What follows belongs to an exercise in optimizing a design on an open flow for small area; a production flow would make more cautious choices. Only simulation tests tie the RTL to the original design; equivalence was not proved. The series may have gaps, and a smaller design here may also do less where the tests do not look.

<file path="design.v">
module Naddr(a,b,s,ci,co);
parameter N=8;
input[N-1:0] a;
input[N-1:0] b;
output[N-1:0] s;
input ci;
output co;
assign {co,s} = a + b + {{(N-1){1'b0}},ci};
endmodule
module boothEncode(A,d);
input[2:0] A;
output reg[2:0] d;
always @(*)
begin
	case(A)
		3'B000: d = 3'b000;
		3'B001: d = 3'b001;
		3'B010: d = 3'b001;
		3'B011: d = 3'b010;
		3'B100: d = 3'b110;
		3'B101: d = 3'b111;
		3'B110: d = 3'b111;
		3'B111: d = 3'b000;
	endcase
end
endmodule
module subMultiply(B,d,P);
input[15:0] B;
input[2:0] d;
output reg[17:0] P;
always @(*)
begin
	case(d)
		3'b000: P = 18'b0;
		default: P = 18'b0;
		3'b001: P = {B[15],B[15],B};
		3'b010: begin
			P = {B[15],B[15],B}<<1;
		end
		3'b110:begin
			P = ((~{B[15],B[15],B})+1)<<1;
		end
		3'b111:begin
			P = (~{B[15],B[15],B})+1;
		end
	endcase
end
endmodule
module subSum(P7,P6,P5,P4,P3,P2,P1,P0,P);
input[17:0] P7,P6,P5,P4,P3,P2,P1,P0;
output[31:0] P;
wire[19:0] P01,P23,P45,P67;
Naddr #(.N(20)) Naddr0(.a({P0[17],P0[17],P0}),.b({P1,2'b0}),.s(P01),.ci(1'b0),.co());
Naddr #(.N(20)) Naddr1(.a({P2[17],P2[17],P2}),.b({P3,2'b0}),.s(P23),.ci(1'b0),.co());
Naddr #(.N(20)) Naddr2(.a({P4[17],P4[17],P4}),.b({P5,2'b0}),.s(P45),.ci(1'b0),.co());
Naddr #(.N(20)) Naddr3(.a({P6[17],P6[17],P6}),.b({P7,2'b0}),.s(P67),.ci(1'b0),.co());
wire[23:0] P0123,P4567;
Naddr #(.N(24)) Naddr4(.a({P01[19],P01[19],P01[19],P01[19],P01}),.b({P23,4'b0}),.s(P0123),.ci(1'b0),.co());
Naddr #(.N(24)) Naddr5(.a({P45[19],P45[19],P45[19],P45[19],P45}),.b({P67,4'b0}),.s(P4567),.ci(1'b0),.co());
Naddr #(.N(32)) Naddr6(.a({{8{P0123[23]}},P0123}),.b({P4567,8'b0}),.s(P),.ci(1'b0),.co());
endmodule
module booth_multiplier(A,B,P);
	input[15:0] A,B;
	output[31:0] P;
	wire[2:0] d0,d1,d2,d3,d4,d5,d6,d7;
	boothEncode boothEncode0(.A({A[1],A[0],1'b0}),.d(d0));
	boothEncode boothEncode1(.A({A[3],A[2],A[1]}),.d(d1));
	boothEncode boothEncode2(.A({A[5],A[4],A[3]}),.d(d2));
	boothEncode boothEncode3(.A({A[7],A[6],A[5]}),.d(d3));
	boothEncode boothEncode4(.A({A[9],A[8],A[7]}),.d(d4));
	boothEncode boothEncode5(.A({A[11],A[10],A[9]}),.d(d5));
	boothEncode boothEncode6(.A({A[13],A[12],A[11]}),.d(d6));
	boothEncode boothEncode7(.A({A[15],A[14],A[13]}),.d(d7));
	wire[17:0] P7,P6,P5,P4,P3,P2,P1,P0;
	subMultiply subMultiply0(.B(B),.d(d0),.P(P0));
	subMultiply subMultiply1(.B(B),.d(d1),.P(P1));
	subMultiply subMultiply2(.B(B),.d(d2),.P(P2));
	subMultiply subMultiply3(.B(B),.d(d3),.P(P3));
	subMultiply subMultiply4(.B(B),.d(d4),.P(P4));
	subMultiply subMultiply5(.B(B),.d(d5),.P(P5));
	subMultiply subMultiply6(.B(B),.d(d6),.P(P6));
	subMultiply subMultiply7(.B(B),.d(d7),.P(P7));
	subSum subSum0(.P7(P7),.P6(P6),.P5(P5),.P4(P4),.P3(P3),.P2(P2),.P1(P1),.P0(P0),.P(P));
endmodule
module counterT(clk,en,r,q,co);
parameter n=2;
parameter counter_bits = 1;
input clk,en,r;
output reg[counter_bits:1] q;
output co;
assign co = (q==(n-1))&&en;
always @(posedge clk)
begin
	if(r) q<=0;
	else if(en)
	begin
		if(q==(n-1)) q<=0;
		else q<=q+1;
	end
	else q<=q;
end
endmodule
module dffre(d,en,r,clk,q);
parameter WIDTH = 1;
input en,r,clk;
input[WIDTH-1:0] d;
output reg[WIDTH-1:0] q;
always @(posedge clk)
begin
	if(r) q <= {WIDTH{1'b0}};
	else if(en) q<=d;
	else q <= q;
end
endmodule
module firControl(sample,reset,co,clk,oe,clr);
input sample,reset,clk,co;
output reg clr,oe;
parameter RESET = 0,MAC= 1,DATAOUT=2;
reg[2:0] state,nextstate;
always @(posedge clk) if(reset) state <= RESET;else state <= nextstate;
always @(*)begin
	clr = 0;oe = 0;
	case(state)
		RESET :begin
			clr = 1;
			oe = 0;
			if(sample)
			begin
				nextstate = MAC;
			end
			else begin
				nextstate = RESET;
			end
		end
		MAC: begin
			clr = 0;
			oe = 0;
			if(co) begin
				nextstate = DATAOUT;
			end
			else begin
				nextstate = MAC;
			end
		end
		DATAOUT : begin
			clr = 0;
			oe = 1;
			nextstate = RESET;
		end
		default : begin
			clr = 0;
			oe = 0;
			nextstate = RESET;
		end
	endcase
end
endmodule
module h_rom_h(addr,dout,mode);
input mode;
input[4:0] addr;
output reg[15:0] dout;
always @(*)begin
		if(mode) begin
		case(addr)
		5'b00000: dout = 16'b1111111111110010;
                    5'b00001: dout = 16'b0000000000010001;
                    5'b00010: dout = 16'b0000000001000000;
                    5'b00011: dout = 16'b0000000010000011;
                    5'b00100: dout = 16'b0000000011000011;
                    5'b00101: dout = 16'b0000000011010000;
                    5'b00110: dout = 16'b0000000001101100;
                    5'b00111: dout = 16'b1111111101101011;
                    5'b01000: dout = 16'b1111110111010110;
                    5'b01001: dout = 16'b1111110000001000;
                    5'b01010: dout = 16'b1111101010110000;
                    5'b01011: dout = 16'b1111101010111101;
                    5'b01100: dout = 16'b1111110101010010;
                    5'b01101: dout = 16'b0000001111111001;
                    5'b01110: dout = 16'b0001001011001101;
                    5'b01111: dout = 16'b0100111010000110;
                    5'b10000: dout = 16'b1011000101111010;
                    5'b10001: dout = 16'b1110110100110011;
                    5'b10010: dout = 16'b1111110000000111;
                    5'b10011: dout = 16'b0000001010101110;
                    5'b10100: dout = 16'b0000010101000011;
                    5'b10101: dout = 16'b0000010101010000;
                    5'b10110: dout = 16'b0000001111111000;
                    5'b10111: dout = 16'b0000001000101010;
                    5'b11000: dout = 16'b0000000010010101;
                    5'b11001: dout = 16'b1111111110010100;
                    5'b11010: dout = 16'b1111111100110000;
                    5'b11011: dout = 16'b1111111100111101;
                    5'b11100: dout = 16'b1111111101111101;
                    5'b11101: dout = 16'b1111111111000000;
                    5'b11110: dout = 16'b1111111111101111;
                    5'b11111: dout = 16'b0000000000001110;
endcase
		end
		else begin
		case(addr)
			5'b00000: dout = 16'b0000000000110001;
5'b00001: dout = 16'b0000000000111100;
5'b00010: dout = 16'b0000000001010101;
5'b00011: dout = 16'b0000000010000000;
5'b00100: dout = 16'b0000000011000001;
5'b00101: dout = 16'b0000000100011100;
5'b00110: dout = 16'b0000000110010101;
5'b00111: dout = 16'b0000001000110011;
5'b01000: dout = 16'b0000001100000000;
5'b01001: dout = 16'b0000010000001100;
5'b01010: dout = 16'b0000010101110010;
5'b01011: dout = 16'b0000011101100011;
5'b01100: dout = 16'b0000101001001110;
5'b01101: dout = 16'b0000111101010011;
5'b01110: dout = 16'b0001101010010010;
5'b01111: dout = 16'b0101000101001010;
5'b10000: dout = 16'b1010111010110110;
5'b10001: dout = 16'b1110010101101110;
5'b10010: dout = 16'b1111000010101101;
5'b10011: dout = 16'b1111010110110010;
5'b10100: dout = 16'b1111100010011101;
5'b10101: dout = 16'b1111101010001110;
5'b10110: dout = 16'b1111101111110100;
5'b10111: dout = 16'b1111110100000000;
5'b11000: dout = 16'b1111110111001101;
5'b11001: dout = 16'b1111111001101011;
5'b11010: dout = 16'b1111111011100100;
5'b11011: dout = 16'b1111111100111111;
5'b11100: dout = 16'b1111111110000000;
5'b11101: dout = 16'b1111111110101011;
5'b11110: dout = 16'b1111111111000100;
5'b11111: dout = 16'b1111111111001111;
			endcase
		end
end
endmodule
module fir_H(xIn,sample,clk,reset,yOut,mode);
input mode;
input sample, clk, reset;
	input[15:0] xIn;
	output[15:0] yOut;
	reg [511:0] x_temp;
	reg [15:0] x_out;
   	wire[4:0] q;
	always @(posedge clk) 
	begin
	   if (reset)
	      x_temp <= 512'b0;
		else if (sample)
			x_temp <= {xIn, x_temp[511:16]};
	end
	always @(*) 
	begin
		case (q)
			5'b00000: x_out=x_temp[15:0];
			5'b00001: x_out=x_temp[31:16];
			5'b00010: x_out=x_temp[47:32];
			5'b00011: x_out=x_temp[63:48];
			5'b00100: x_out=x_temp[79:64];
			5'b00101: x_out=x_temp[95:80];
			5'b00110: x_out=x_temp[111:96];
			5'b00111: x_out=x_temp[127:112];
			5'b01000: x_out=x_temp[143:128];
			5'b01001: x_out=x_temp[159:144];
			5'b01010: x_out=x_temp[175:160];
			5'b01011: x_out=x_temp[191:176];
			5'b01100: x_out=x_temp[207:192];
			5'b01101: x_out=x_temp[223:208];
			5'b01110: x_out=x_temp[239:224];
			5'b01111: x_out=x_temp[255:240];
			5'b10000: x_out=x_temp[271:256];
			5'b10001: x_out=x_temp[287:272];
			5'b10010: x_out=x_temp[303:288];
			5'b10011: x_out=x_temp[319:304];
			5'b10100: x_out=x_temp[335:320];
			5'b10101: x_out=x_temp[351:336];
			5'b10110: x_out=x_temp[367:352];
			5'b10111: x_out=x_temp[383:368];
			5'b11000: x_out=x_temp[399:384];
			5'b11001: x_out=x_temp[415:400];
			5'b11010: x_out=x_temp[431:416];
			5'b11011: x_out=x_temp[447:432];
			5'b11100: x_out=x_temp[463:448];
			5'b11101: x_out=x_temp[479:464];
			5'b11110: x_out=x_temp[495:480];
			5'b11111: x_out=x_temp[511:496];
		endcase
	end
	wire[31:0] p, raw_y;
	wire oe, clr, co;
	firControl firControl0(.reset(reset), .sample(sample), 
			.clk(clk), .co(co), .clr(clr), .oe(oe));
	counterT #(.n(5'b1111_1),.counter_bits(5)) counter(.r(clr), .clk(clk), .q(q), .co(co), .en(1'b1));
	wire[15:0] b;
	h_rom_h h(.addr(~q+1),.dout(b),.mode(mode));
	booth_multiplier mu(.A(x_out), .B(b), .P(p));
	wire[32:0] temp_s;
	wire[31:0] s;
	Naddr  #(.N(33)) adder_32(.a({raw_y[31],raw_y}), .b({p[31],p}), .ci(1'b0), .s(temp_s), .co());
	assign s = (temp_s[32] == temp_s[31])? temp_s[31:0]:(temp_s[32]? 32'h8000_0000:32'h7fff_fff);
	dffre #(.WIDTH(32)) D_32(.d(s),.clk(clk), .r(clr), .q(raw_y), .en(1'b1));
	wire[15:0] temp_y;
	assign temp_y = raw_y[31]? (raw_y[30]? raw_y[30:15]:16'h8000)
			:(raw_y[30]? 16'h7fff:raw_y[30:15]);
	dffre #(.WIDTH(16)) D_y(.d(temp_y), .clk(clk), .r(reset), .q(yOut), .en(oe));
endmodule
</file>
<file path="run.sh">
#!/bin/bash
# synth_recipe.tcl (not shown) runs the flow's synth.tcl, then flattens the netlist and writes it again
# the make line also repeats each setting of config.mk as NAME=value (left out here)
make -C /OpenROAD-flow-scripts/flow DESIGN_CONFIG=/design/flow/config.mk WORK_HOME=/design/flow/orfs CLKGATE_MAP_FILE= SYNTH_SCRIPT=/design/flow/synth_recipe.tcl finish
</file>
<file path="config.mk">
export PLATFORM = sky130hd
export DESIGN_NAME = fir_H
export DESIGN_NICKNAME = fir_H
export VERILOG_FILES = /design/flow/design.v
export SDC_FILE = /design/flow/constraint.sdc
export NUM_CORES = 4
export LEC_CHECK = 0
export CAP_MARGIN = 20
export CORE_MARGIN = 2
export CORE_UTILIZATION = 40
export SLEW_MARGIN = 20
</file>
<file path="constraint.sdc">
create_clock -name core_clock -period 25.0 [get_ports {clk}]
set_input_delay 5.0000 -clock core_clock [delete_from_list [all_inputs] [get_ports {clk}]]
set_output_delay 5.0000 -clock core_clock [all_outputs]
set_load 0.01 [all_outputs]
</file>
Fig. 1: run 1, signal wires by layer
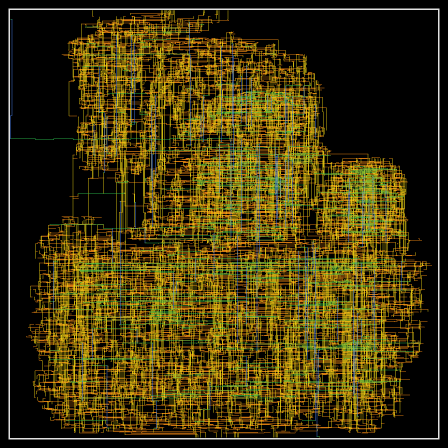
legend:
  blue:
    layer: met4
    wire_length: 3450 um
  orange:
    layer: met1
    wire_length: 53.4 mm
  green:
    layer: met3
    wire_length: 8550 um
  yellow:
    layer: met2
    wire_length: 49.0 mm
Avg WL per Cell: 21.6 um
GRT Total Usage: 24.3%
vias: 31.9k
DRT Wirelength: 114000 um

Fig. 2: run 1, cell classes on the final placement
Bar = 100 um. Fill, decap, tap and diode cells in grey.
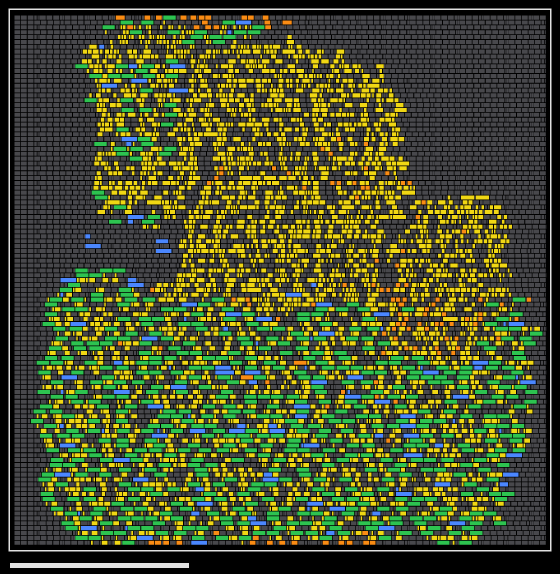
legend:
  blue:
    class: clock drivers and dummy loads
    cells: 112
    share_of_their_area: 5.4%
  green:
    class: flip-flops
    cells: 567
    share_of_their_area: 30%
  orange:
    class: other buffers and delay cells
    cells: 124
    share_of_their_area: 2.8%
  yellow:
    class: all other logic
    cells: 3315
    share_of_their_area: 61%
Seq area share: 29.2%
fin util: 44.1%
CORE AREA: 88200 um^2

==> impl_metrics.toml, run 1 <==
[logic_synthesis]
async_flop_share_pct = 0
synth-simple-area-share_pct = 15.2
synth_edf_count = 0
synth-seq-cells = 567
synth_top_family_by_area = "compound AO/OA/AOI/OAI gates"
muxShareOfSynthArea_pct = 15.7
synth-xor-area-share_pct = 3.91
synth_top_flop_cell = "dfxtp_1"
netlist_area_um2 = 35500
synthAdderAreaFrac_pct = 7.14
synth.distinct_cells = 101
syn-num-nets = 4416
avgSynthCellArea_um2 = 8.47
ys_warn_count = 9
synth_compound_area_share_pct = 21.5

[global_routing]
grt_antenna_before_repair = 4
grt_start_max_net_pins = 143
grt_pass1_vias = 29200
grt_pass1_wl_um = 175000

[critical_path]
reg2reg_from = "counter.q[3]"
worstPathArrival_ps = 18070
cpPeakStageDelay_ps = 810
critPathCaptureType = "flip-flop"
r2r_setup_slack_ps = 9470
crit_slowest_cell = "o211ai_1"
required_ps = 25480
critPathLaunchType = "primary input"
setup.worst_path.class = "in2reg"
startpoint = "mode"
cp_common_cell = "a21oi_1"

[final_layout]
drive_gt1_share_pct = 6.46
fillers = 8716

[routing]
drc = 0
ant_nets = 0
vias_per_cell = 6.04

[cts]
cts.sinks = 567
post_cts_buffers = 0
path_clk_slew_ps = 60
clockRootBuffer = "clkbuf_16"
cts_tree = "built"
clockBufferDepth = 3
post_cts_resized = 0
postCtsHoldBufs = 0
clk_latency_ps = 650
h-tree-depth = 2

[sta]
post-route-period-util_pct = 70.3
maxSlewViolCount = 0
finalHoldViolations = 0
fin_crit_ps = 17580
max_slew_margin_pct = 29.9

[die]
num_rows = 109
initial_core_util_pct = 40.3
die_w_um = 302
io_pins = 36

[status]
outcome = "finished clean"

[place]
dp_hpwl_um = 74100
dp_slack_ps = 7020
gp_congestion = 0.928
port_buffers = 35

[job]
maxCapViolations = 0
Fig. 3: run 1, worst path highlighted
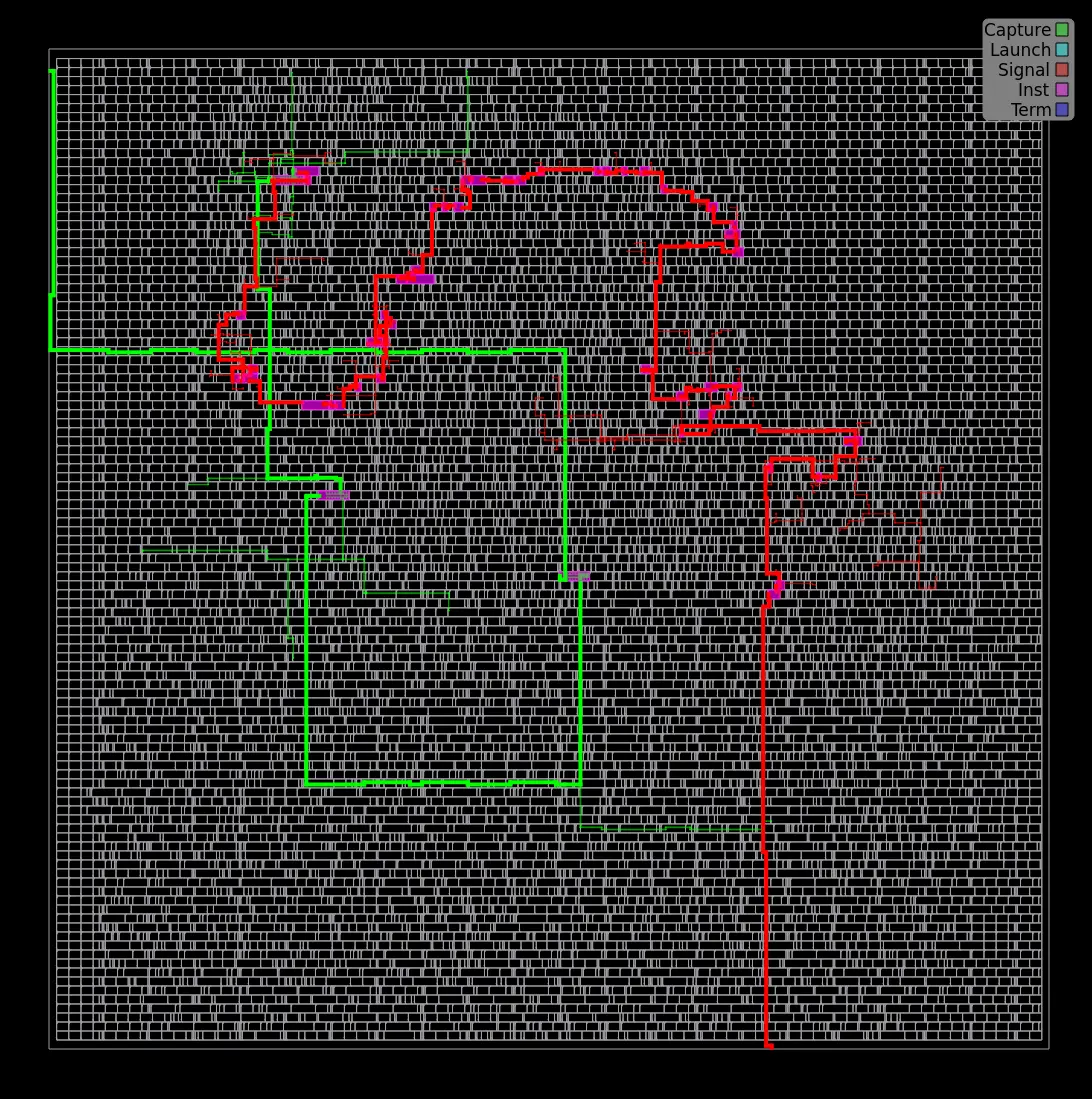
Layout Cells excl Fill: 5284
setup TNS: 0 ps
Final Worst Setup Slack: 7420 ps

-- run 1: final cells by class --
type | count | area (um^2) | area share, %
diodes | 1 | 2.50 | 0.00643
clock buffers | 89 | 1790 | 4.60
clock inverters | 23 | 248 | 0.636
inverters | 100 | 375 | 0.964
multi-input cells | 3215 | 22600 | 58.2
flip-flops and latches | 567 | 11400 | 29.2
well taps | 1165 | 1460 | 3.74
repair buffers | 124 | 1050 | 2.71
-- run 1: registers in the layout, summed over array words and instances, names as in the netlist --
register,count
counter.q,5
D_y.q,16
x_temp,512
firControl0.state,2
D_32.q,32
-- run 1: synth_stat cells, drive strengths merged (8+ instances only) --
| library cell | n | area, um^2 |
|---|---|---|
| nor2 | 729 | 2740 |
| dfxtp | 567 | 11400 |
| mux2i | 549 | 5500 |
| a21oi | 260 | 1310 |
| clkbuf | 227 | 852 |
| ha | 190 | 2380 |
| o21ai | 156 | 781 |
| nand2 | 151 | 574 |
| a22oi | 138 | 1040 |
| a221oi | 133 | 1160 |
| xnor2 | 113 | 990 |
| inv | 97 | 364 |
| buf | 89 | 424 |
| a21o | 55 | 413 |
| nor3 | 55 | 290 |
| a22o | 53 | 464 |
| nand4 | 47 | 294 |
| a31oi | 44 | 297 |
| nand3 | 44 | 220 |
| o21bai | 43 | 323 |
| xor2 | 38 | 333 |
| a222oi | 36 | 360 |
| nor2b | 32 | 200 |
| nand2b | 27 | 169 |
| and3 | 24 | 150 |
| and2 | 23 | 146 |
| or3 | 22 | 144 |
| nor4 | 19 | 149 |
| o31ai | 16 | 134 |
| o21a | 15 | 113 |
| a211oi | 14 | 110 |
| o211ai | 13 | 97.6 |
| or2 | 13 | 83.8 |
| a21boi | 12 | 90.1 |
| o22ai | 9 | 56.3 |
| a2111oi | 8 | 76.3 |
| fa | 8 | 160 |
| mux2 | 8 | 90.1 |
-- run 1: through the flow --
stage / instance area [um^2] / hold slack, ps
4_1_cts: 38900 / 460
6_report: 38900 / 465
5_1_grt: 38900 / 528
3_5_place_dp: 36900 / 452
2_1_floorplan: 35500 / 456
3_3_place_gp: 36900 / 447
-- run 1: worst max path at each step --
stage                     depth (start not counted)          to  slack [ps]
after floorplan                                  53  D_32.q[17]        8980
after global placement                           47   D_32.q[9]        7290
after detailed placement                         47  D_32.q[12]        7020
after CTS                                        47  D_32.q[10]        7650
after global routing                             47   D_32.q[7]        6360
final                                            47   D_32.q[7]        7420
-- run 1: per-layer routing --
metal	part of all wire, %	routed length [um]	GRT usage (%)
met1	47	53400	35.8
met2	43	49000	36.6
met3	7.5	8550	3.17
met4	3.0	3450	7.86
met5	0	0	0
-- run 1: layout by cell type (no fill, tap or decap), types with 87 or more instances in the layout --
cell,count
buf_4,87
ha_1,190
mux2i_1,548
a221oi_1,133
inv_1,94
nor2_1,714
dfxtp_1,566
a22oi_1,138
xnor2_1,111
nand2_1,150
o21ai_0,151
a21oi_1,257
-- run 1: logic make-up after synthesis --
logic type | after synthesis
AND/OR/NAND/NOR | 1214
AO/OA/AOI/OAI | 1092
flip-flops | 567
multiplexers | 557
buffers and inverters | 416
adder cells (fa/ha/maj) | 198
XOR/XNOR | 154
-- run 1: worst max-delay path, delay by kind of cell --
family	cells	cell delay, ps
AO/OA/AOI/OAI	25	5650
AND/OR/NAND/NOR	7	2040
buffers and inverters	6	1820
XOR/XNOR	4	1800
adder cells (fa/ha/maj)	5	1710
Fig. 4: run 1, signal wires on met3
Bar = 100 um.
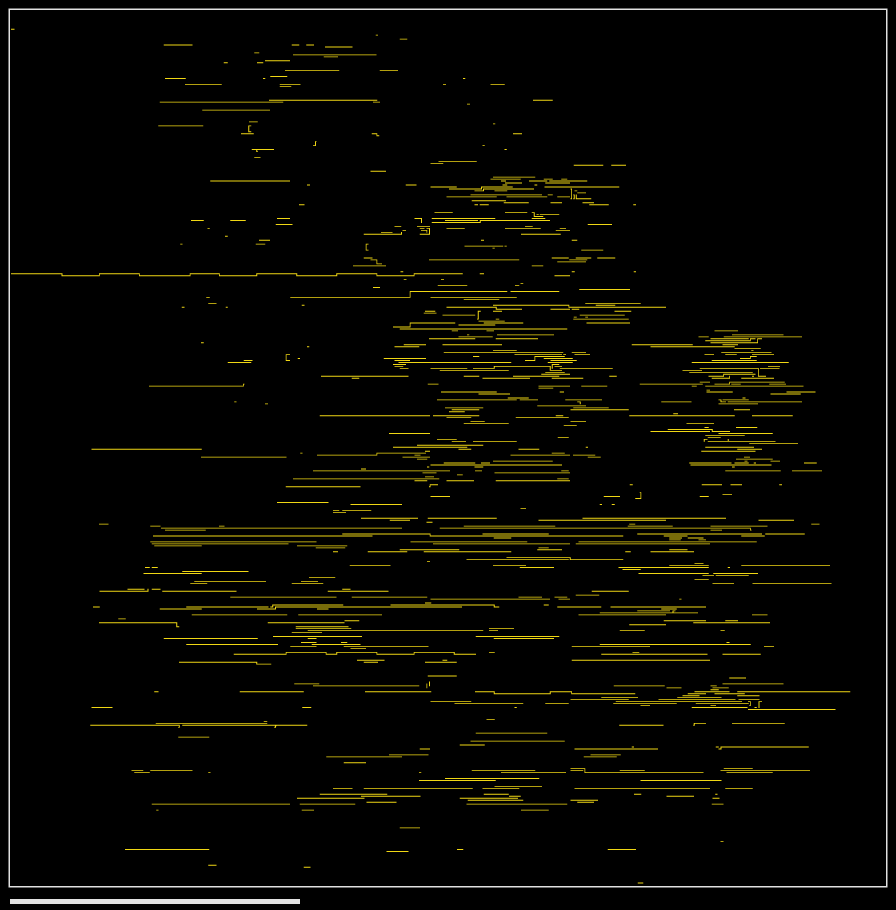

## Run 2: files that changed since run 1, shown whole
==> design.v <==
module fa(a,b,ci,s,co);
input a,b,ci;
output s,co;
assign s = a ^ b ^ ci;
assign co = (a & b) | (ci & (a ^ b));
endmodule
module mac(h,acc,one,two,neg,s);
input[15:0] h;
input[31:0] acc;
input[7:0] one,two,neg;
output[32:0] s;
wire pp0_0;
wire pp0_1;
wire pp0_2;
wire pp0_3;
wire pp0_4;
wire pp0_5;
wire pp0_6;
wire pp0_7;
wire pp0_8;
wire pp0_9;
wire pp0_10;
wire pp0_11;
wire pp0_12;
wire pp0_13;
wire pp0_14;
wire pp0_15;
wire pp0_16;
wire pp1_0;
wire pp1_1;
wire pp1_2;
wire pp1_3;
wire pp1_4;
wire pp1_5;
wire pp1_6;
wire pp1_7;
wire pp1_8;
wire pp1_9;
wire pp1_10;
wire pp1_11;
wire pp1_12;
wire pp1_13;
wire pp1_14;
wire pp1_15;
wire pp1_16;
wire pp2_0;
wire pp2_1;
wire pp2_2;
wire pp2_3;
wire pp2_4;
wire pp2_5;
wire pp2_6;
wire pp2_7;
wire pp2_8;
wire pp2_9;
wire pp2_10;
wire pp2_11;
wire pp2_12;
wire pp2_13;
wire pp2_14;
wire pp2_15;
wire pp2_16;
wire pp3_0;
wire pp3_1;
wire pp3_2;
wire pp3_3;
wire pp3_4;
wire pp3_5;
wire pp3_6;
wire pp3_7;
wire pp3_8;
wire pp3_9;
wire pp3_10;
wire pp3_11;
wire pp3_12;
wire pp3_13;
wire pp3_14;
wire pp3_15;
wire pp3_16;
wire pp4_0;
wire pp4_1;
wire pp4_2;
wire pp4_3;
wire pp4_4;
wire pp4_5;
wire pp4_6;
wire pp4_7;
wire pp4_8;
wire pp4_9;
wire pp4_10;
wire pp4_11;
wire pp4_12;
wire pp4_13;
wire pp4_14;
wire pp4_15;
wire pp4_16;
wire pp5_0;
wire pp5_1;
wire pp5_2;
wire pp5_3;
wire pp5_4;
wire pp5_5;
wire pp5_6;
wire pp5_7;
wire pp5_8;
wire pp5_9;
wire pp5_10;
wire pp5_11;
wire pp5_12;
wire pp5_13;
wire pp5_14;
wire pp5_15;
wire pp5_16;
wire pp6_0;
wire pp6_1;
wire pp6_2;
wire pp6_3;
wire pp6_4;
wire pp6_5;
wire pp6_6;
wire pp6_7;
wire pp6_8;
wire pp6_9;
wire pp6_10;
wire pp6_11;
wire pp6_12;
wire pp6_13;
wire pp6_14;
wire pp6_15;
wire pp6_16;
wire pp7_0;
wire pp7_1;
wire pp7_2;
wire pp7_3;
wire pp7_4;
wire pp7_5;
wire pp7_6;
wire pp7_7;
wire pp7_8;
wire pp7_9;
wire pp7_10;
wire pp7_11;
wire pp7_12;
wire pp7_13;
wire pp7_14;
wire pp7_15;
wire pp7_16;
wire s0, c0;
wire s1, c1;
wire s2, c2;
wire s3, c3;
wire s4, c4;
wire s5, c5;
wire s6, c6;
wire s7, c7;
wire s8, c8;
wire s9, c9;
wire s10, c10;
wire s11, c11;
wire s12, c12;
wire s13, c13;
wire s14, c14;
wire s15, c15;
wire s16, c16;
wire s17, c17;
wire s18, c18;
wire s19, c19;
wire s20, c20;
wire s21, c21;
wire s22, c22;
wire s23, c23;
wire s24, c24;
wire s25, c25;
wire s26, c26;
wire s27, c27;
wire s28, c28;
wire s29, c29;
wire s30, c30;
wire s31, c31;
wire s32, c32;
wire s33, c33;
wire s34, c34;
wire s35, c35;
wire s36, c36;
wire s37, c37;
wire s38, c38;
wire s39, c39;
wire s40, c40;
wire s41, c41;
wire s42, c42;
wire s43, c43;
wire s44, c44;
wire s45, c45;
wire s46, c46;
wire s47, c47;
wire s48, c48;
wire s49, c49;
wire s50, c50;
wire s51, c51;
wire s52, c52;
wire s53, c53;
wire s54, c54;
wire s55, c55;
wire s56, c56;
wire s57, c57;
wire s58, c58;
wire s59, c59;
wire s60, c60;
wire s61, c61;
wire s62, c62;
wire s63, c63;
wire s64, c64;
wire s65, c65;
wire s66, c66;
wire s67, c67;
wire s68, c68;
wire s69, c69;
wire s70, c70;
wire s71, c71;
wire s72, c72;
wire s73, c73;
wire s74, c74;
wire s75, c75;
wire s76, c76;
wire s77, c77;
wire s78, c78;
wire s79, c79;
wire s80, c80;
wire s81, c81;
wire s82, c82;
wire s83, c83;
wire s84, c84;
wire s85, c85;
wire s86, c86;
wire s87, c87;
wire s88, c88;
wire s89, c89;
wire s90, c90;
wire s91, c91;
wire s92, c92;
wire s93, c93;
wire s94, c94;
wire s95, c95;
wire s96, c96;
wire s97, c97;
wire s98, c98;
wire s99, c99;
wire s100, c100;
wire s101, c101;
wire s102, c102;
wire s103, c103;
wire s104, c104;
wire s105, c105;
wire s106, c106;
wire s107, c107;
wire s108, c108;
wire s109, c109;
wire s110, c110;
wire s111, c111;
wire s112, c112;
wire s113, c113;
wire s114, c114;
wire s115, c115;
wire s116, c116;
wire s117, c117;
wire s118, c118;
wire s119, c119;
wire s120, c120;
wire s121, c121;
wire s122, c122;
wire s123, c123;
wire s124, c124;
wire s125, c125;
wire s126, c126;
wire s127, c127;
wire s128, c128;
wire s129, c129;
wire s130, c130;
wire s131, c131;
wire s132, c132;
wire s133, c133;
wire s134, c134;
wire s135, c135;
wire s136, c136;
wire s137, c137;
wire s138, c138;
wire s139, c139;
wire s140, c140;
wire s141, c141;
wire s142, c142;
wire s143, c143;
wire s144, c144;
wire s145, c145;
wire s146, c146;
wire s147, c147;
wire s148, c148;
wire s149, c149;
wire s150, c150;
wire s151, c151;
wire s152, c152;
wire s153, c153;
wire s154, c154;
wire s155, c155;
wire s156, c156;
wire s157, c157;
wire s158, c158;
wire s159, c159;
assign pp0_0 = (one[0] & h[0]) ^ neg[0];
assign pp0_1 = ((one[0] & h[1]) | (two[0] & h[0])) ^ neg[0];
assign pp0_2 = ((one[0] & h[2]) | (two[0] & h[1])) ^ neg[0];
assign pp0_3 = ((one[0] & h[3]) | (two[0] & h[2])) ^ neg[0];
assign pp0_4 = ((one[0] & h[4]) | (two[0] & h[3])) ^ neg[0];
assign pp0_5 = ((one[0] & h[5]) | (two[0] & h[4])) ^ neg[0];
assign pp0_6 = ((one[0] & h[6]) | (two[0] & h[5])) ^ neg[0];
assign pp0_7 = ((one[0] & h[7]) | (two[0] & h[6])) ^ neg[0];
assign pp0_8 = ((one[0] & h[8]) | (two[0] & h[7])) ^ neg[0];
assign pp0_9 = ((one[0] & h[9]) | (two[0] & h[8])) ^ neg[0];
assign pp0_10 = ((one[0] & h[10]) | (two[0] & h[9])) ^ neg[0];
assign pp0_11 = ((one[0] & h[11]) | (two[0] & h[10])) ^ neg[0];
assign pp0_12 = ((one[0] & h[12]) | (two[0] & h[11])) ^ neg[0];
assign pp0_13 = ((one[0] & h[13]) | (two[0] & h[12])) ^ neg[0];
assign pp0_14 = ((one[0] & h[14]) | (two[0] & h[13])) ^ neg[0];
assign pp0_15 = ((one[0] & h[15]) | (two[0] & h[14])) ^ neg[0];
assign pp0_16 = ~(((one[0] | two[0]) & h[15]) ^ neg[0]);
assign pp1_0 = (one[1] & h[0]) ^ neg[1];
assign pp1_1 = ((one[1] & h[1]) | (two[1] & h[0])) ^ neg[1];
assign pp1_2 = ((one[1] & h[2]) | (two[1] & h[1])) ^ neg[1];
assign pp1_3 = ((one[1] & h[3]) | (two[1] & h[2])) ^ neg[1];
assign pp1_4 = ((one[1] & h[4]) | (two[1] & h[3])) ^ neg[1];
assign pp1_5 = ((one[1] & h[5]) | (two[1] & h[4])) ^ neg[1];
assign pp1_6 = ((one[1] & h[6]) | (two[1] & h[5])) ^ neg[1];
assign pp1_7 = ((one[1] & h[7]) | (two[1] & h[6])) ^ neg[1];
assign pp1_8 = ((one[1] & h[8]) | (two[1] & h[7])) ^ neg[1];
assign pp1_9 = ((one[1] & h[9]) | (two[1] & h[8])) ^ neg[1];
assign pp1_10 = ((one[1] & h[10]) | (two[1] & h[9])) ^ neg[1];
assign pp1_11 = ((one[1] & h[11]) | (two[1] & h[10])) ^ neg[1];
assign pp1_12 = ((one[1] & h[12]) | (two[1] & h[11])) ^ neg[1];
assign pp1_13 = ((one[1] & h[13]) | (two[1] & h[12])) ^ neg[1];
assign pp1_14 = ((one[1] & h[14]) | (two[1] & h[13])) ^ neg[1];
assign pp1_15 = ((one[1] & h[15]) | (two[1] & h[14])) ^ neg[1];
assign pp1_16 = ~(((one[1] | two[1]) & h[15]) ^ neg[1]);
assign pp2_0 = (one[2] & h[0]) ^ neg[2];
assign pp2_1 = ((one[2] & h[1]) | (two[2] & h[0])) ^ neg[2];
assign pp2_2 = ((one[2] & h[2]) | (two[2] & h[1])) ^ neg[2];
assign pp2_3 = ((one[2] & h[3]) | (two[2] & h[2])) ^ neg[2];
assign pp2_4 = ((one[2] & h[4]) | (two[2] & h[3])) ^ neg[2];
assign pp2_5 = ((one[2] & h[5]) | (two[2] & h[4])) ^ neg[2];
assign pp2_6 = ((one[2] & h[6]) | (two[2] & h[5])) ^ neg[2];
assign pp2_7 = ((one[2] & h[7]) | (two[2] & h[6])) ^ neg[2];
assign pp2_8 = ((one[2] & h[8]) | (two[2] & h[7])) ^ neg[2];
assign pp2_9 = ((one[2] & h[9]) | (two[2] & h[8])) ^ neg[2];
assign pp2_10 = ((one[2] & h[10]) | (two[2] & h[9])) ^ neg[2];
assign pp2_11 = ((one[2] & h[11]) | (two[2] & h[10])) ^ neg[2];
assign pp2_12 = ((one[2] & h[12]) | (two[2] & h[11])) ^ neg[2];
assign pp2_13 = ((one[2] & h[13]) | (two[2] & h[12])) ^ neg[2];
assign pp2_14 = ((one[2] & h[14]) | (two[2] & h[13])) ^ neg[2];
assign pp2_15 = ((one[2] & h[15]) | (two[2] & h[14])) ^ neg[2];
assign pp2_16 = ~(((one[2] | two[2]) & h[15]) ^ neg[2]);
assign pp3_0 = (one[3] & h[0]) ^ neg[3];
assign pp3_1 = ((one[3] & h[1]) | (two[3] & h[0])) ^ neg[3];
assign pp3_2 = ((one[3] & h[2]) | (two[3] & h[1])) ^ neg[3];
assign pp3_3 = ((one[3] & h[3]) | (two[3] & h[2])) ^ neg[3];
assign pp3_4 = ((one[3] & h[4]) | (two[3] & h[3])) ^ neg[3];
assign pp3_5 = ((one[3] & h[5]) | (two[3] & h[4])) ^ neg[3];
assign pp3_6 = ((one[3] & h[6]) | (two[3] & h[5])) ^ neg[3];
assign pp3_7 = ((one[3] & h[7]) | (two[3] & h[6])) ^ neg[3];
assign pp3_8 = ((one[3] & h[8]) | (two[3] & h[7])) ^ neg[3];
assign pp3_9 = ((one[3] & h[9]) | (two[3] & h[8])) ^ neg[3];
assign pp3_10 = ((one[3] & h[10]) | (two[3] & h[9])) ^ neg[3];
assign pp3_11 = ((one[3] & h[11]) | (two[3] & h[10])) ^ neg[3];
assign pp3_12 = ((one[3] & h[12]) | (two[3] & h[11])) ^ neg[3];
assign pp3_13 = ((one[3] & h[13]) | (two[3] & h[12])) ^ neg[3];
assign pp3_14 = ((one[3] & h[14]) | (two[3] & h[13])) ^ neg[3];
assign pp3_15 = ((one[3] & h[15]) | (two[3] & h[14])) ^ neg[3];
assign pp3_16 = ~(((one[3] | two[3]) & h[15]) ^ neg[3]);
assign pp4_0 = (one[4] & h[0]) ^ neg[4];
assign pp4_1 = ((one[4] & h[1]) | (two[4] & h[0])) ^ neg[4];
assign pp4_2 = ((one[4] & h[2]) | (two[4] & h[1])) ^ neg[4];
assign pp4_3 = ((one[4] & h[3]) | (two[4] & h[2])) ^ neg[4];
assign pp4_4 = ((one[4] & h[4]) | (two[4] & h[3])) ^ neg[4];
assign pp4_5 = ((one[4] & h[5]) | (two[4] & h[4])) ^ neg[4];
assign pp4_6 = ((one[4] & h[6]) | (two[4] & h[5])) ^ neg[4];
assign pp4_7 = ((one[4] & h[7]) | (two[4] & h[6])) ^ neg[4];
assign pp4_8 = ((one[4] & h[8]) | (two[4] & h[7])) ^ neg[4];
assign pp4_9 = ((one[4] & h[9]) | (two[4] & h[8])) ^ neg[4];
assign pp4_10 = ((one[4] & h[10]) | (two[4] & h[9])) ^ neg[4];
assign pp4_11 = ((one[4] & h[11]) | (two[4] & h[10])) ^ neg[4];
assign pp4_12 = ((one[4] & h[12]) | (two[4] & h[11])) ^ neg[4];
assign pp4_13 = ((one[4] & h[13]) | (two[4] & h[12])) ^ neg[4];
assign pp4_14 = ((one[4] & h[14]) | (two[4] & h[13])) ^ neg[4];
assign pp4_15 = ((one[4] & h[15]) | (two[4] & h[14])) ^ neg[4];
assign pp4_16 = ~(((one[4] | two[4]) & h[15]) ^ neg[4]);
assign pp5_0 = (one[5] & h[0]) ^ neg[5];
assign pp5_1 = ((one[5] & h[1]) | (two[5] & h[0])) ^ neg[5];
assign pp5_2 = ((one[5] & h[2]) | (two[5] & h[1])) ^ neg[5];
assign pp5_3 = ((one[5] & h[3]) | (two[5] & h[2])) ^ neg[5];
assign pp5_4 = ((one[5] & h[4]) | (two[5] & h[3])) ^ neg[5];
assign pp5_5 = ((one[5] & h[5]) | (two[5] & h[4])) ^ neg[5];
assign pp5_6 = ((one[5] & h[6]) | (two[5] & h[5])) ^ neg[5];
assign pp5_7 = ((one[5] & h[7]) | (two[5] & h[6])) ^ neg[5];
assign pp5_8 = ((one[5] & h[8]) | (two[5] & h[7])) ^ neg[5];
assign pp5_9 = ((one[5] & h[9]) | (two[5] & h[8])) ^ neg[5];
assign pp5_10 = ((one[5] & h[10]) | (two[5] & h[9])) ^ neg[5];
assign pp5_11 = ((one[5] & h[11]) | (two[5] & h[10])) ^ neg[5];
assign pp5_12 = ((one[5] & h[12]) | (two[5] & h[11])) ^ neg[5];
assign pp5_13 = ((one[5] & h[13]) | (two[5] & h[12])) ^ neg[5];
assign pp5_14 = ((one[5] & h[14]) | (two[5] & h[13])) ^ neg[5];
assign pp5_15 = ((one[5] & h[15]) | (two[5] & h[14])) ^ neg[5];
assign pp5_16 = ~(((one[5] | two[5]) & h[15]) ^ neg[5]);
assign pp6_0 = (one[6] & h[0]) ^ neg[6];
assign pp6_1 = ((one[6] & h[1]) | (two[6] & h[0])) ^ neg[6];
assign pp6_2 = ((one[6] & h[2]) | (two[6] & h[1])) ^ neg[6];
assign pp6_3 = ((one[6] & h[3]) | (two[6] & h[2])) ^ neg[6];
assign pp6_4 = ((one[6] & h[4]) | (two[6] & h[3])) ^ neg[6];
assign pp6_5 = ((one[6] & h[5]) | (two[6] & h[4])) ^ neg[6];
assign pp6_6 = ((one[6] & h[6]) | (two[6] & h[5])) ^ neg[6];
assign pp6_7 = ((one[6] & h[7]) | (two[6] & h[6])) ^ neg[6];
assign pp6_8 = ((one[6] & h[8]) | (two[6] & h[7])) ^ neg[6];
assign pp6_9 = ((one[6] & h[9]) | (two[6] & h[8])) ^ neg[6];
assign pp6_10 = ((one[6] & h[10]) | (two[6] & h[9])) ^ neg[6];
assign pp6_11 = ((one[6] & h[11]) | (two[6] & h[10])) ^ neg[6];
assign pp6_12 = ((one[6] & h[12]) | (two[6] & h[11])) ^ neg[6];
assign pp6_13 = ((one[6] & h[13]) | (two[6] & h[12])) ^ neg[6];
assign pp6_14 = ((one[6] & h[14]) | (two[6] & h[13])) ^ neg[6];
assign pp6_15 = ((one[6] & h[15]) | (two[6] & h[14])) ^ neg[6];
assign pp6_16 = ~(((one[6] | two[6]) & h[15]) ^ neg[6]);
assign pp7_0 = (one[7] & h[0]) ^ neg[7];
assign pp7_1 = ((one[7] & h[1]) | (two[7] & h[0])) ^ neg[7];
assign pp7_2 = ((one[7] & h[2]) | (two[7] & h[1])) ^ neg[7];
assign pp7_3 = ((one[7] & h[3]) | (two[7] & h[2])) ^ neg[7];
assign pp7_4 = ((one[7] & h[4]) | (two[7] & h[3])) ^ neg[7];
assign pp7_5 = ((one[7] & h[5]) | (two[7] & h[4])) ^ neg[7];
assign pp7_6 = ((one[7] & h[6]) | (two[7] & h[5])) ^ neg[7];
assign pp7_7 = ((one[7] & h[7]) | (two[7] & h[6])) ^ neg[7];
assign pp7_8 = ((one[7] & h[8]) | (two[7] & h[7])) ^ neg[7];
assign pp7_9 = ((one[7] & h[9]) | (two[7] & h[8])) ^ neg[7];
assign pp7_10 = ((one[7] & h[10]) | (two[7] & h[9])) ^ neg[7];
assign pp7_11 = ((one[7] & h[11]) | (two[7] & h[10])) ^ neg[7];
assign pp7_12 = ((one[7] & h[12]) | (two[7] & h[11])) ^ neg[7];
assign pp7_13 = ((one[7] & h[13]) | (two[7] & h[12])) ^ neg[7];
assign pp7_14 = ((one[7] & h[14]) | (two[7] & h[13])) ^ neg[7];
assign pp7_15 = ((one[7] & h[15]) | (two[7] & h[14])) ^ neg[7];
assign pp7_16 = ~(((one[7] | two[7]) & h[15]) ^ neg[7]);
fa fa1(.a(acc[0]), .b(neg[0]), .ci(pp0_0), .s(s0), .co(c0));
fa fa2(.a(acc[1]), .b(pp0_1), .ci(c0), .s(s1), .co(c1));
fa fa3(.a(acc[2]), .b(neg[1]), .ci(pp0_2), .s(s2), .co(c2));
fa fa4(.a(pp1_0), .b(s2), .ci(c1), .s(s3), .co(c3));
fa fa5(.a(acc[3]), .b(pp0_3), .ci(pp1_1), .s(s4), .co(c4));
fa fa6(.a(c2), .b(s4), .ci(c3), .s(s5), .co(c5));
fa fa7(.a(acc[4]), .b(neg[2]), .ci(pp0_4), .s(s6), .co(c6));
fa fa8(.a(pp1_2), .b(pp2_0), .ci(c4), .s(s7), .co(c7));
fa fa9(.a(s6), .b(s7), .ci(c5), .s(s8), .co(c8));
fa fa10(.a(acc[5]), .b(pp0_5), .ci(pp1_3), .s(s9), .co(c9));
fa fa11(.a(pp2_1), .b(c6), .ci(s9), .s(s10), .co(c10));
fa fa12(.a(c7), .b(s10), .ci(c8), .s(s11), .co(c11));
fa fa13(.a(acc[6]), .b(neg[3]), .ci(pp0_6), .s(s12), .co(c12));
fa fa14(.a(pp1_4), .b(pp2_2), .ci(pp3_0), .s(s13), .co(c13));
fa fa15(.a(c9), .b(s12), .ci(s13), .s(s14), .co(c14));
fa fa16(.a(c10), .b(s14), .ci(c11), .s(s15), .co(c15));
fa fa17(.a(acc[7]), .b(pp0_7), .ci(pp1_5), .s(s16), .co(c16));
fa fa18(.a(pp2_3), .b(pp3_1), .ci(c12), .s(s17), .co(c17));
fa fa19(.a(c13), .b(s16), .ci(c14), .s(s18), .co(c18));
fa fa20(.a(s17), .b(s18), .ci(c15), .s(s19), .co(c19));
fa fa21(.a(acc[8]), .b(neg[4]), .ci(pp0_8), .s(s20), .co(c20));
fa fa22(.a(pp1_6), .b(pp2_4), .ci(pp3_2), .s(s21), .co(c21));
fa fa23(.a(pp4_0), .b(c16), .ci(s20), .s(s22), .co(c22));
fa fa24(.a(s21), .b(c17), .ci(s22), .s(s23), .co(c23));
fa fa25(.a(c18), .b(s23), .ci(c19), .s(s24), .co(c24));
fa fa26(.a(acc[9]), .b(pp0_9), .ci(pp1_7), .s(s25), .co(c25));
fa fa27(.a(pp2_5), .b(pp3_3), .ci(pp4_1), .s(s26), .co(c26));
fa fa28(.a(c20), .b(c21), .ci(s25), .s(s27), .co(c27));
fa fa29(.a(s26), .b(c22), .ci(s27), .s(s28), .co(c28));
fa fa30(.a(c23), .b(s28), .ci(c24), .s(s29), .co(c29));
fa fa31(.a(acc[10]), .b(neg[5]), .ci(pp0_10), .s(s30), .co(c30));
fa fa32(.a(pp1_8), .b(pp2_6), .ci(pp3_4), .s(s31), .co(c31));
fa fa33(.a(pp4_2), .b(pp5_0), .ci(c25), .s(s32), .co(c32));
fa fa34(.a(c26), .b(s30), .ci(s31), .s(s33), .co(c33));
fa fa35(.a(c27), .b(s32), .ci(s33), .s(s34), .co(c34));
fa fa36(.a(c28), .b(s34), .ci(c29), .s(s35), .co(c35));
fa fa37(.a(acc[11]), .b(pp0_11), .ci(pp1_9), .s(s36), .co(c36));
fa fa38(.a(pp2_7), .b(pp3_5), .ci(pp4_3), .s(s37), .co(c37));
fa fa39(.a(pp5_1), .b(c30), .ci(c31), .s(s38), .co(c38));
fa fa40(.a(s36), .b(s37), .ci(c32), .s(s39), .co(c39));
fa fa41(.a(c33), .b(s38), .ci(c34), .s(s40), .co(c40));
fa fa42(.a(s39), .b(s40), .ci(c35), .s(s41), .co(c41));
fa fa43(.a(acc[12]), .b(neg[6]), .ci(pp0_12), .s(s42), .co(c42));
fa fa44(.a(pp1_10), .b(pp2_8), .ci(pp3_6), .s(s43), .co(c43));
fa fa45(.a(pp4_4), .b(pp5_2), .ci(pp6_0), .s(s44), .co(c44));
fa fa46(.a(c36), .b(c37), .ci(s42), .s(s45), .co(c45));
fa fa47(.a(s43), .b(s44), .ci(c38), .s(s46), .co(c46));
fa fa48(.a(s45), .b(c39), .ci(s46), .s(s47), .co(c47));
fa fa49(.a(c40), .b(s47), .ci(c41), .s(s48), .co(c48));
fa fa50(.a(acc[13]), .b(pp0_13), .ci(pp1_11), .s(s49), .co(c49));
fa fa51(.a(pp2_9), .b(pp3_7), .ci(pp4_5), .s(s50), .co(c50));
fa fa52(.a(pp5_3), .b(pp6_1), .ci(c42), .s(s51), .co(c51));
fa fa53(.a(c43), .b(c44), .ci(s49), .s(s52), .co(c52));
fa fa54(.a(s50), .b(c45), .ci(s51), .s(s53), .co(c53));
fa fa55(.a(s52), .b(c46), .ci(s53), .s(s54), .co(c54));
fa fa56(.a(c47), .b(s54), .ci(c48), .s(s55), .co(c55));
fa fa57(.a(acc[14]), .b(neg[7]), .ci(pp0_14), .s(s56), .co(c56));
fa fa58(.a(pp1_12), .b(pp2_10), .ci(pp3_8), .s(s57), .co(c57));
fa fa59(.a(pp4_6), .b(pp5_4), .ci(pp6_2), .s(s58), .co(c58));
fa fa60(.a(pp7_0), .b(c49), .ci(c50), .s(s59), .co(c59));
fa fa61(.a(s56), .b(s57), .ci(s58), .s(s60), .co(c60));
fa fa62(.a(c51), .b(c52), .ci(s59), .s(s61), .co(c61));
fa fa63(.a(s60), .b(c53), .ci(s61), .s(s62), .co(c62));
fa fa64(.a(c54), .b(s62), .ci(c55), .s(s63), .co(c63));
fa fa65(.a(acc[15]), .b(pp0_15), .ci(pp1_13), .s(s64), .co(c64));
fa fa66(.a(pp2_11), .b(pp3_9), .ci(pp4_7), .s(s65), .co(c65));
fa fa67(.a(pp5_5), .b(pp6_3), .ci(pp7_1), .s(s66), .co(c66));
fa fa68(.a(c56), .b(c57), .ci(c58), .s(s67), .co(c67));
fa fa69(.a(s64), .b(s65), .ci(s66), .s(s68), .co(c68));
fa fa70(.a(c59), .b(c60), .ci(s67), .s(s69), .co(c69));
fa fa71(.a(s68), .b(c61), .ci(s69), .s(s70), .co(c70));
fa fa72(.a(c62), .b(s70), .ci(c63), .s(s71), .co(c71));
fa fa73(.a(1'b1), .b(acc[16]), .ci(pp0_16), .s(s72), .co(c72));
fa fa74(.a(pp1_14), .b(pp2_12), .ci(pp3_10), .s(s73), .co(c73));
fa fa75(.a(pp4_8), .b(pp5_6), .ci(pp6_4), .s(s74), .co(c74));
fa fa76(.a(pp7_2), .b(c64), .ci(c65), .s(s75), .co(c75));
fa fa77(.a(c66), .b(s72), .ci(s73), .s(s76), .co(c76));
fa fa78(.a(s74), .b(c67), .ci(c68), .s(s77), .co(c77));
fa fa79(.a(s75), .b(s76), .ci(c69), .s(s78), .co(c78));
fa fa80(.a(s77), .b(c70), .ci(s78), .s(s79), .co(c79));
assign s80 = c71 ^ s79;
assign c80 = c71 & s79;
fa fa82(.a(1'b1), .b(acc[17]), .ci(pp1_15), .s(s81), .co(c81));
fa fa83(.a(pp2_13), .b(pp3_11), .ci(pp4_9), .s(s82), .co(c82));
fa fa84(.a(pp5_7), .b(pp6_5), .ci(pp7_3), .s(s83), .co(c83));
fa fa85(.a(c72), .b(c73), .ci(c74), .s(s84), .co(c84));
fa fa86(.a(s81), .b(s82), .ci(s83), .s(s85), .co(c85));
fa fa87(.a(c75), .b(c76), .ci(s84), .s(s86), .co(c86));
fa fa88(.a(s85), .b(c77), .ci(s86), .s(s87), .co(c87));
fa fa89(.a(c78), .b(s87), .ci(c79), .s(s88), .co(c88));
assign s89 = c80 ^ s88;
assign c89 = c80 & s88;
fa fa91(.a(acc[18]), .b(pp1_16), .ci(pp2_14), .s(s90), .co(c90));
fa fa92(.a(pp3_12), .b(pp4_10), .ci(pp5_8), .s(s91), .co(c91));
fa fa93(.a(pp6_6), .b(pp7_4), .ci(c81), .s(s92), .co(c92));
fa fa94(.a(c82), .b(c83), .ci(s90), .s(s93), .co(c93));
fa fa95(.a(s91), .b(c84), .ci(c85), .s(s94), .co(c94));
fa fa96(.a(s92), .b(s93), .ci(c86), .s(s95), .co(c95));
fa fa97(.a(s94), .b(c87), .ci(s95), .s(s96), .co(c96));
fa fa98(.a(s96), .b(c88), .ci(c89), .s(s97), .co(c97));
fa fa99(.a(1'b1), .b(acc[19]), .ci(pp2_15), .s(s98), .co(c98));
fa fa100(.a(pp3_13), .b(pp4_11), .ci(pp5_9), .s(s99), .co(c99));
fa fa101(.a(pp6_7), .b(pp7_5), .ci(c90), .s(s100), .co(c100));
fa fa102(.a(c91), .b(s98), .ci(s99), .s(s101), .co(c101));
fa fa103(.a(c92), .b(c93), .ci(s100), .s(s102), .co(c102));
fa fa104(.a(s101), .b(c94), .ci(s102), .s(s103), .co(c103));
fa fa105(.a(c95), .b(s103), .ci(c96), .s(s104), .co(c104));
assign s105 = c97 ^ s104;
assign c105 = c97 & s104;
fa fa107(.a(acc[20]), .b(pp2_16), .ci(pp3_14), .s(s106), .co(c106));
fa fa108(.a(pp4_12), .b(pp5_10), .ci(pp6_8), .s(s107), .co(c107));
fa fa109(.a(pp7_6), .b(c98), .ci(c99), .s(s108), .co(c108));
fa fa110(.a(s106), .b(s107), .ci(c100), .s(s109), .co(c109));
fa fa111(.a(c101), .b(s108), .ci(c102), .s(s110), .co(c110));
fa fa112(.a(s109), .b(c103), .ci(s110), .s(s111), .co(c111));
fa fa113(.a(s111), .b(c104), .ci(c105), .s(s112), .co(c112));
fa fa114(.a(1'b1), .b(acc[21]), .ci(pp3_15), .s(s113), .co(c113));
fa fa115(.a(pp4_13), .b(pp5_11), .ci(pp6_9), .s(s114), .co(c114));
fa fa116(.a(pp7_7), .b(c106), .ci(c107), .s(s115), .co(c115));
fa fa117(.a(s113), .b(s114), .ci(c108), .s(s116), .co(c116));
fa fa118(.a(s115), .b(c109), .ci(s116), .s(s117), .co(c117));
fa fa119(.a(c110), .b(s117), .ci(c111), .s(s118), .co(c118));
assign s119 = c112 ^ s118;
assign c119 = c112 & s118;
fa fa121(.a(acc[22]), .b(pp3_16), .ci(pp4_14), .s(s120), .co(c120));
fa fa122(.a(pp5_12), .b(pp6_10), .ci(pp7_8), .s(s121), .co(c121));
fa fa123(.a(c113), .b(c114), .ci(s120), .s(s122), .co(c122));
fa fa124(.a(s121), .b(c115), .ci(s122), .s(s123), .co(c123));
fa fa125(.a(c116), .b(s123), .ci(c117), .s(s124), .co(c124));
fa fa126(.a(s124), .b(c118), .ci(c119), .s(s125), .co(c125));
fa fa127(.a(1'b1), .b(acc[23]), .ci(pp4_15), .s(s126), .co(c126));
fa fa128(.a(pp5_13), .b(pp6_11), .ci(pp7_9), .s(s127), .co(c127));
fa fa129(.a(c120), .b(c121), .ci(s126), .s(s128), .co(c128));
fa fa130(.a(s127), .b(c122), .ci(s128), .s(s129), .co(c129));
fa fa131(.a(c123), .b(s129), .ci(c124), .s(s130), .co(c130));
assign s131 = c125 ^ s130;
assign c131 = c125 & s130;
fa fa133(.a(acc[24]), .b(pp4_16), .ci(pp5_14), .s(s132), .co(c132));
fa fa134(.a(pp6_12), .b(pp7_10), .ci(c126), .s(s133), .co(c133));
fa fa135(.a(c127), .b(s132), .ci(c128), .s(s134), .co(c134));
fa fa136(.a(s133), .b(c129), .ci(s134), .s(s135), .co(c135));
fa fa137(.a(s135), .b(c130), .ci(c131), .s(s136), .co(c136));
fa fa138(.a(1'b1), .b(acc[25]), .ci(pp5_15), .s(s137), .co(c137));
fa fa139(.a(pp6_13), .b(pp7_11), .ci(c132), .s(s138), .co(c138));
fa fa140(.a(s137), .b(c133), .ci(s138), .s(s139), .co(c139));
fa fa141(.a(c134), .b(s139), .ci(c135), .s(s140), .co(c140));
assign s141 = c136 ^ s140;
assign c141 = c136 & s140;
fa fa143(.a(acc[26]), .b(pp5_16), .ci(pp6_14), .s(s142), .co(c142));
fa fa144(.a(pp7_12), .b(c137), .ci(s142), .s(s143), .co(c143));
fa fa145(.a(c138), .b(s143), .ci(c139), .s(s144), .co(c144));
fa fa146(.a(s144), .b(c140), .ci(c141), .s(s145), .co(c145));
fa fa147(.a(1'b1), .b(acc[27]), .ci(pp6_15), .s(s146), .co(c146));
fa fa148(.a(pp7_13), .b(c142), .ci(s146), .s(s147), .co(c147));
fa fa149(.a(c143), .b(s147), .ci(c144), .s(s148), .co(c148));
assign s149 = c145 ^ s148;
assign c149 = c145 & s148;
fa fa151(.a(acc[28]), .b(pp6_16), .ci(pp7_14), .s(s150), .co(c150));
fa fa152(.a(c146), .b(s150), .ci(c147), .s(s151), .co(c151));
fa fa153(.a(s151), .b(c148), .ci(c149), .s(s152), .co(c152));
fa fa154(.a(1'b1), .b(acc[29]), .ci(pp7_15), .s(s153), .co(c153));
fa fa155(.a(c150), .b(s153), .ci(c151), .s(s154), .co(c154));
assign s155 = c152 ^ s154;
assign c155 = c152 & s154;
fa fa157(.a(acc[30]), .b(pp7_16), .ci(c153), .s(s156), .co(c156));
fa fa158(.a(s156), .b(c154), .ci(c155), .s(s157), .co(c157));
fa fa159(.a(~acc[31]), .b(c156), .ci(c157), .s(s158), .co(c158));
assign s159 = 1'b1 ^ c158;
assign s = {s159, s158, s157, s155, s152, s149, s145, s141, s136, s131, s125, s119, s112, s105, s97, s89, s80, s71, s63, s55, s48, s41, s35, s29, s24, s19, s15, s11, s8, s5, s3, s1, s0};
endmodule
module h_rom_h(addr,mode,one,two,neg);
input mode;
input[4:0] addr;
output reg[7:0] one, two, neg;
always @(*) begin
	case({mode,addr})
		6'd0: begin one = 8'b00001101; two = 8'b00000000; neg = 8'b00000100; end  
		6'd1: begin one = 8'b00001101; two = 8'b00000000; neg = 8'b00001001; end  
		6'd2: begin one = 8'b00001010; two = 8'b00000000; neg = 8'b00001000; end  
		6'd3: begin one = 8'b00001111; two = 8'b00000000; neg = 8'b00001111; end  
		6'd4: begin one = 8'b00000000; two = 8'b00001000; neg = 8'b00001000; end  
		6'd5: begin one = 8'b00011001; two = 8'b00000000; neg = 8'b00010001; end  
		6'd6: begin one = 8'b00010010; two = 8'b00000100; neg = 8'b00010100; end  
		6'd7: begin one = 8'b00000111; two = 8'b00011000; neg = 8'b00010111; end  
		6'd8: begin one = 8'b00101111; two = 8'b00010000; neg = 8'b00101010; end  
		6'd9: begin one = 8'b00110000; two = 8'b00000000; neg = 8'b00100000; end  
		6'd10: begin one = 8'b00100110; two = 8'b00000000; neg = 8'b00100100; end  
		6'd11: begin one = 8'b00110100; two = 8'b00001001; neg = 8'b00111001; end  
		6'd12: begin one = 8'b00010011; two = 8'b00101100; neg = 8'b00101010; end  
		6'd13: begin one = 8'b01101110; two = 8'b00010001; neg = 8'b01001101; end  
		6'd14: begin one = 8'b01011111; two = 8'b00000000; neg = 8'b01001110; end  
		6'd15: begin one = 8'b00110100; two = 8'b01001001; neg = 8'b01000101; end  
		6'd16: begin one = 8'b11011100; two = 8'b00000011; neg = 8'b11011101; end  
		6'd17: begin one = 8'b11011110; two = 8'b00000001; neg = 8'b00000011; end  
		6'd18: begin one = 8'b00110110; two = 8'b01001001; neg = 8'b00111001; end  
		6'd19: begin one = 8'b01011111; two = 8'b00000000; neg = 8'b00010001; end  
		6'd20: begin one = 8'b01101100; two = 8'b00010001; neg = 8'b00110001; end  
		6'd21: begin one = 8'b00010011; two = 8'b00101100; neg = 8'b00010101; end  
		6'd22: begin one = 8'b00110110; two = 8'b00001001; neg = 8'b00000101; end  
		6'd23: begin one = 8'b00100110; two = 8'b00000000; neg = 8'b00000010; end  
		6'd24: begin one = 8'b00110000; two = 8'b00000000; neg = 8'b00010000; end  
		6'd25: begin one = 8'b00101111; two = 8'b00010000; neg = 8'b00010101; end  
		6'd26: begin one = 8'b00000111; two = 8'b00011000; neg = 8'b00001000; end  
		6'd27: begin one = 8'b00010010; two = 8'b00000100; neg = 8'b00000010; end  
		6'd28: begin one = 8'b00011001; two = 8'b00000000; neg = 8'b00001000; end  
		6'd29: begin one = 8'b00010000; two = 8'b00001000; neg = 8'b00001000; end  
		6'd30: begin one = 8'b00001111; two = 8'b00000000; neg = 8'b00000000; end  
		6'd31: begin one = 8'b00001010; two = 8'b00000000; neg = 8'b00000010; end  
		6'd32: begin one = 8'b00000110; two = 8'b00000001; neg = 8'b00000101; end  
		6'd33: begin one = 8'b00000100; two = 8'b00000001; neg = 8'b00000001; end  
		6'd34: begin one = 8'b00000101; two = 8'b00000000; neg = 8'b00000101; end  
		6'd35: begin one = 8'b00001000; two = 8'b00000000; neg = 8'b00001000; end  
		6'd36: begin one = 8'b00010011; two = 8'b00001000; neg = 8'b00010010; end  
		6'd37: begin one = 8'b00011011; two = 8'b00000000; neg = 8'b00010010; end  
		6'd38: begin one = 8'b00011100; two = 8'b00000000; neg = 8'b00010100; end  
		6'd39: begin one = 8'b00000110; two = 8'b00001000; neg = 8'b00001000; end  
		6'd40: begin one = 8'b00010111; two = 8'b00001000; neg = 8'b00001000; end  
		6'd41: begin one = 8'b00101110; two = 8'b00010001; neg = 8'b00010111; end  
		6'd42: begin one = 8'b00100000; two = 8'b00000010; neg = 8'b00000010; end  
		6'd43: begin one = 8'b00111100; two = 8'b00000000; neg = 8'b00000000; end  
		6'd44: begin one = 8'b00111011; two = 8'b00000000; neg = 8'b00000001; end  
		6'd45: begin one = 8'b00111100; two = 8'b00000001; neg = 8'b00011101; end  
		6'd46: begin one = 8'b00100001; two = 8'b00000010; neg = 8'b00100001; end  
		6'd47: begin one = 8'b01111111; two = 8'b00000000; neg = 8'b01100101; end  
		6'd48: begin one = 8'b11010010; two = 8'b00001001; neg = 8'b11000011; end  
		6'd49: begin one = 8'b11010000; two = 8'b00001011; neg = 8'b00011001; end  
		6'd50: begin one = 8'b01111111; two = 8'b00000000; neg = 8'b00011010; end  
		6'd51: begin one = 8'b00100001; two = 8'b00000010; neg = 8'b00000010; end  
		6'd52: begin one = 8'b00111110; two = 8'b00000001; neg = 8'b00100001; end  
		6'd53: begin one = 8'b00111011; two = 8'b00000000; neg = 8'b00111010; end  
		6'd54: begin one = 8'b00111100; two = 8'b00000000; neg = 8'b00111100; end  
		6'd55: begin one = 8'b00100100; two = 8'b00000010; neg = 8'b00100010; end  
		6'd56: begin one = 8'b00101100; two = 8'b00010011; neg = 8'b00101001; end  
		6'd57: begin one = 8'b00010111; two = 8'b00001000; neg = 8'b00010111; end  
		6'd58: begin one = 8'b00000110; two = 8'b00001000; neg = 8'b00000110; end  
		6'd59: begin one = 8'b00011100; two = 8'b00000000; neg = 8'b00001000; end  
		6'd60: begin one = 8'b00011011; two = 8'b00000000; neg = 8'b00001001; end  
		6'd61: begin one = 8'b00010011; two = 8'b00001000; neg = 8'b00001001; end  
		6'd62: begin one = 8'b00001000; two = 8'b00000000; neg = 8'b00000000; end  
		6'd63: begin one = 8'b00000101; two = 8'b00000000; neg = 8'b00000000; end  
		default: begin one = 8'b0; two = 8'b0; neg = 8'b0; end
	endcase
end
endmodule
module fir_H(xIn,sample,clk,reset,yOut,mode);
input mode;
input sample, clk, reset;
input[15:0] xIn;
output reg[15:0] yOut;
	reg [495:0] ring;           
	reg [4:0] ph;               
	reg [4:0] u;                
	reg [31:0] acc;
	wire start = sample & ~reset & (ph == 5'd0);
	wire busy = (ph != 5'd0);
	wire [15:0] fb = busy ? ring[15:0] : xIn;
	always @(posedge clk)
		if (start | busy) ring <= {fb, ring[495:16]};
	always @(posedge clk)
		if (reset) ph <= 5'd0;
		else if (start | busy) ph <= ph + 5'd1;
	always @(posedge clk)
		if (reset) u <= 5'd31;
		else if (ph == 5'd31 && u != 5'd0) u <= u - 5'd1;
	wire [7:0] one, two, neg;
	h_rom_h rom(.addr(ph), .mode(mode), .one(one), .two(two), .neg(neg));
	wire [32:0] s;
	mac mac0(.h(ring[15:0]), .acc(acc), .one(one), .two(two), .neg(neg), .s(s));
	wire [31:0] sat = (s[32] == s[31]) ? s[31:0] : (s[32] ? 32'h8000_0000 : 32'h07ff_ffff);
	wire clr = reset | (ph == 5'd31) | (~busy & ~sample) | (ph < u);
	always @(posedge clk)
		acc <= clr ? 32'd0 : sat;
	wire [15:0] y = acc[31] ? (acc[30] ? acc[30:15] : 16'h8000)
	                        : (acc[30] ? 16'h7fff : acc[30:15]);
	always @(posedge clk)
		if (reset) yOut <= 16'd0;
		else if (ph == 5'd31) yOut <= y;
endmodule
==> config.mk <==
export PLATFORM = sky130hd
export DESIGN_NAME = fir_H
export DESIGN_NICKNAME = fir_H
export VERILOG_FILES = /design/flow/design.v
export SDC_FILE = /design/flow/constraint.sdc
export NUM_CORES = 4
export LEC_CHECK = 0
export CAP_MARGIN = 20
export CORE_MARGIN = 2
export CORE_UTILIZATION = 60
export CTS_BUF_LIST = sky130_fd_sc_hd__clkbuf_4
export CTS_CLUSTER_SIZE = 20
export SLEW_MARGIN = 20
Fig. 5: run 2, signal wires on met3
Bar = 50 um.
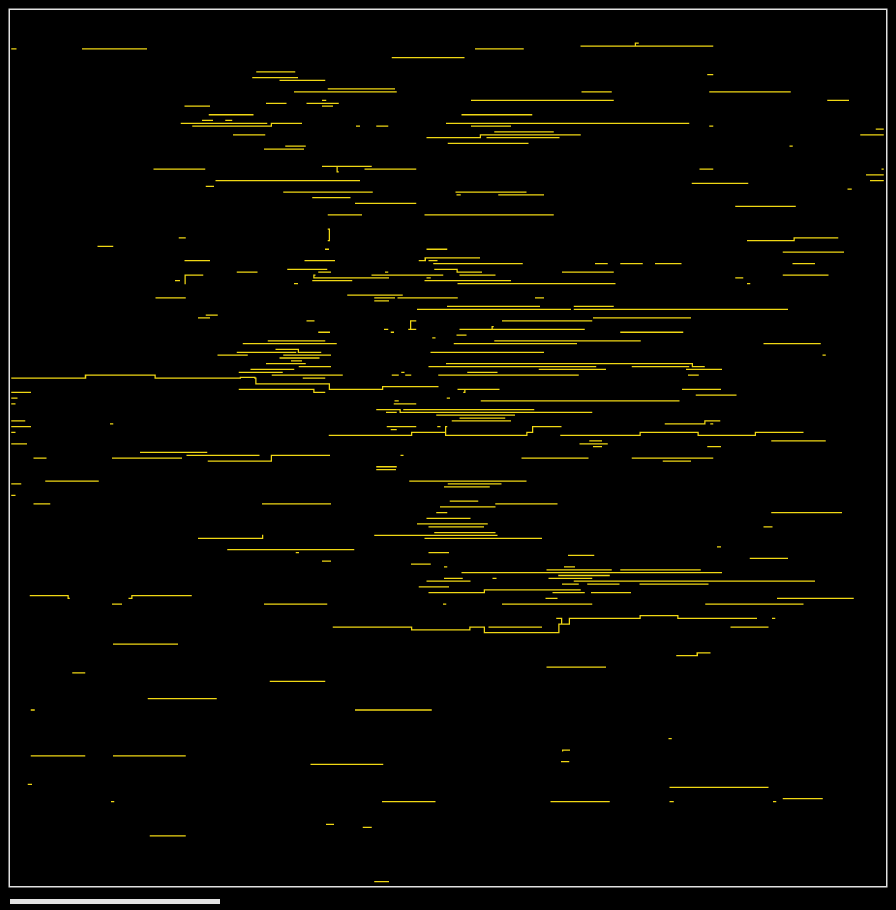
longest straight run: 61.6 um
nets with wire on the layer: 138
wire length on this layer: 3420 um
main direction: horizontal
share of all routed wire: 6.9%

Fig. 6: run 2, cell classes on the final placement
Bar = 50 um. Fill, decap, tap and diode cells in grey.
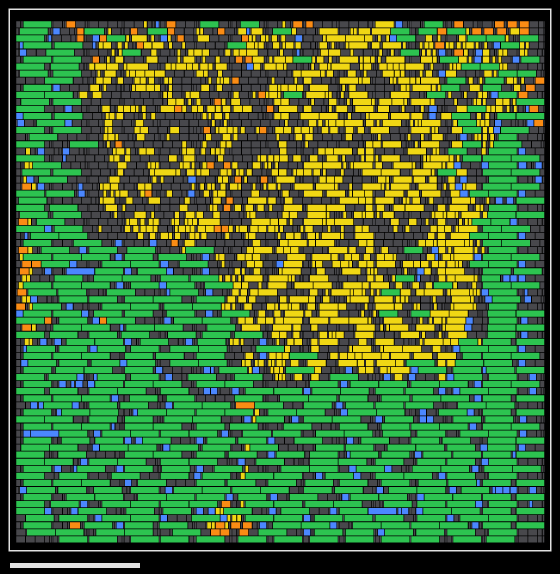
legend:
  orange:
    class: other buffers and delay cells
    cells: 70
    share_of_their_area: 2.3%
  green:
    class: flip-flops
    cells: 554
    share_of_their_area: 60%
  blue:
    class: clock drivers and dummy loads
    cells: 231
    share_of_their_area: 6.3%
  yellow:
    class: all other logic
    cells: 1041
    share_of_their_area: 32%

==> run 2 against run 1 <==
Against the previous run: still clean; setup slack improved by 430 ps; die area fell by 53%; cell area fell by 29%; routed wire length fell by 57%.
==> impl_metrics.toml, run 2 <==
[status]
outcome = "finished clean"

[cts]
cts_tree = "built"
path_clk_slew_ps = 60
clockRootBuffer = "clkbuf_4"
post_cts_resized = 0
clk_latency_ps = 920
clockBufferDepth = 3
postCtsHoldBufs = 0

[final_layout]
multi_input_area_um2 = 7890
fillers = 2885
post-route-cell-area_um2 = 27600
largest_reg_flops = 496
final_common_cell = "edfxtp_1"
top_regs = "ring (496), acc (32), yOut (16)"
drive_gt1_share_pct = 14.9

[place]
dp_hpwl_um = 30100
dp_slack_ps = 6990
placed_area_um2 = 25800

[critical_path]
cp_common_cell = "fa_1"
crit_end = "acc[28]"
worstPathArrival_ps = 17970
crit_slowest_cell = "and3_1"
r2r_setup_slack_ps = 11180
required_ps = 25810
startpoint = "mode"
setup.worst_path.class = "in2reg"

[global_routing]
grt_start_max_net_pins = 212
grt_antenna_before_repair = 2
grt_usage_pct = 23.7
grt_pass1_vias = 14200

[logic_synthesis]
synth_top_cell_area_share_pct = 59.6
netlist_area_um2 = 25000
synth_common_cells = "edfxtp_1, inv_1, fa_1"
synth_area_leader_cell = "edfxtp_1"
ys_warn_count = 2
async_flop_share_pct = 0
syn-num-nets = 1893
synth_edf_count = 496

[routing]
vias = 13900
drc = 0
vias_per_cell = 5.70
wl_per_cell_um = 20.3
ant_nets = 0

[sta]
maxSlewViolCount = 0
setup_slack_ps = 7840
finalHoldViolations = 0
fin_crit_ps = 17160
max_slew_margin_pct = 29.1
tns_ps = 0

[job]
maxCapViolations = 0

[die]
die_w_um = 208
core_area_um2 = 41000
num_rows = 74
Fig. 7: run 2, I/O nets highlighted
Bar = 50 um.
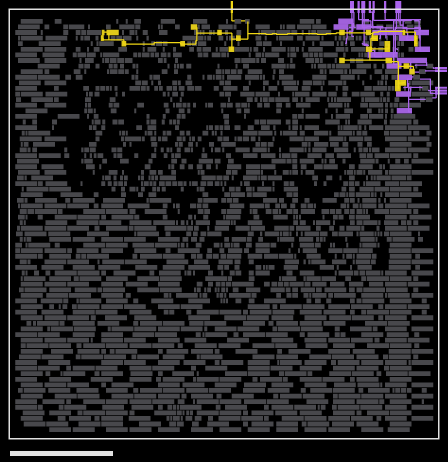
legend:
  purple:
    port: yOut
    bits: 16
    direction: output
    edge: 11 top, 5 right
    end_cells: 16
    wire: 420 um
  yellow:
    port: reset
    bits: 1
    direction: input
    edge: top
    end_cells: 25
    wire: 287 um
Ports: 36
port bufs: 35

## run 2: cell count changes in the layout (fill, tap and decap cells not counted), moves of 131 or more
| cell | change |
|---|---|
| a21oi_1 | -202 |
| a221oi_1 | -131 |
| clkbuf_4 | +190 |
| dfxtp_1 | -510 |
| edfxtp_1 | +496 |
| fa_1 | +134 |
| ha_1 | -157 |
| mux2i_1 | -545 |
| nor2_1 | -639 |
## run 2: layout make-up
| cell class | instances | area share, % |
|---|---|---|
| Inverter | 163 | 2.22 |
| Clock inverter | 41 | 0.981 |
| Sequential cell | 554 | 58.3 |
| Clock buffer | 190 | 5.18 |
| Antenna cell | 5 | 0.0454 |
| Timing Repair Buffer | 70 | 2.28 |
| Multi-Input combinational cell | 878 | 28.6 |
| Tap cell | 532 | 2.42 |
## run 2: cells by family (layout without fill, tap and decap cells)
| family | count (synthesis) | count (layout) | share of synthesized area, % |
|---|---|---|---|
| xor+xnor | 139 | 139 | 4.87 |
| buf+inv | 266 | 464 | 4.37 |
| fa+ha+maj | 175 | 175 | 13.0 |
| other cells | 0 | 5 | 0 |
| simple gates | 248 | 248 | 4.80 |
| flops | 554 | 554 | 64.2 |
| compound gates | 306 | 306 | 8.17 |
| mux | 10 | 10 | 0.570 |
## run 2: routing by layer
| metal | wire length, um | share of wire (%) | track usage (%) |
|---|---|---|---|
| met4 | 1250 | 2.5 | 11.1 |
| met1 | 23100 | 47 | 34.6 |
| met3 | 3420 | 6.9 | 5.80 |
| met5 | 13 | 0.026 | 0 |
| met2 | 21800 | 44 | 34.0 |
## run 2: worst min path at each step
| stage | slack (ps) | end | depth (start not counted) | startpoint |
|---|---|---|---|---|
| after floorplan | 400 | ring[0] | 0 | ring[16] |
| after global placement | 400 | ring[13] | 0 | ring[29] |
| after detailed placement | 400 | ring[120] | 0 | ring[136] |
| after CTS | 390 | ring[299] | 0 | ring[315] |
| after global routing | 380 | ring[320] | 0 | ring[336] |
| final | 390 | ring[61] | 0 | ring[77] |
## run 2: worst max-delay path: cells and delay by family
family	cells	cell delay (ps)
buffers and inverters	21	1950
XOR/XNOR	1	200
AO/OA/AOI/OAI	4	740
AND/OR/NAND/NOR	4	2000
adder cells (fa/ha/maj)	31	8090
## run 2: stage by stage
stage | instances | utilization [%]
after floorplan | 1698 | -
after global placement | 2197 | 63.0
after detailed placement | 2197 | 63.0
after CTS | 2428 | 67.2
after global routing | 2429 | 67.2
final | 2433 | 67.2
Fig. 8: run 2, worst path highlighted
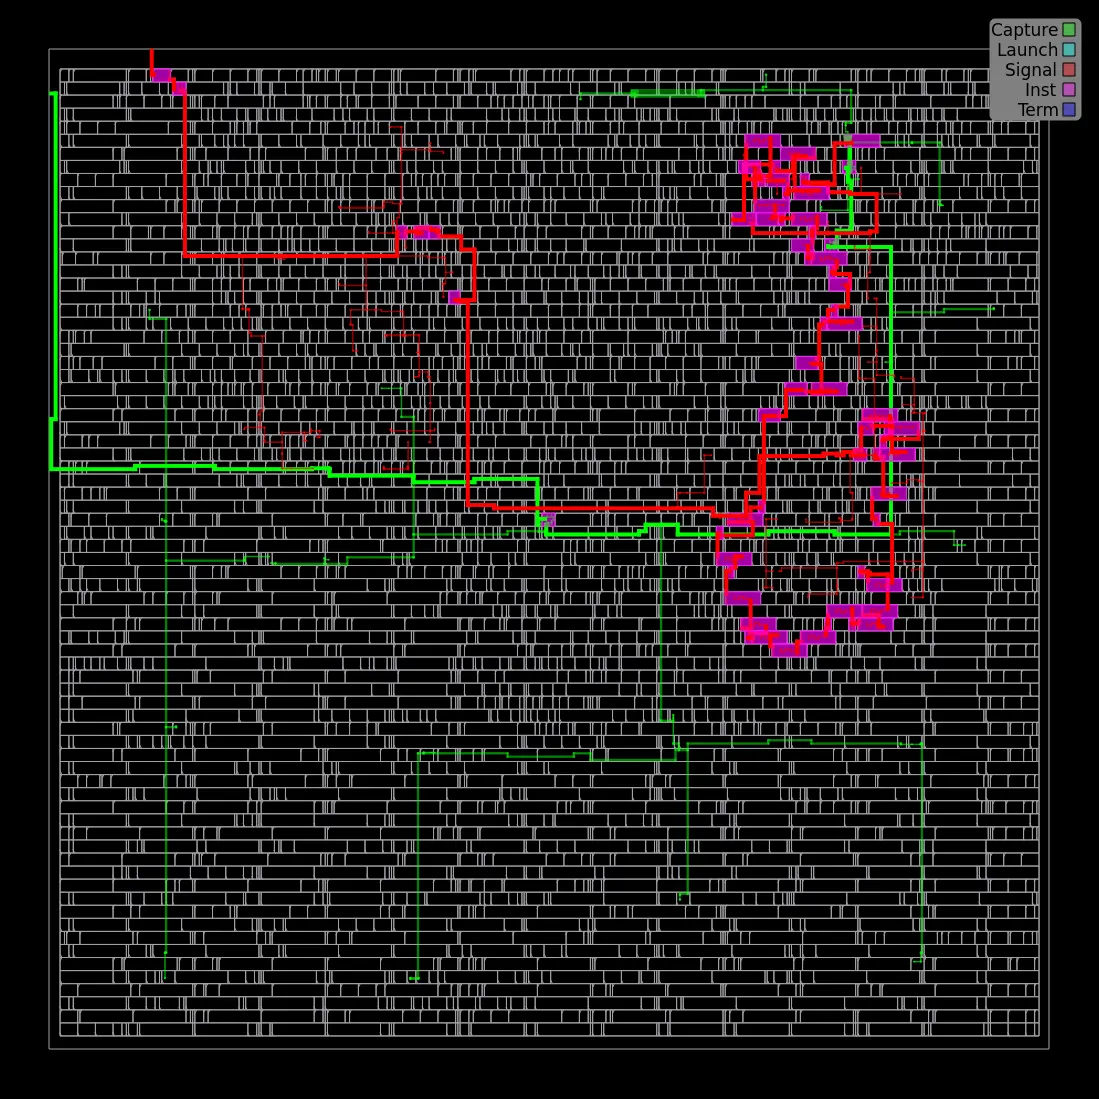

## Run 3: what changed since run 2
--- a/config.mk
+++ b/config.mk
@@ -8,6 +8,4 @@
 export CAP_MARGIN = 20
 export CORE_MARGIN = 2
-export CORE_UTILIZATION = 60
-export CTS_BUF_LIST = sky130_fd_sc_hd__clkbuf_4
-export CTS_CLUSTER_SIZE = 20
+export CORE_UTILIZATION = 40
 export SLEW_MARGIN = 20
Fig. 9: run 3, worst path highlighted
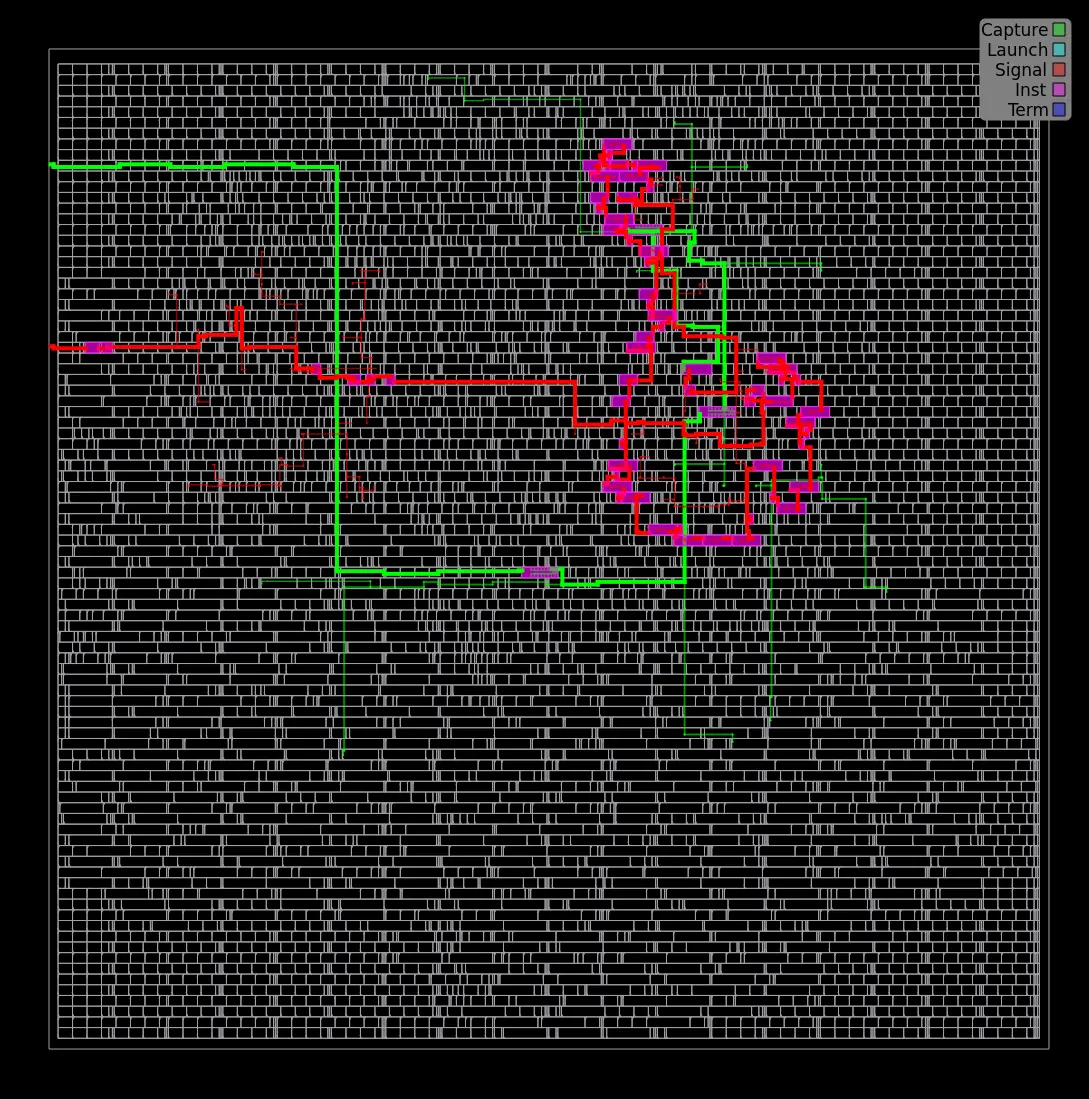
fin util: 45.6%
crit path time final: 17220 ps

Fig. 10: run 3, I/O nets highlighted
Bar = 100 um.
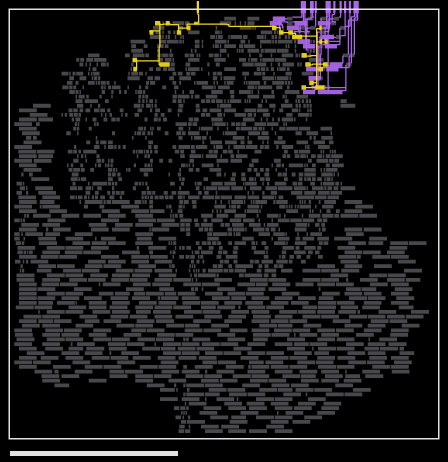
legend:
  yellow:
    port: reset
    bits: 1
    direction: input
    edge: top
    end_cells: 25
    wire: 255 um
  purple:
    port: yOut
    bits: 16
    direction: output
    edge: top
    end_cells: 16
    wire: 560 um

Fig. 11: run 3, cell classes on the final placement
Bar = 100 um. Fill, decap, tap and diode cells in grey.
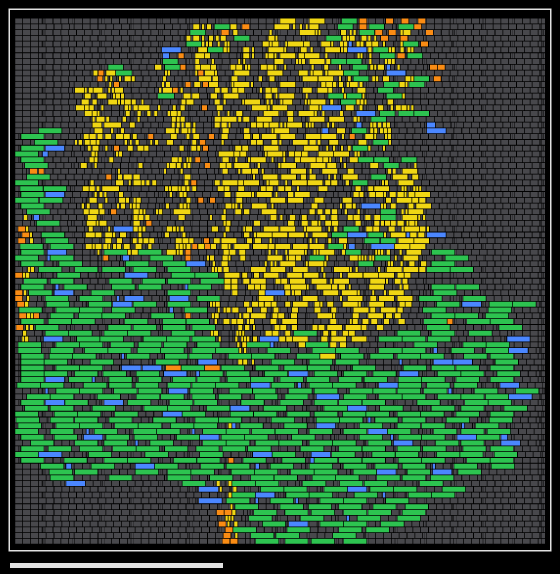
legend:
  orange:
    class: other buffers and delay cells
    cells: 72
    share_of_their_area: 2.4%
  green:
    class: flip-flops
    cells: 554
    share_of_their_area: 59%
  yellow:
    class: all other logic
    cells: 1041
    share_of_their_area: 31%
  blue:
    class: clock drivers and dummy loads
    cells: 106
    share_of_their_area: 7.0%

==> run 3 against run 2 <==
Against the previous run: global-route usage decreased by 7.7 points; synthesized cell count is the same; largest cell class unchanged; clock skew is 20 ps lower; routed wire length grew 3.3%; area after synthesis unchanged; count of clock-buffer cells in the layout fell by 125; via count is 3.2% lower; register-to-register slack lost 40 ps; critical endpoint is now acc[0].
==> impl_metrics.toml, run 3 <==
[status]
outcome = "finished clean"

[logic_synthesis]
yosysMostFrequentCell = "edfxtp_1"
syn-num-nets = 1893
synth_common_cells = "edfxtp_1, inv_1, fa_1"
synth.distinct_cells = 71
synth_area_leaders = "edfxtp_1, fa_1, dfxtp_1"
netlist_area_um2 = 25000
synth_area_leader_cell = "edfxtp_1"
avgSynthCellArea_um2 = 14.7
ys_warn_count = 2
synth-seq-cells = 554
synth_top_cell_area_share_pct = 59.6
synth_top_flop_cell = "edfxtp_1"
async_flop_share_pct = 0

[final_layout]
layout_common_cells = "edfxtp_1, inv_1, fa_1, nand2_1, a22oi_1"
largest_reg_flops = 496
final_common_cell = "edfxtp_1"
antenna_cells = 0
final_cells = 2610
fillers = 5477
drive_gt1_share_pct = 9.14
top_regs = "ring (496), acc (32), yOut (16)"
top_register = "ring"

[die]
num_rows = 91
core_area_um2 = 61700
io_pins = 36
initial_core_util_pct = 40.5
die_w_um = 254

[sta]
tns_ps = 0
hold_slack_ps = 399
finalHoldViolations = 0
max_slew_margin_pct = 29.8
maxSlewViolCount = 0
post-route-period-util_pct = 68.9

[worst_hold_path]
hold_path_end = "ring[66]"
whs_path_depth = 0
worstHoldStart = "ring[82]"

[critical_path]
critPathTopFamily = "adder cells"
cp_common_cell = "fa_1"
setup.worst_path.class = "in2reg"
critPathLaunchType = "primary input"
r2r_setup_slack_ps = 11140
cp_num_buf_inv = 21
critPathCaptureType = "flip-flop"
worstPathArrival_ps = 17740
reg2reg_from = "ph[0]"
crit_slowest_cell = "or4b_4"

[routing]
vias = 13400
ant_nets = 0
drc = 0
vias_per_cell = 5.14
wl_per_cell_um = 19.6
wl_um = 51100

[cts]
cts.sinks = 554
post_cts_buffers = 0
clockBufferDepth = 3
cts_tree = "built"
path_clk_slew_ps = 70
postCtsHoldBufs = 0
post_cts_resized = 0
h-tree-depth = 2
clk_latency_ps = 610
clockRootBuffer = "clkbuf_16"

[place]
placed_area_um2 = 26200
gp_congestion = 0.845
place_inst = 2503
dp_slack_ps = 7140
port_buffers = 35

[global_routing]
grt_start_max_net_pins = 202
grt_usage_pct = 16.0
grt_use_met2_pct = 24.9
use_met3_pct = 2.83
grt_pass1_vias = 13700
gr-max-usage-layer = "met2"
grt_pass1_wl_um = 79500
grt_antenna_before_repair = 0

[job]
maxCapViolations = 0
[run 3: worst max-delay path by stage]
stage                     startpoint       to  slack [ps]  cells past startpoint
final                           mode   acc[0]        7780                     61
after global routing            mode  acc[30]        6930                     61
after CTS                       mode  acc[30]        7780                     61
after detailed placement        mode   acc[0]        7140                     61
after global placement          mode   acc[0]        7180                     61
after floorplan                reset  ring[0]        6260                      2
[run 3: layout make-up]
cell class	instances	area (um^2)	share of cell area, %
clock buffer	65	1460	5.18
tap	837	1050	3.72
multi-input combinational	878	7880	28.0
sequential	554	16100	57.1
inverter	163	612	2.17
timing repair buffer	72	653	2.32
clock inverter	41	428	1.52
[run 3: cell families after synthesis]
kind of cell,after synthesis,share of synthesized area (%)
compound gates,306,8.17
xor+xnor,139,4.87
fa+ha+maj,175,13.0
buf+inv,266,4.37
flops,554,64.2
mux,10,0.570
simple gates,248,4.80
[run 3: routing by layer]
layer  wire (um)  vias to the layer above
met5           0                        -
met4        1460                        0
met3        2710                      107
met2       23400                      402
met1       23500                     6824
li1            -                     6078
Fig. 12: run 3, signal wires by layer
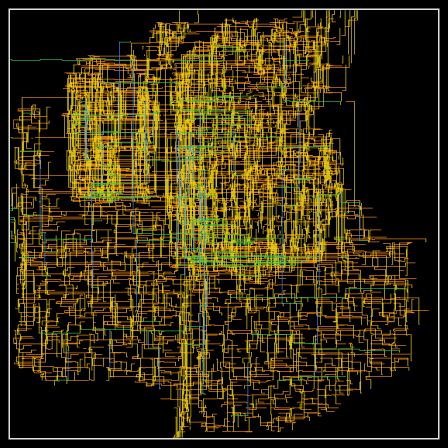

==> run 4: too many edits to list; what changed since run 3 <==
design.v: 721 -> 778 lines; modules unchanged: 0
  fa: edited, 6 -> 6 lines
  ha: new, 6 lines
  fa1: new, 6 lines
  aoi222: new, 5 lines
  nand2: new, 5 lines
  nand3: new, 5 lines
  nand4: new, 5 lines
  nor3: new, 5 lines
  bsel: new, 5 lines
  bsel0: new, 5 lines
  mac: edited, 607 -> 599 lines
  rmux: new, 22 lines
  h_rom_h: edited, 74 -> 48 lines
  fir_H: edited, 34 -> 56 lines
==> module bsel0 as of run 4 <==
module bsel0(onen,hn,neg,pp);
input onen,hn,neg;
output pp;
assign pp = ~(hn | onen) ^ neg;
endmodule
==> module h_rom_h as of run 4 <==
module h_rom_h(addr,mode,onen,twon,neg);
input mode;
input[4:0] addr;
output[7:0] onen, twon, neg;
wire [4:0] k = 5'd0 - addr;
wire [3:0] kk = k[4] ? ~k[3:0] : k[3:0];
reg [7:0] one, two, sg;
always @(*) begin
	case({mode,kk})
		5'd0: begin one = 8'b00001101; two = 8'b00000000; sg = 8'b00000100; end  
		5'd1: begin one = 8'b00001010; two = 8'b00000000; sg = 8'b00000010; end  
		5'd2: begin one = 8'b00001111; two = 8'b00000000; sg = 8'b00000000; end  
		5'd3: begin one = 8'b00010000; two = 8'b00001000; sg = 8'b00001000; end  
		5'd4: begin one = 8'b00011001; two = 8'b00000000; sg = 8'b00001000; end  
		5'd5: begin one = 8'b00010010; two = 8'b00000100; sg = 8'b00000010; end  
		5'd6: begin one = 8'b00000111; two = 8'b00011000; sg = 8'b00001000; end  
		5'd7: begin one = 8'b00101111; two = 8'b00010000; sg = 8'b00010101; end  
		5'd8: begin one = 8'b00110000; two = 8'b00000000; sg = 8'b00010000; end  
		5'd9: begin one = 8'b00100110; two = 8'b00000000; sg = 8'b00000010; end  
		5'd10: begin one = 8'b00110110; two = 8'b00001001; sg = 8'b00000101; end  
		5'd11: begin one = 8'b00010011; two = 8'b00101100; sg = 8'b00010101; end  
		5'd12: begin one = 8'b01101100; two = 8'b00010001; sg = 8'b00110001; end  
		5'd13: begin one = 8'b01011111; two = 8'b00000000; sg = 8'b00010001; end  
		5'd14: begin one = 8'b00110110; two = 8'b01001001; sg = 8'b00111001; end  
		5'd15: begin one = 8'b11011110; two = 8'b00000001; sg = 8'b00000011; end  
		5'd16: begin one = 8'b00000110; two = 8'b00000001; sg = 8'b00000101; end  
		5'd17: begin one = 8'b00000101; two = 8'b00000000; sg = 8'b00000000; end  
		5'd18: begin one = 8'b00001000; two = 8'b00000000; sg = 8'b00000000; end  
		5'd19: begin one = 8'b00010011; two = 8'b00001000; sg = 8'b00001001; end  
		5'd20: begin one = 8'b00011011; two = 8'b00000000; sg = 8'b00001001; end  
		5'd21: begin one = 8'b00011100; two = 8'b00000000; sg = 8'b00001000; end  
		5'd22: begin one = 8'b00000110; two = 8'b00001000; sg = 8'b00000110; end  
		5'd23: begin one = 8'b00010111; two = 8'b00001000; sg = 8'b00010111; end  
		5'd24: begin one = 8'b00101100; two = 8'b00010011; sg = 8'b00101001; end  
		5'd25: begin one = 8'b00100100; two = 8'b00000010; sg = 8'b00100010; end  
		5'd26: begin one = 8'b00111100; two = 8'b00000000; sg = 8'b00111100; end  
		5'd27: begin one = 8'b00111011; two = 8'b00000000; sg = 8'b00111010; end  
		5'd28: begin one = 8'b00111110; two = 8'b00000001; sg = 8'b00100001; end  
		5'd29: begin one = 8'b00100001; two = 8'b00000010; sg = 8'b00000010; end  
		5'd30: begin one = 8'b01111111; two = 8'b00000000; sg = 8'b00011010; end  
		5'd31: begin one = 8'b11010000; two = 8'b00001011; sg = 8'b00011001; end  
		default: begin one = 8'b0; two = 8'b0; sg = 8'b0; end
	endcase
end
assign onen = ~one;
assign twon = ~two;
assign neg = sg ^ {8{k[4]}};
endmodule
==> module ha as of run 4 <==
module ha(a,b,s,co);              
input a,b;
output s,co;
assign s = a ^ b;
assign co = a & b;
endmodule
==> module nand4 as of run 4 <==
module nand4(a,b,c,d,y);
input a,b,c,d;
output y;
assign y = ~(a & b & c & d);
endmodule
==> module nand3 as of run 4 <==
module nand3(a,b,c,y);
input a,b,c;
output y;
assign y = ~(a & b & c);
endmodule
==> module fa1 as of run 4 <==
module fa1(a,b,s,co);             
input a,b;
output s,co;
assign s = ~(a ^ b);
assign co = a | b;
endmodule
==> module aoi222 as of run 4 <==
module aoi222(a1,a2,b1,b2,c1,c2,y);
input a1,a2,b1,b2,c1,c2;
output y;
assign y = ~((a1 & a2) | (b1 & b2) | (c1 & c2));
endmodule
==> module fa as of run 4 <==
module fa(a,b,ci,s,co);           
input a,b,ci;
output s,co;
assign s = a ^ b ^ ci;
assign co = (a & b) | (ci & (a ^ b));
endmodule
==> module nand2 as of run 4 <==
module nand2(a,b,y);
input a,b;
output y;
assign y = ~(a & b);
endmodule
==> module nor3 as of run 4 <==
module nor3(a,b,c,y);
input a,b,c;
output y;
assign y = ~(a | b | c);
endmodule
==> module rmux as of run 4 <==
module rmux(d,sel,yn);
input[30:0] d;
input[30:0] sel;
output yn;
wire [10:0] t;
wire [2:0] o;
aoi222 a0(.a1(d[0]), .a2(sel[0]), .b1(d[1]), .b2(sel[1]), .c1(d[2]), .c2(sel[2]), .y(t[0]));
aoi222 a1(.a1(d[3]), .a2(sel[3]), .b1(d[4]), .b2(sel[4]), .c1(d[5]), .c2(sel[5]), .y(t[1]));
aoi222 a2(.a1(d[6]), .a2(sel[6]), .b1(d[7]), .b2(sel[7]), .c1(d[8]), .c2(sel[8]), .y(t[2]));
aoi222 a3(.a1(d[9]), .a2(sel[9]), .b1(d[10]), .b2(sel[10]), .c1(d[11]), .c2(sel[11]), .y(t[3]));
aoi222 a4(.a1(d[12]), .a2(sel[12]), .b1(d[13]), .b2(sel[13]), .c1(d[14]), .c2(sel[14]), .y(t[4]));
aoi222 a5(.a1(d[15]), .a2(sel[15]), .b1(d[16]), .b2(sel[16]), .c1(d[17]), .c2(sel[17]), .y(t[5]));
aoi222 a6(.a1(d[18]), .a2(sel[18]), .b1(d[19]), .b2(sel[19]), .c1(d[20]), .c2(sel[20]), .y(t[6]));
aoi222 a7(.a1(d[21]), .a2(sel[21]), .b1(d[22]), .b2(sel[22]), .c1(d[23]), .c2(sel[23]), .y(t[7]));
aoi222 a8(.a1(d[24]), .a2(sel[24]), .b1(d[25]), .b2(sel[25]), .c1(d[26]), .c2(sel[26]), .y(t[8]));
aoi222 a9(.a1(d[27]), .a2(sel[27]), .b1(d[28]), .b2(sel[28]), .c1(d[29]), .c2(sel[29]), .y(t[9]));
nand2 a10(.a(d[30]), .b(sel[30]), .y(t[10]));
nand4 o0(.a(t[0]), .b(t[1]), .c(t[2]), .d(t[3]), .y(o[0]));
nand4 o1(.a(t[4]), .b(t[5]), .c(t[6]), .d(t[7]), .y(o[1]));
nand3 o2(.a(t[8]), .b(t[9]), .c(t[10]), .y(o[2]));
nor3 o3(.a(o[0]), .b(o[1]), .c(o[2]), .y(yn));
endmodule
==> module fir_H as of run 4 <==
module fir_H(xIn,sample,clk,reset,yOut,mode);
input mode;
input sample, clk, reset;
input[15:0] xIn;
output reg[15:0] yOut;
	reg [495:0] ring;           
	reg [4:0] r;                
	reg [15:0] xb;              
	reg [4:0] ph;               
	reg [4:0] u;                
	reg [31:0] acc;
	wire start = sample & ~reset & (ph == 5'd0);
	wire busy = (ph != 5'd0);
	wire ins = busy & ((ph == r) | ((ph == 5'd31) & (r == 5'd0)));
	wire [15:0] fb = ins ? xb : ring[15:0];
	always @(posedge clk)
		ring <= {fb, ring[495:16]};
	always @(posedge clk)
		if (!busy) xb <= xIn;
	always @(posedge clk)
		if (reset) r <= 5'd0;
		else if (!(start | busy)) r <= (r == 5'd0) ? 5'd30 : r - 5'd1;
	wire [15:0] hn;
	wire [30:0] sel;
	genvar g;
	generate for (g = 0; g < 31; g = g + 1) begin : rd
		assign sel[g] = (r == g);
	end
	for (g = 0; g < 16; g = g + 1) begin : rb
		wire [30:0] d;
		genvar w;
		for (w = 0; w < 31; w = w + 1) begin : dw
			assign d[w] = ring[16*w + g];
		end
		rmux m(.d(d), .sel(sel), .yn(hn[g]));
	end endgenerate
	always @(posedge clk)
		if (reset) ph <= 5'd0;
		else if (start | busy) ph <= ph + 5'd1;
	always @(posedge clk)
		if (reset) u <= 5'd31;
		else if (ph == 5'd31 && u != 5'd0) u <= u - 5'd1;
	wire [7:0] onen, twon, neg;
	h_rom_h rom(.addr(ph), .mode(mode), .onen(onen), .twon(twon), .neg(neg));
	wire [32:0] s;
	mac mac0(.hn(hn), .acc(acc), .onen(onen), .twon(twon), .neg(neg), .s(s));
	wire [31:0] sat = (s[32] == s[31]) ? s[31:0] : (s[32] ? 32'h8000_0000 : 32'h07ff_ffff);
	wire clr = reset | (ph == 5'd31) | (~busy & ~sample) | (ph < u);
	always @(posedge clk)
		acc <= clr ? 32'd0 : sat;
	wire [15:0] y = acc[31] ? (acc[30] ? acc[30:15] : 16'h8000)
	                        : (acc[30] ? 16'h7fff : acc[30:15]);
	always @(posedge clk)
		if (reset) yOut <= 16'd0;
		else if (ph == 5'd31) yOut <= y;
endmodule
==> module bsel as of run 4 <==
module bsel(onen,twon,hn,hn1,neg,pp);
input onen,twon,hn,hn1,neg;
output pp;
assign pp = ~((hn | onen) & (hn1 | twon)) ^ neg;
endmodule
==> flow/run.sh (new file) <==
#!/bin/bash
# Layout flow: the standard ORFS flow (standard.sh), with
#  - clock tree synthesis without dummy loads (CTS_ARGS), and
#  - power recovery in global routing, which downsizes gates that have slack.
set -euo pipefail
export CTS_ARGS="-sink_clustering_enable -repair_clock_nets -dont_use_dummy_load"
export RECOVER_POWER=100
bash standard.sh > standard.log 2>&1
==> standard.sh (new file) <==
#!/bin/bash
# synth_recipe.tcl (not shown) runs the flow's synth.tcl, then flattens the netlist and writes it again
# the make line also repeats each setting of config.mk as NAME=value (left out here)
make -C /OpenROAD-flow-scripts/flow DESIGN_CONFIG=/design/flow/config.mk WORK_HOME=/design/flow/orfs CLKGATE_MAP_FILE= SYNTH_SCRIPT=/design/flow/synth_recipe.tcl "${@:-finish}"
--- a/config.mk
+++ b/config.mk
@@ -8,4 +8,5 @@
 export CAP_MARGIN = 20
 export CORE_MARGIN = 2
-export CORE_UTILIZATION = 40
+export CORE_UTILIZATION = 60
 export SLEW_MARGIN = 20
+export SYNTH_HIERARCHICAL = 1
removed: run.sh
Fig. 13: run 4, signal wires by layer
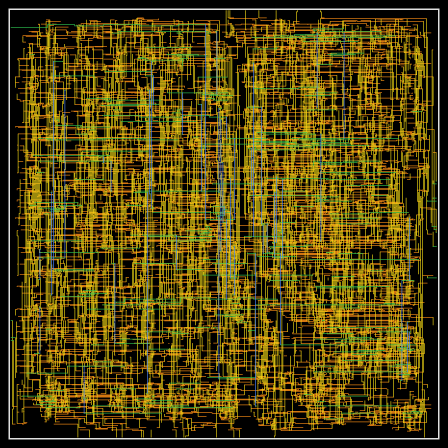
legend:
  green:
    layer: met3
    wire_length: 3800 um
  blue:
    layer: met4
    wire_length: 1790 um
  yellow:
    layer: met2
    wire_length: 30.9 mm
  orange:
    layer: met1
    wire_length: 26.3 mm
vias: 16.4k
GRT Total Usage: 30.4%

Fig. 14: run 4, worst path highlighted
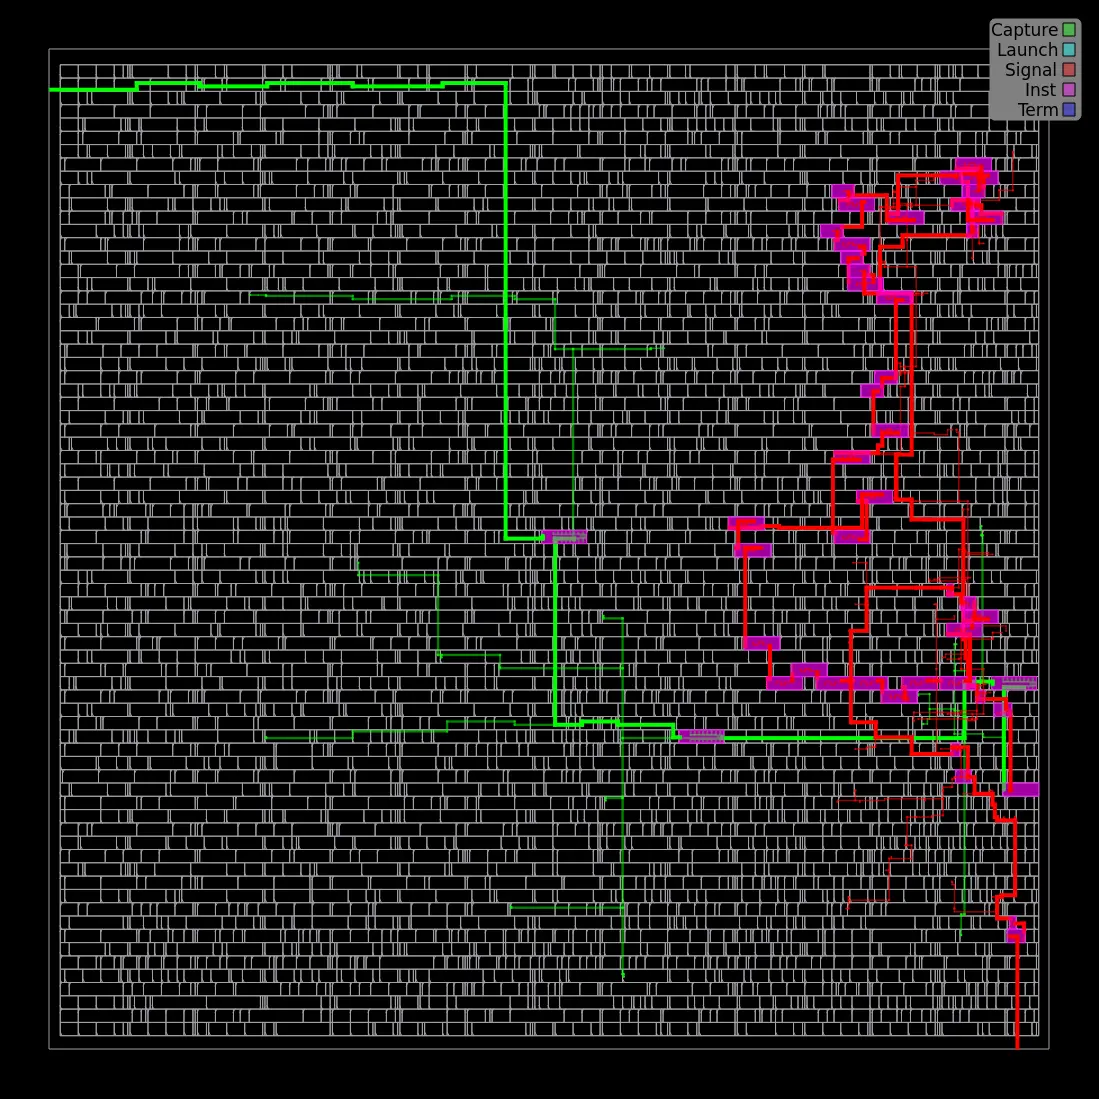
fin util: 67.1%
Final Worst Setup Slack: 3730 ps
crit path time final: 21270 ps

==> run 4 against run 3 <==
Against the previous run: the layout now fails its checks (capacitance limit, slew limit); clock skew rose by 42 ps; fmax shrank 19%; via count is 23% higher; routed wire length grew 23%; area after synthesis down 3.5%; first-iteration DRC count increased by 64%; critical path depth decreased by 18; setup slack lost 4100 ps; global-route usage increased by 14 points; non-clock buffer count grew 35; critical path type unchanged; highest routed layer unchanged.
==> impl_metrics.toml, run 4 <==
[cts]
post_cts_resized = 0
cts_made_buffers = 55
post_cts_buffers = 0
path_clk_slew_ps = 60
clk_latency_ps = 620
clockBufferDepth = 3
cts.sinks = 575
clockRootBuffer = "clkbuf_16"
h-tree-depth = 2
cts_tree = "built"

[place]
gp_congestion = 0.911
dp_hpwl_um = 41600
place_inst = 2487
port_buffers = 35

[status]
violatedChecks = "capacitance limit, slew limit"
outcome = "finished with violations"

[final_layout]
top_regs = "ring (496), acc (32)"
layout_common_cells = "dfxtp_1, a222oi_1, fa_1, xor2_1, o22ai_2"
top_register = "ring"
fillers = 3009
final_cells = 2542
drive_gt1_share_pct = 17.6
final_common_cell = "dfxtp_1"
largest_reg_flops = 496
antenna_cells = 0

[die]
die_w_um = 205
num_rows = 73
initial_core_util_pct = 60.7
core_area_um2 = 39700
io_pins = 36

[sta]
tns_ps = 0
maxSlewViolCount = 86
finalHoldViolations = 0
post-route-period-util_pct = 85.1
hold_slack_ps = 295
max_slew_margin_pct = -29.4

[logic_synthesis]
synth.distinct_cells = 77
async_flop_share_pct = 0
seq_area_frac_synth_pct = 48.4
synth_edf_count = 16
synth_area_leader_cell = "dfxtp_1"
yosysMostFrequentCell = "dfxtp_1"
syn-num-nets = 2156
synth_top_cell_area_share_pct = 46.4
netlist_area_um2 = 24100
ys_warn_count = 8
synth_top_flop_cell = "dfxtp_1"
synth_area_leaders = "dfxtp_1, fa_1, o22ai_2"
avgSynthCellArea_um2 = 12.4
synth-seq-cells = 575

[routing]
vias_per_cell = 6.47
drc = 0
wl_per_cell_um = 24.7

[global_routing]
grt_antenna_before_repair = 0
grt_pass1_wl_um = 97400
grt_start_max_net_pins = 45

[critical_path]
critPathCaptureType = "flip-flop"
setup.worst_path.class = "in2reg"
crit_slowest_cell = "a21oi_1"
worstPathArrival_ps = 21750
critPathLaunchType = "primary input"
cp_common_cell = "fa_1"
cpPeakStageDelay_ps = 1500
required_ps = 25470

[job]
maxCapViolations = 3
Fig. 15: run 4, signal wires on met3
Bar = 50 um.
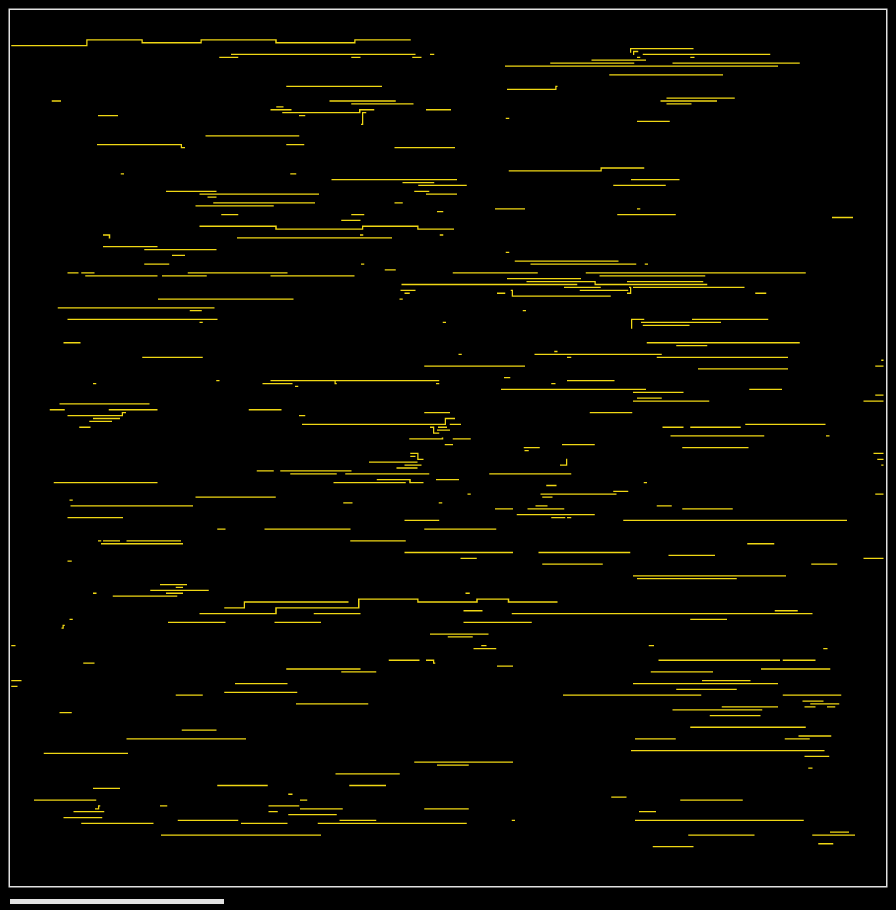
longest straight run: 69.9 um
nets with wire on the layer: 187
wire length on this layer: 3800 um

run 4: changes by cell type after synthesis, moves of 65 or more:
cell / previous run / this run
edfxtp_1: 496 / 16
o22ai_2: 0 / 129
xor2_1: 73 / 138
a222oi_1: 1 / 160
a22oi_1: 90 / 1
dfxtp_1: 58 / 559
inv_1: 160 / 79
run 4: per-layer routing:
layer | track usage (%) | routed length [um]
met4 | 9.47 | 1790
met1 | 40.4 | 26300
met2 | 51.5 | 30900
met3 | 4.55 | 3800
met5 | 0 | 0
run 4: cell type report:
class	count	area, um^2	share of cell area (%)
timing repair buffer	107	880	3.30
tap	525	657	2.46
clock buffer	55	1380	5.16
inverter	83	314	1.18
sequential	575	11700	43.8
multi-input combinational	1197	11800	44.1
run 4: final timing paths:
check                               start        end  slack [ps]  cells after the start
worst max register to register      ph[0]     acc[6]        5770                     50
worst min register to register  ring[453]  ring[437]         300                      0
worst max-delay path                 mode     acc[6]        3730                     43
worst min-delay path            ring[453]  ring[437]         300                      0
run 4: metrics by stage:
step                setup slack, ps  cell area, um^2
global placement               4810            25300
floorplan                      5830            24100
detailed placement             4570            25300
CTS                            5140            26700
global route                   2870            26700
finish                         3730            26700
run 4: cells by family after synthesis:
group / share of synthesized area (%)
xor gates and xnor gates: 6.18
adders and majority gates: 14.0
and+or+nand+nor: 8.32
muxes: 0.296
DFF: 48.4
buffers and inverters: 3.84
AOI/OAI and AO/OA: 19.0
other: 0.0155
run 4: modules after synthesis, one instance, submodules excluded, excerpt:
module	copies in the design	cells	area, um^2
nand2	16	1	3.75
aoi222	160	1	10.0
bsel	128	2	21.3
nor3	16	1	10.0
bsel0	8	2	12.5
ha	8	1	12.5
h_rom_h	1	218	1510
fa1	8	5	27.5
nand4	32	1	6.26
fir_H	1	989	14200
run 4: critical path: cells and delay by family:
kind,cells,cell delay [ps]
buffers and inverters,3,1480
adder cells (fa/ha/maj),33,11900
AND/OR/NAND/NOR,3,1360
XOR/XNOR,1,230
AO/OA/AOI/OAI,3,1710
Fig. 16: run 4, cell classes on the final placement
Bar = 50 um. Fill, decap, tap and diode cells in grey.
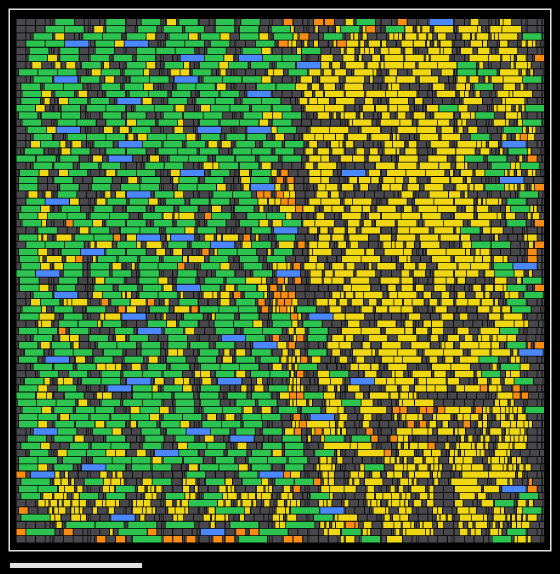

## Run 5: what changed since run 4
==> run.sh (new file) <==
#!/bin/bash
# synth_recipe.tcl (not shown) runs the flow's synth.tcl, then flattens the netlist and writes it again
# the make line also repeats each setting of config.mk as NAME=value (left out here)
make -C /OpenROAD-flow-scripts/flow DESIGN_CONFIG=/design/flow/config.mk WORK_HOME=/design/flow/orfs CLKGATE_MAP_FILE= SYNTH_SCRIPT=/design/flow/synth_recipe.tcl finish
removed: flow/run.sh
removed: standard.sh
Fig. 17: run 5, cell classes on the final placement
Bar = 50 um. Fill, decap, tap and diode cells in grey.
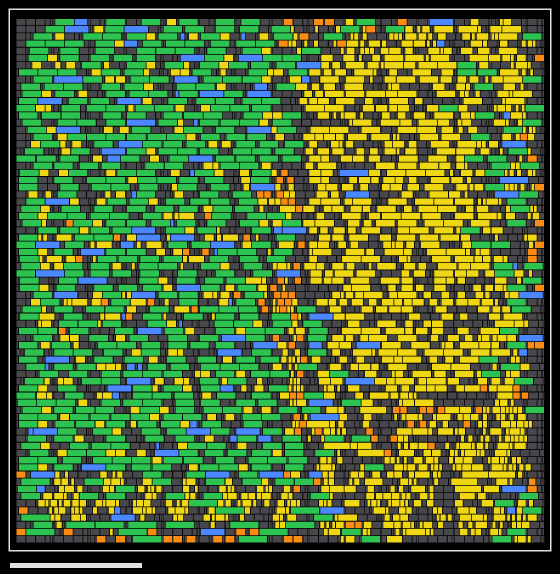
legend:
  blue:
    class: clock drivers and dummy loads
    cells: 101
    share_of_their_area: 7.3%
  green:
    class: flip-flops
    cells: 575
    share_of_their_area: 44%
  yellow:
    class: all other logic
    cells: 1280
    share_of_their_area: 46%
  orange:
    class: other buffers and delay cells
    cells: 107
    share_of_their_area: 3.3%
Finished Cell Area: 27300 um^2
Core Rows: 73
CORE AREA: 39700 um^2

Fig. 18: run 5, signal wires by layer
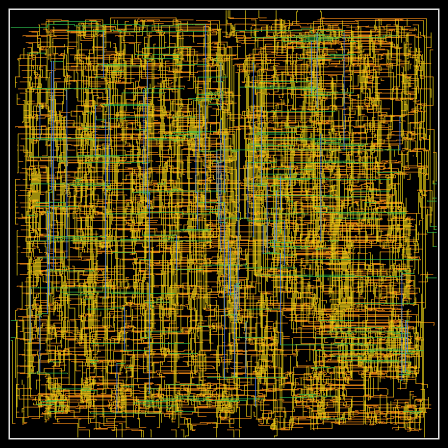
Avg WL per Cell: 24.3 um
vias: 16.5k
GRT Total Usage: 30.5%
DRT Wirelength: 63000 um

Fig. 19: run 5, worst path highlighted
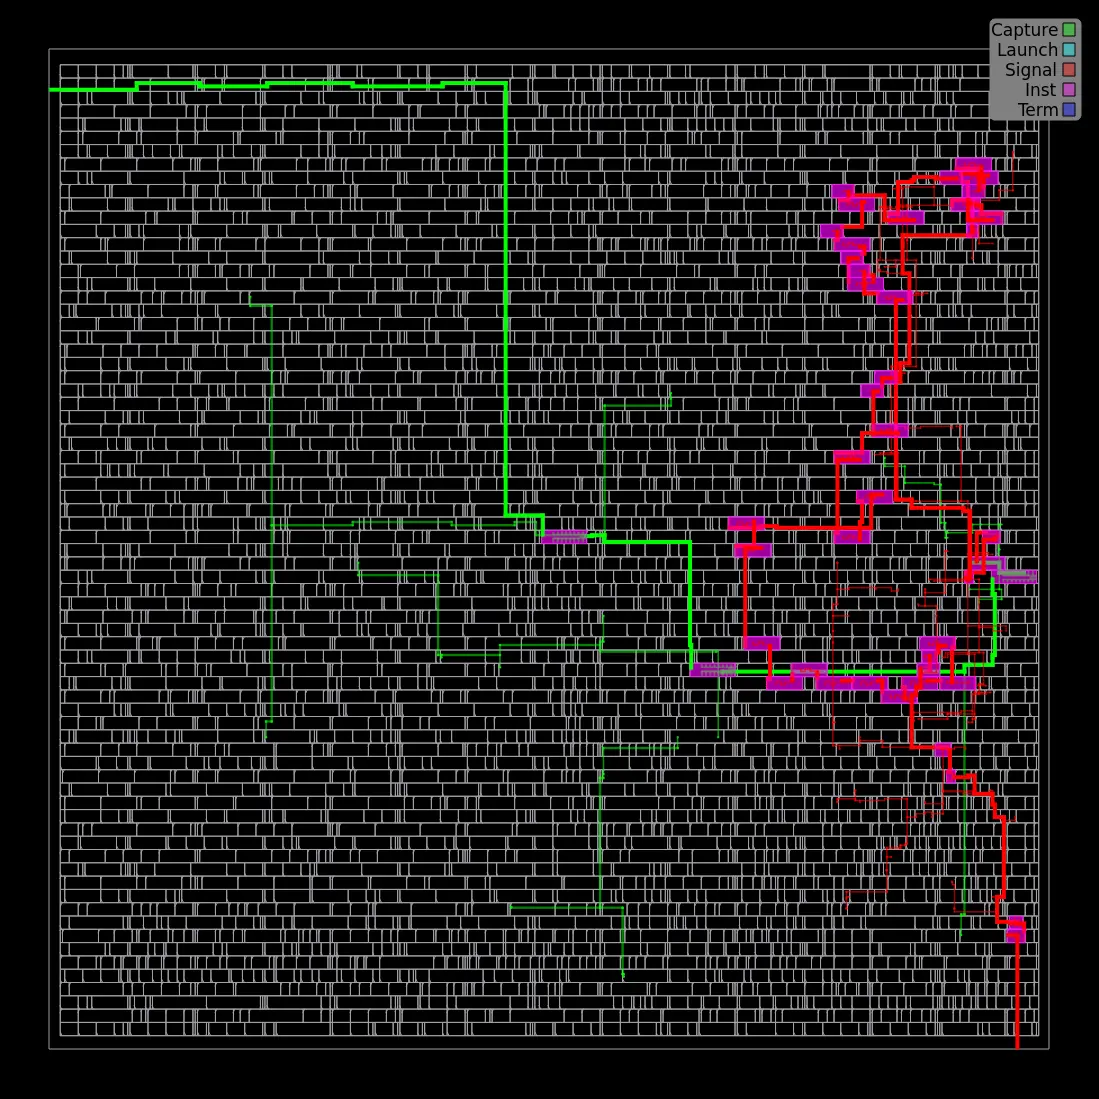
crit path time final: 19590 ps
Final Worst Setup Slack: 5410 ps
Layout Cells excl Fill: 2588

==> run 5 against run 4 <==
Against the previous run: now clean on timing, DRC and antenna; sequential cell count did not move; final cell count rose by 1.8%; setup slack improved by 1700 ps; routed wire length is 0.26% higher; count of clock-buffer cells in the layout increased by 18; via count is 0.44% higher; non-clock buffer count stayed put; global-route usage barely moved; first-iteration DRC count up 9.1%.
==> impl_metrics.toml, run 5 <==
[logic_synthesis]
synth-xor-area-share_pct = 6.18
synth.distinct_cells = 77
synth_top_cell_area_share_pct = 46.4
netlist_area_um2 = 24100
synth_area_leaders = "dfxtp_1, fa_1, o22ai_2"
synth_top_family_by_area = "compound AO/OA/AOI/OAI gates"
synthAdderAreaFrac_pct = 14.0
synth-seq-cells = 575
synth_compound_area_share_pct = 19.0
yosysMostFrequentCell = "dfxtp_1"
avgSynthCellArea_um2 = 12.4
synth-simple-area-share_pct = 8.32
synth_common_cells = "dfxtp_1, a222oi_1, fa_1"
synth_area_leader_cell = "dfxtp_1"
seq_area_frac_synth_pct = 48.4

[cts]
cts_made_buffers = 55
path_clk_slew_ps = 70
clockRootBuffer = "clkbuf_16"
post_cts_resized = 0
post_cts_buffers = 0
h-tree-depth = 2
cts_tree = "built"

[global_routing]
grt_start_max_net_pins = 45
grt_antenna_before_repair = 0
grt_pass1_vias = 16700

[job]
maxCapViolations = 0

[final_layout]
layout_common_cells = "dfxtp_1, a222oi_1, fa_1, xor2_1, o22ai_2"
drive_gt1_share_pct = 19.5
antenna_cells = 0
largest_reg_flops = 496
top_regs = "ring (496), acc (32)"
top_register = "ring"

[routing]
ant_nets = 0
vias_per_cell = 6.38
drc = 0

[critical_path]
cp_common_cell = "fa_1"
worstPathArrival_ps = 20110
setup.worst_path.class = "in2reg"
crit_slowest_cell = "nor2_2"
critPathCaptureType = "flip-flop"
cpPeakStageDelay_ps = 1050
required_ps = 25520

[status]
outcome = "finished clean"

[place]
gp_congestion = 0.911
dp_hpwl_um = 41600
placed_area_um2 = 25300
port_buffers = 35

[sta]
maxSlewViolCount = 0
post-route-period-util_pct = 78.3
tns_ps = 0

[die]
initial_core_util_pct = 60.7
## run 5: cell count changes in the layout (fill, tap and decap cells not counted), sizes merged
cell	delta
inv	+6
clkbuf	+15
buf	+3
clkinvlp	+4
clkdlybuf4s50	+34
clkinv	+12
bufinv	+6
dlygate4sd3	-34
## run 5: layer usage
layer	vias up	track usage (%)	wire, um
li1	7423	-	-
met1	8363	40.3	26300
met2	608	51.3	30700
met3	116	4.15	3890
met4	0	11.0	2080
met5	-	0	0
## run 5: cells by family (layout without fill, tap and decap cells)
group                      after synthesis  after routing
muxes                                    7              7
DFF                                    575            575
buffers and inverters                  180            291
other                                    1              1
AOI/OAI and AO/OA                      484            484
adders and majority gates              184            184
and+or+nand+nor                        362            362
xor gates and xnor gates               159            159
## run 5: area by class of cell
| cell class | instances | area [um^2] |
|---|---|---|
| Inverter | 83 | 314 |
| Clock buffer | 73 | 1560 |
| Tap cell | 525 | 657 |
| Multi-Input combinational cell | 1197 | 11800 |
| Sequential cell | 575 | 11700 |
| Clock inverter | 28 | 378 |
| Fill cell | 2930 | 12500 |
| Timing Repair Buffer | 107 | 891 |
## run 5: path summary, 6_finish.rpt
| check | start | to | slack (ps) | cells past startpoint |
|---|---|---|---|---|
| setup / recovery | mode | acc[9] | 5410 | 42 |
| hold / removal | ring[256] | ring[240] | 340 | 0 |
| setup reg to reg | ph[0] | acc[9] | 6740 | 50 |
| hold reg to reg | ring[256] | ring[240] | 340 | 0 |
## run 5: metrics by stage
step / hold slack [ps] / util (%) / cells / setup WS, ps
4_1_cts: 343 / 68.6 / 2588 / 5190
5_1_grt: 348 / 68.6 / 2588 / 4750
6_report: 338 / 68.6 / 2588 / 5410
3_3_place_gp: 333 / 63.7 / 2487 / 4810
3_5_place_dp: 336 / 63.7 / 2487 / 4570
2_1_floorplan: 330 / - / 1952 / 5830
## run 5: modules after synthesis (local to each module, per instance), excerpt
module,cells inside,area [um^2]
fir_H,989,14200
mac,42,278
fa1,5,27.5
ha,1,12.5
nor3,1,10.0
nand4,1,6.26
nand3,1,5.00
nand2,1,3.75
## run 5: worst max-delay path, delay by kind of cell
| kind | cells | cell delay, ps |
|---|---|---|
| xor+xnor | 1 | 200 |
| buf+inv | 3 | 800 |
| fa+ha+maj | 32 | 11600 |
| compound gates | 3 | 1150 |
| simple gates | 3 | 1320 |

==> screenshots <==
I/O nets highlighted.
image #1
Bar = 50 um.
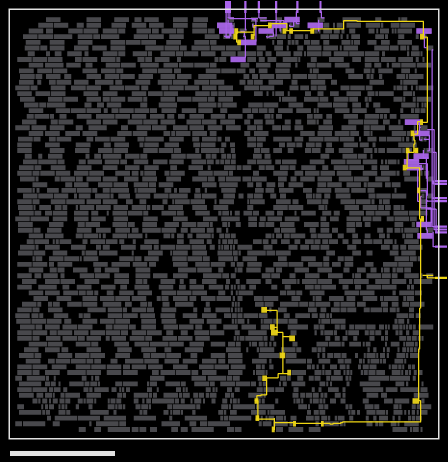
image #2
Bar = 100 um.
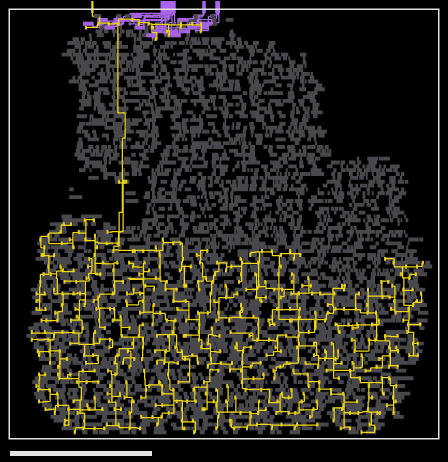
Of these, most cells: image #2
Of these, largest die: image #2
- run 4 = image #1
- run 1 = image #2

[separate check: timing with driven ports]
The results above use ideal ports. As a check the final layouts listed here were re-extracted and re-timed, cells and wires unchanged.
Step 1 assumes that a clkbuf_16 drives the clock port and a buf_2 every other input.
Step 2 moves the port delays by t, midway between the first and last clock arrival at a register: inputs arrive t later, outputs are due t later. That takes back most of the time a late clock gives input paths.
Three values: no drivers, after step 1, after step 2; two values: the first two.
| run | t, ns | slack for setup (ns) | latest minus earliest clock arrival (ns) |
|---|---|---|---|
| run 1 | 0.702 | 7.416 / 7.346 / 6.644 | 0.035 / 0.035 |
| run 2 | 0.949 | 7.845 / 7.874 / 6.925 | 0.049 / 0.049 |
| run 3 | 0.655 | 7.777 / 7.814 / 7.159 | 0.028 / 0.028 |
| run 4 | 0.640 | 3.726 / 3.752 / 3.112 | 0.071 / 0.072 |
| run 5 | 0.665 | 5.413 / 5.433 / 4.769 | 0.026 / 0.025 |
For run 2, which loses most, drivers alone change the setup slack by +0.029 ns; drivers and shift together by -0.920 ns.
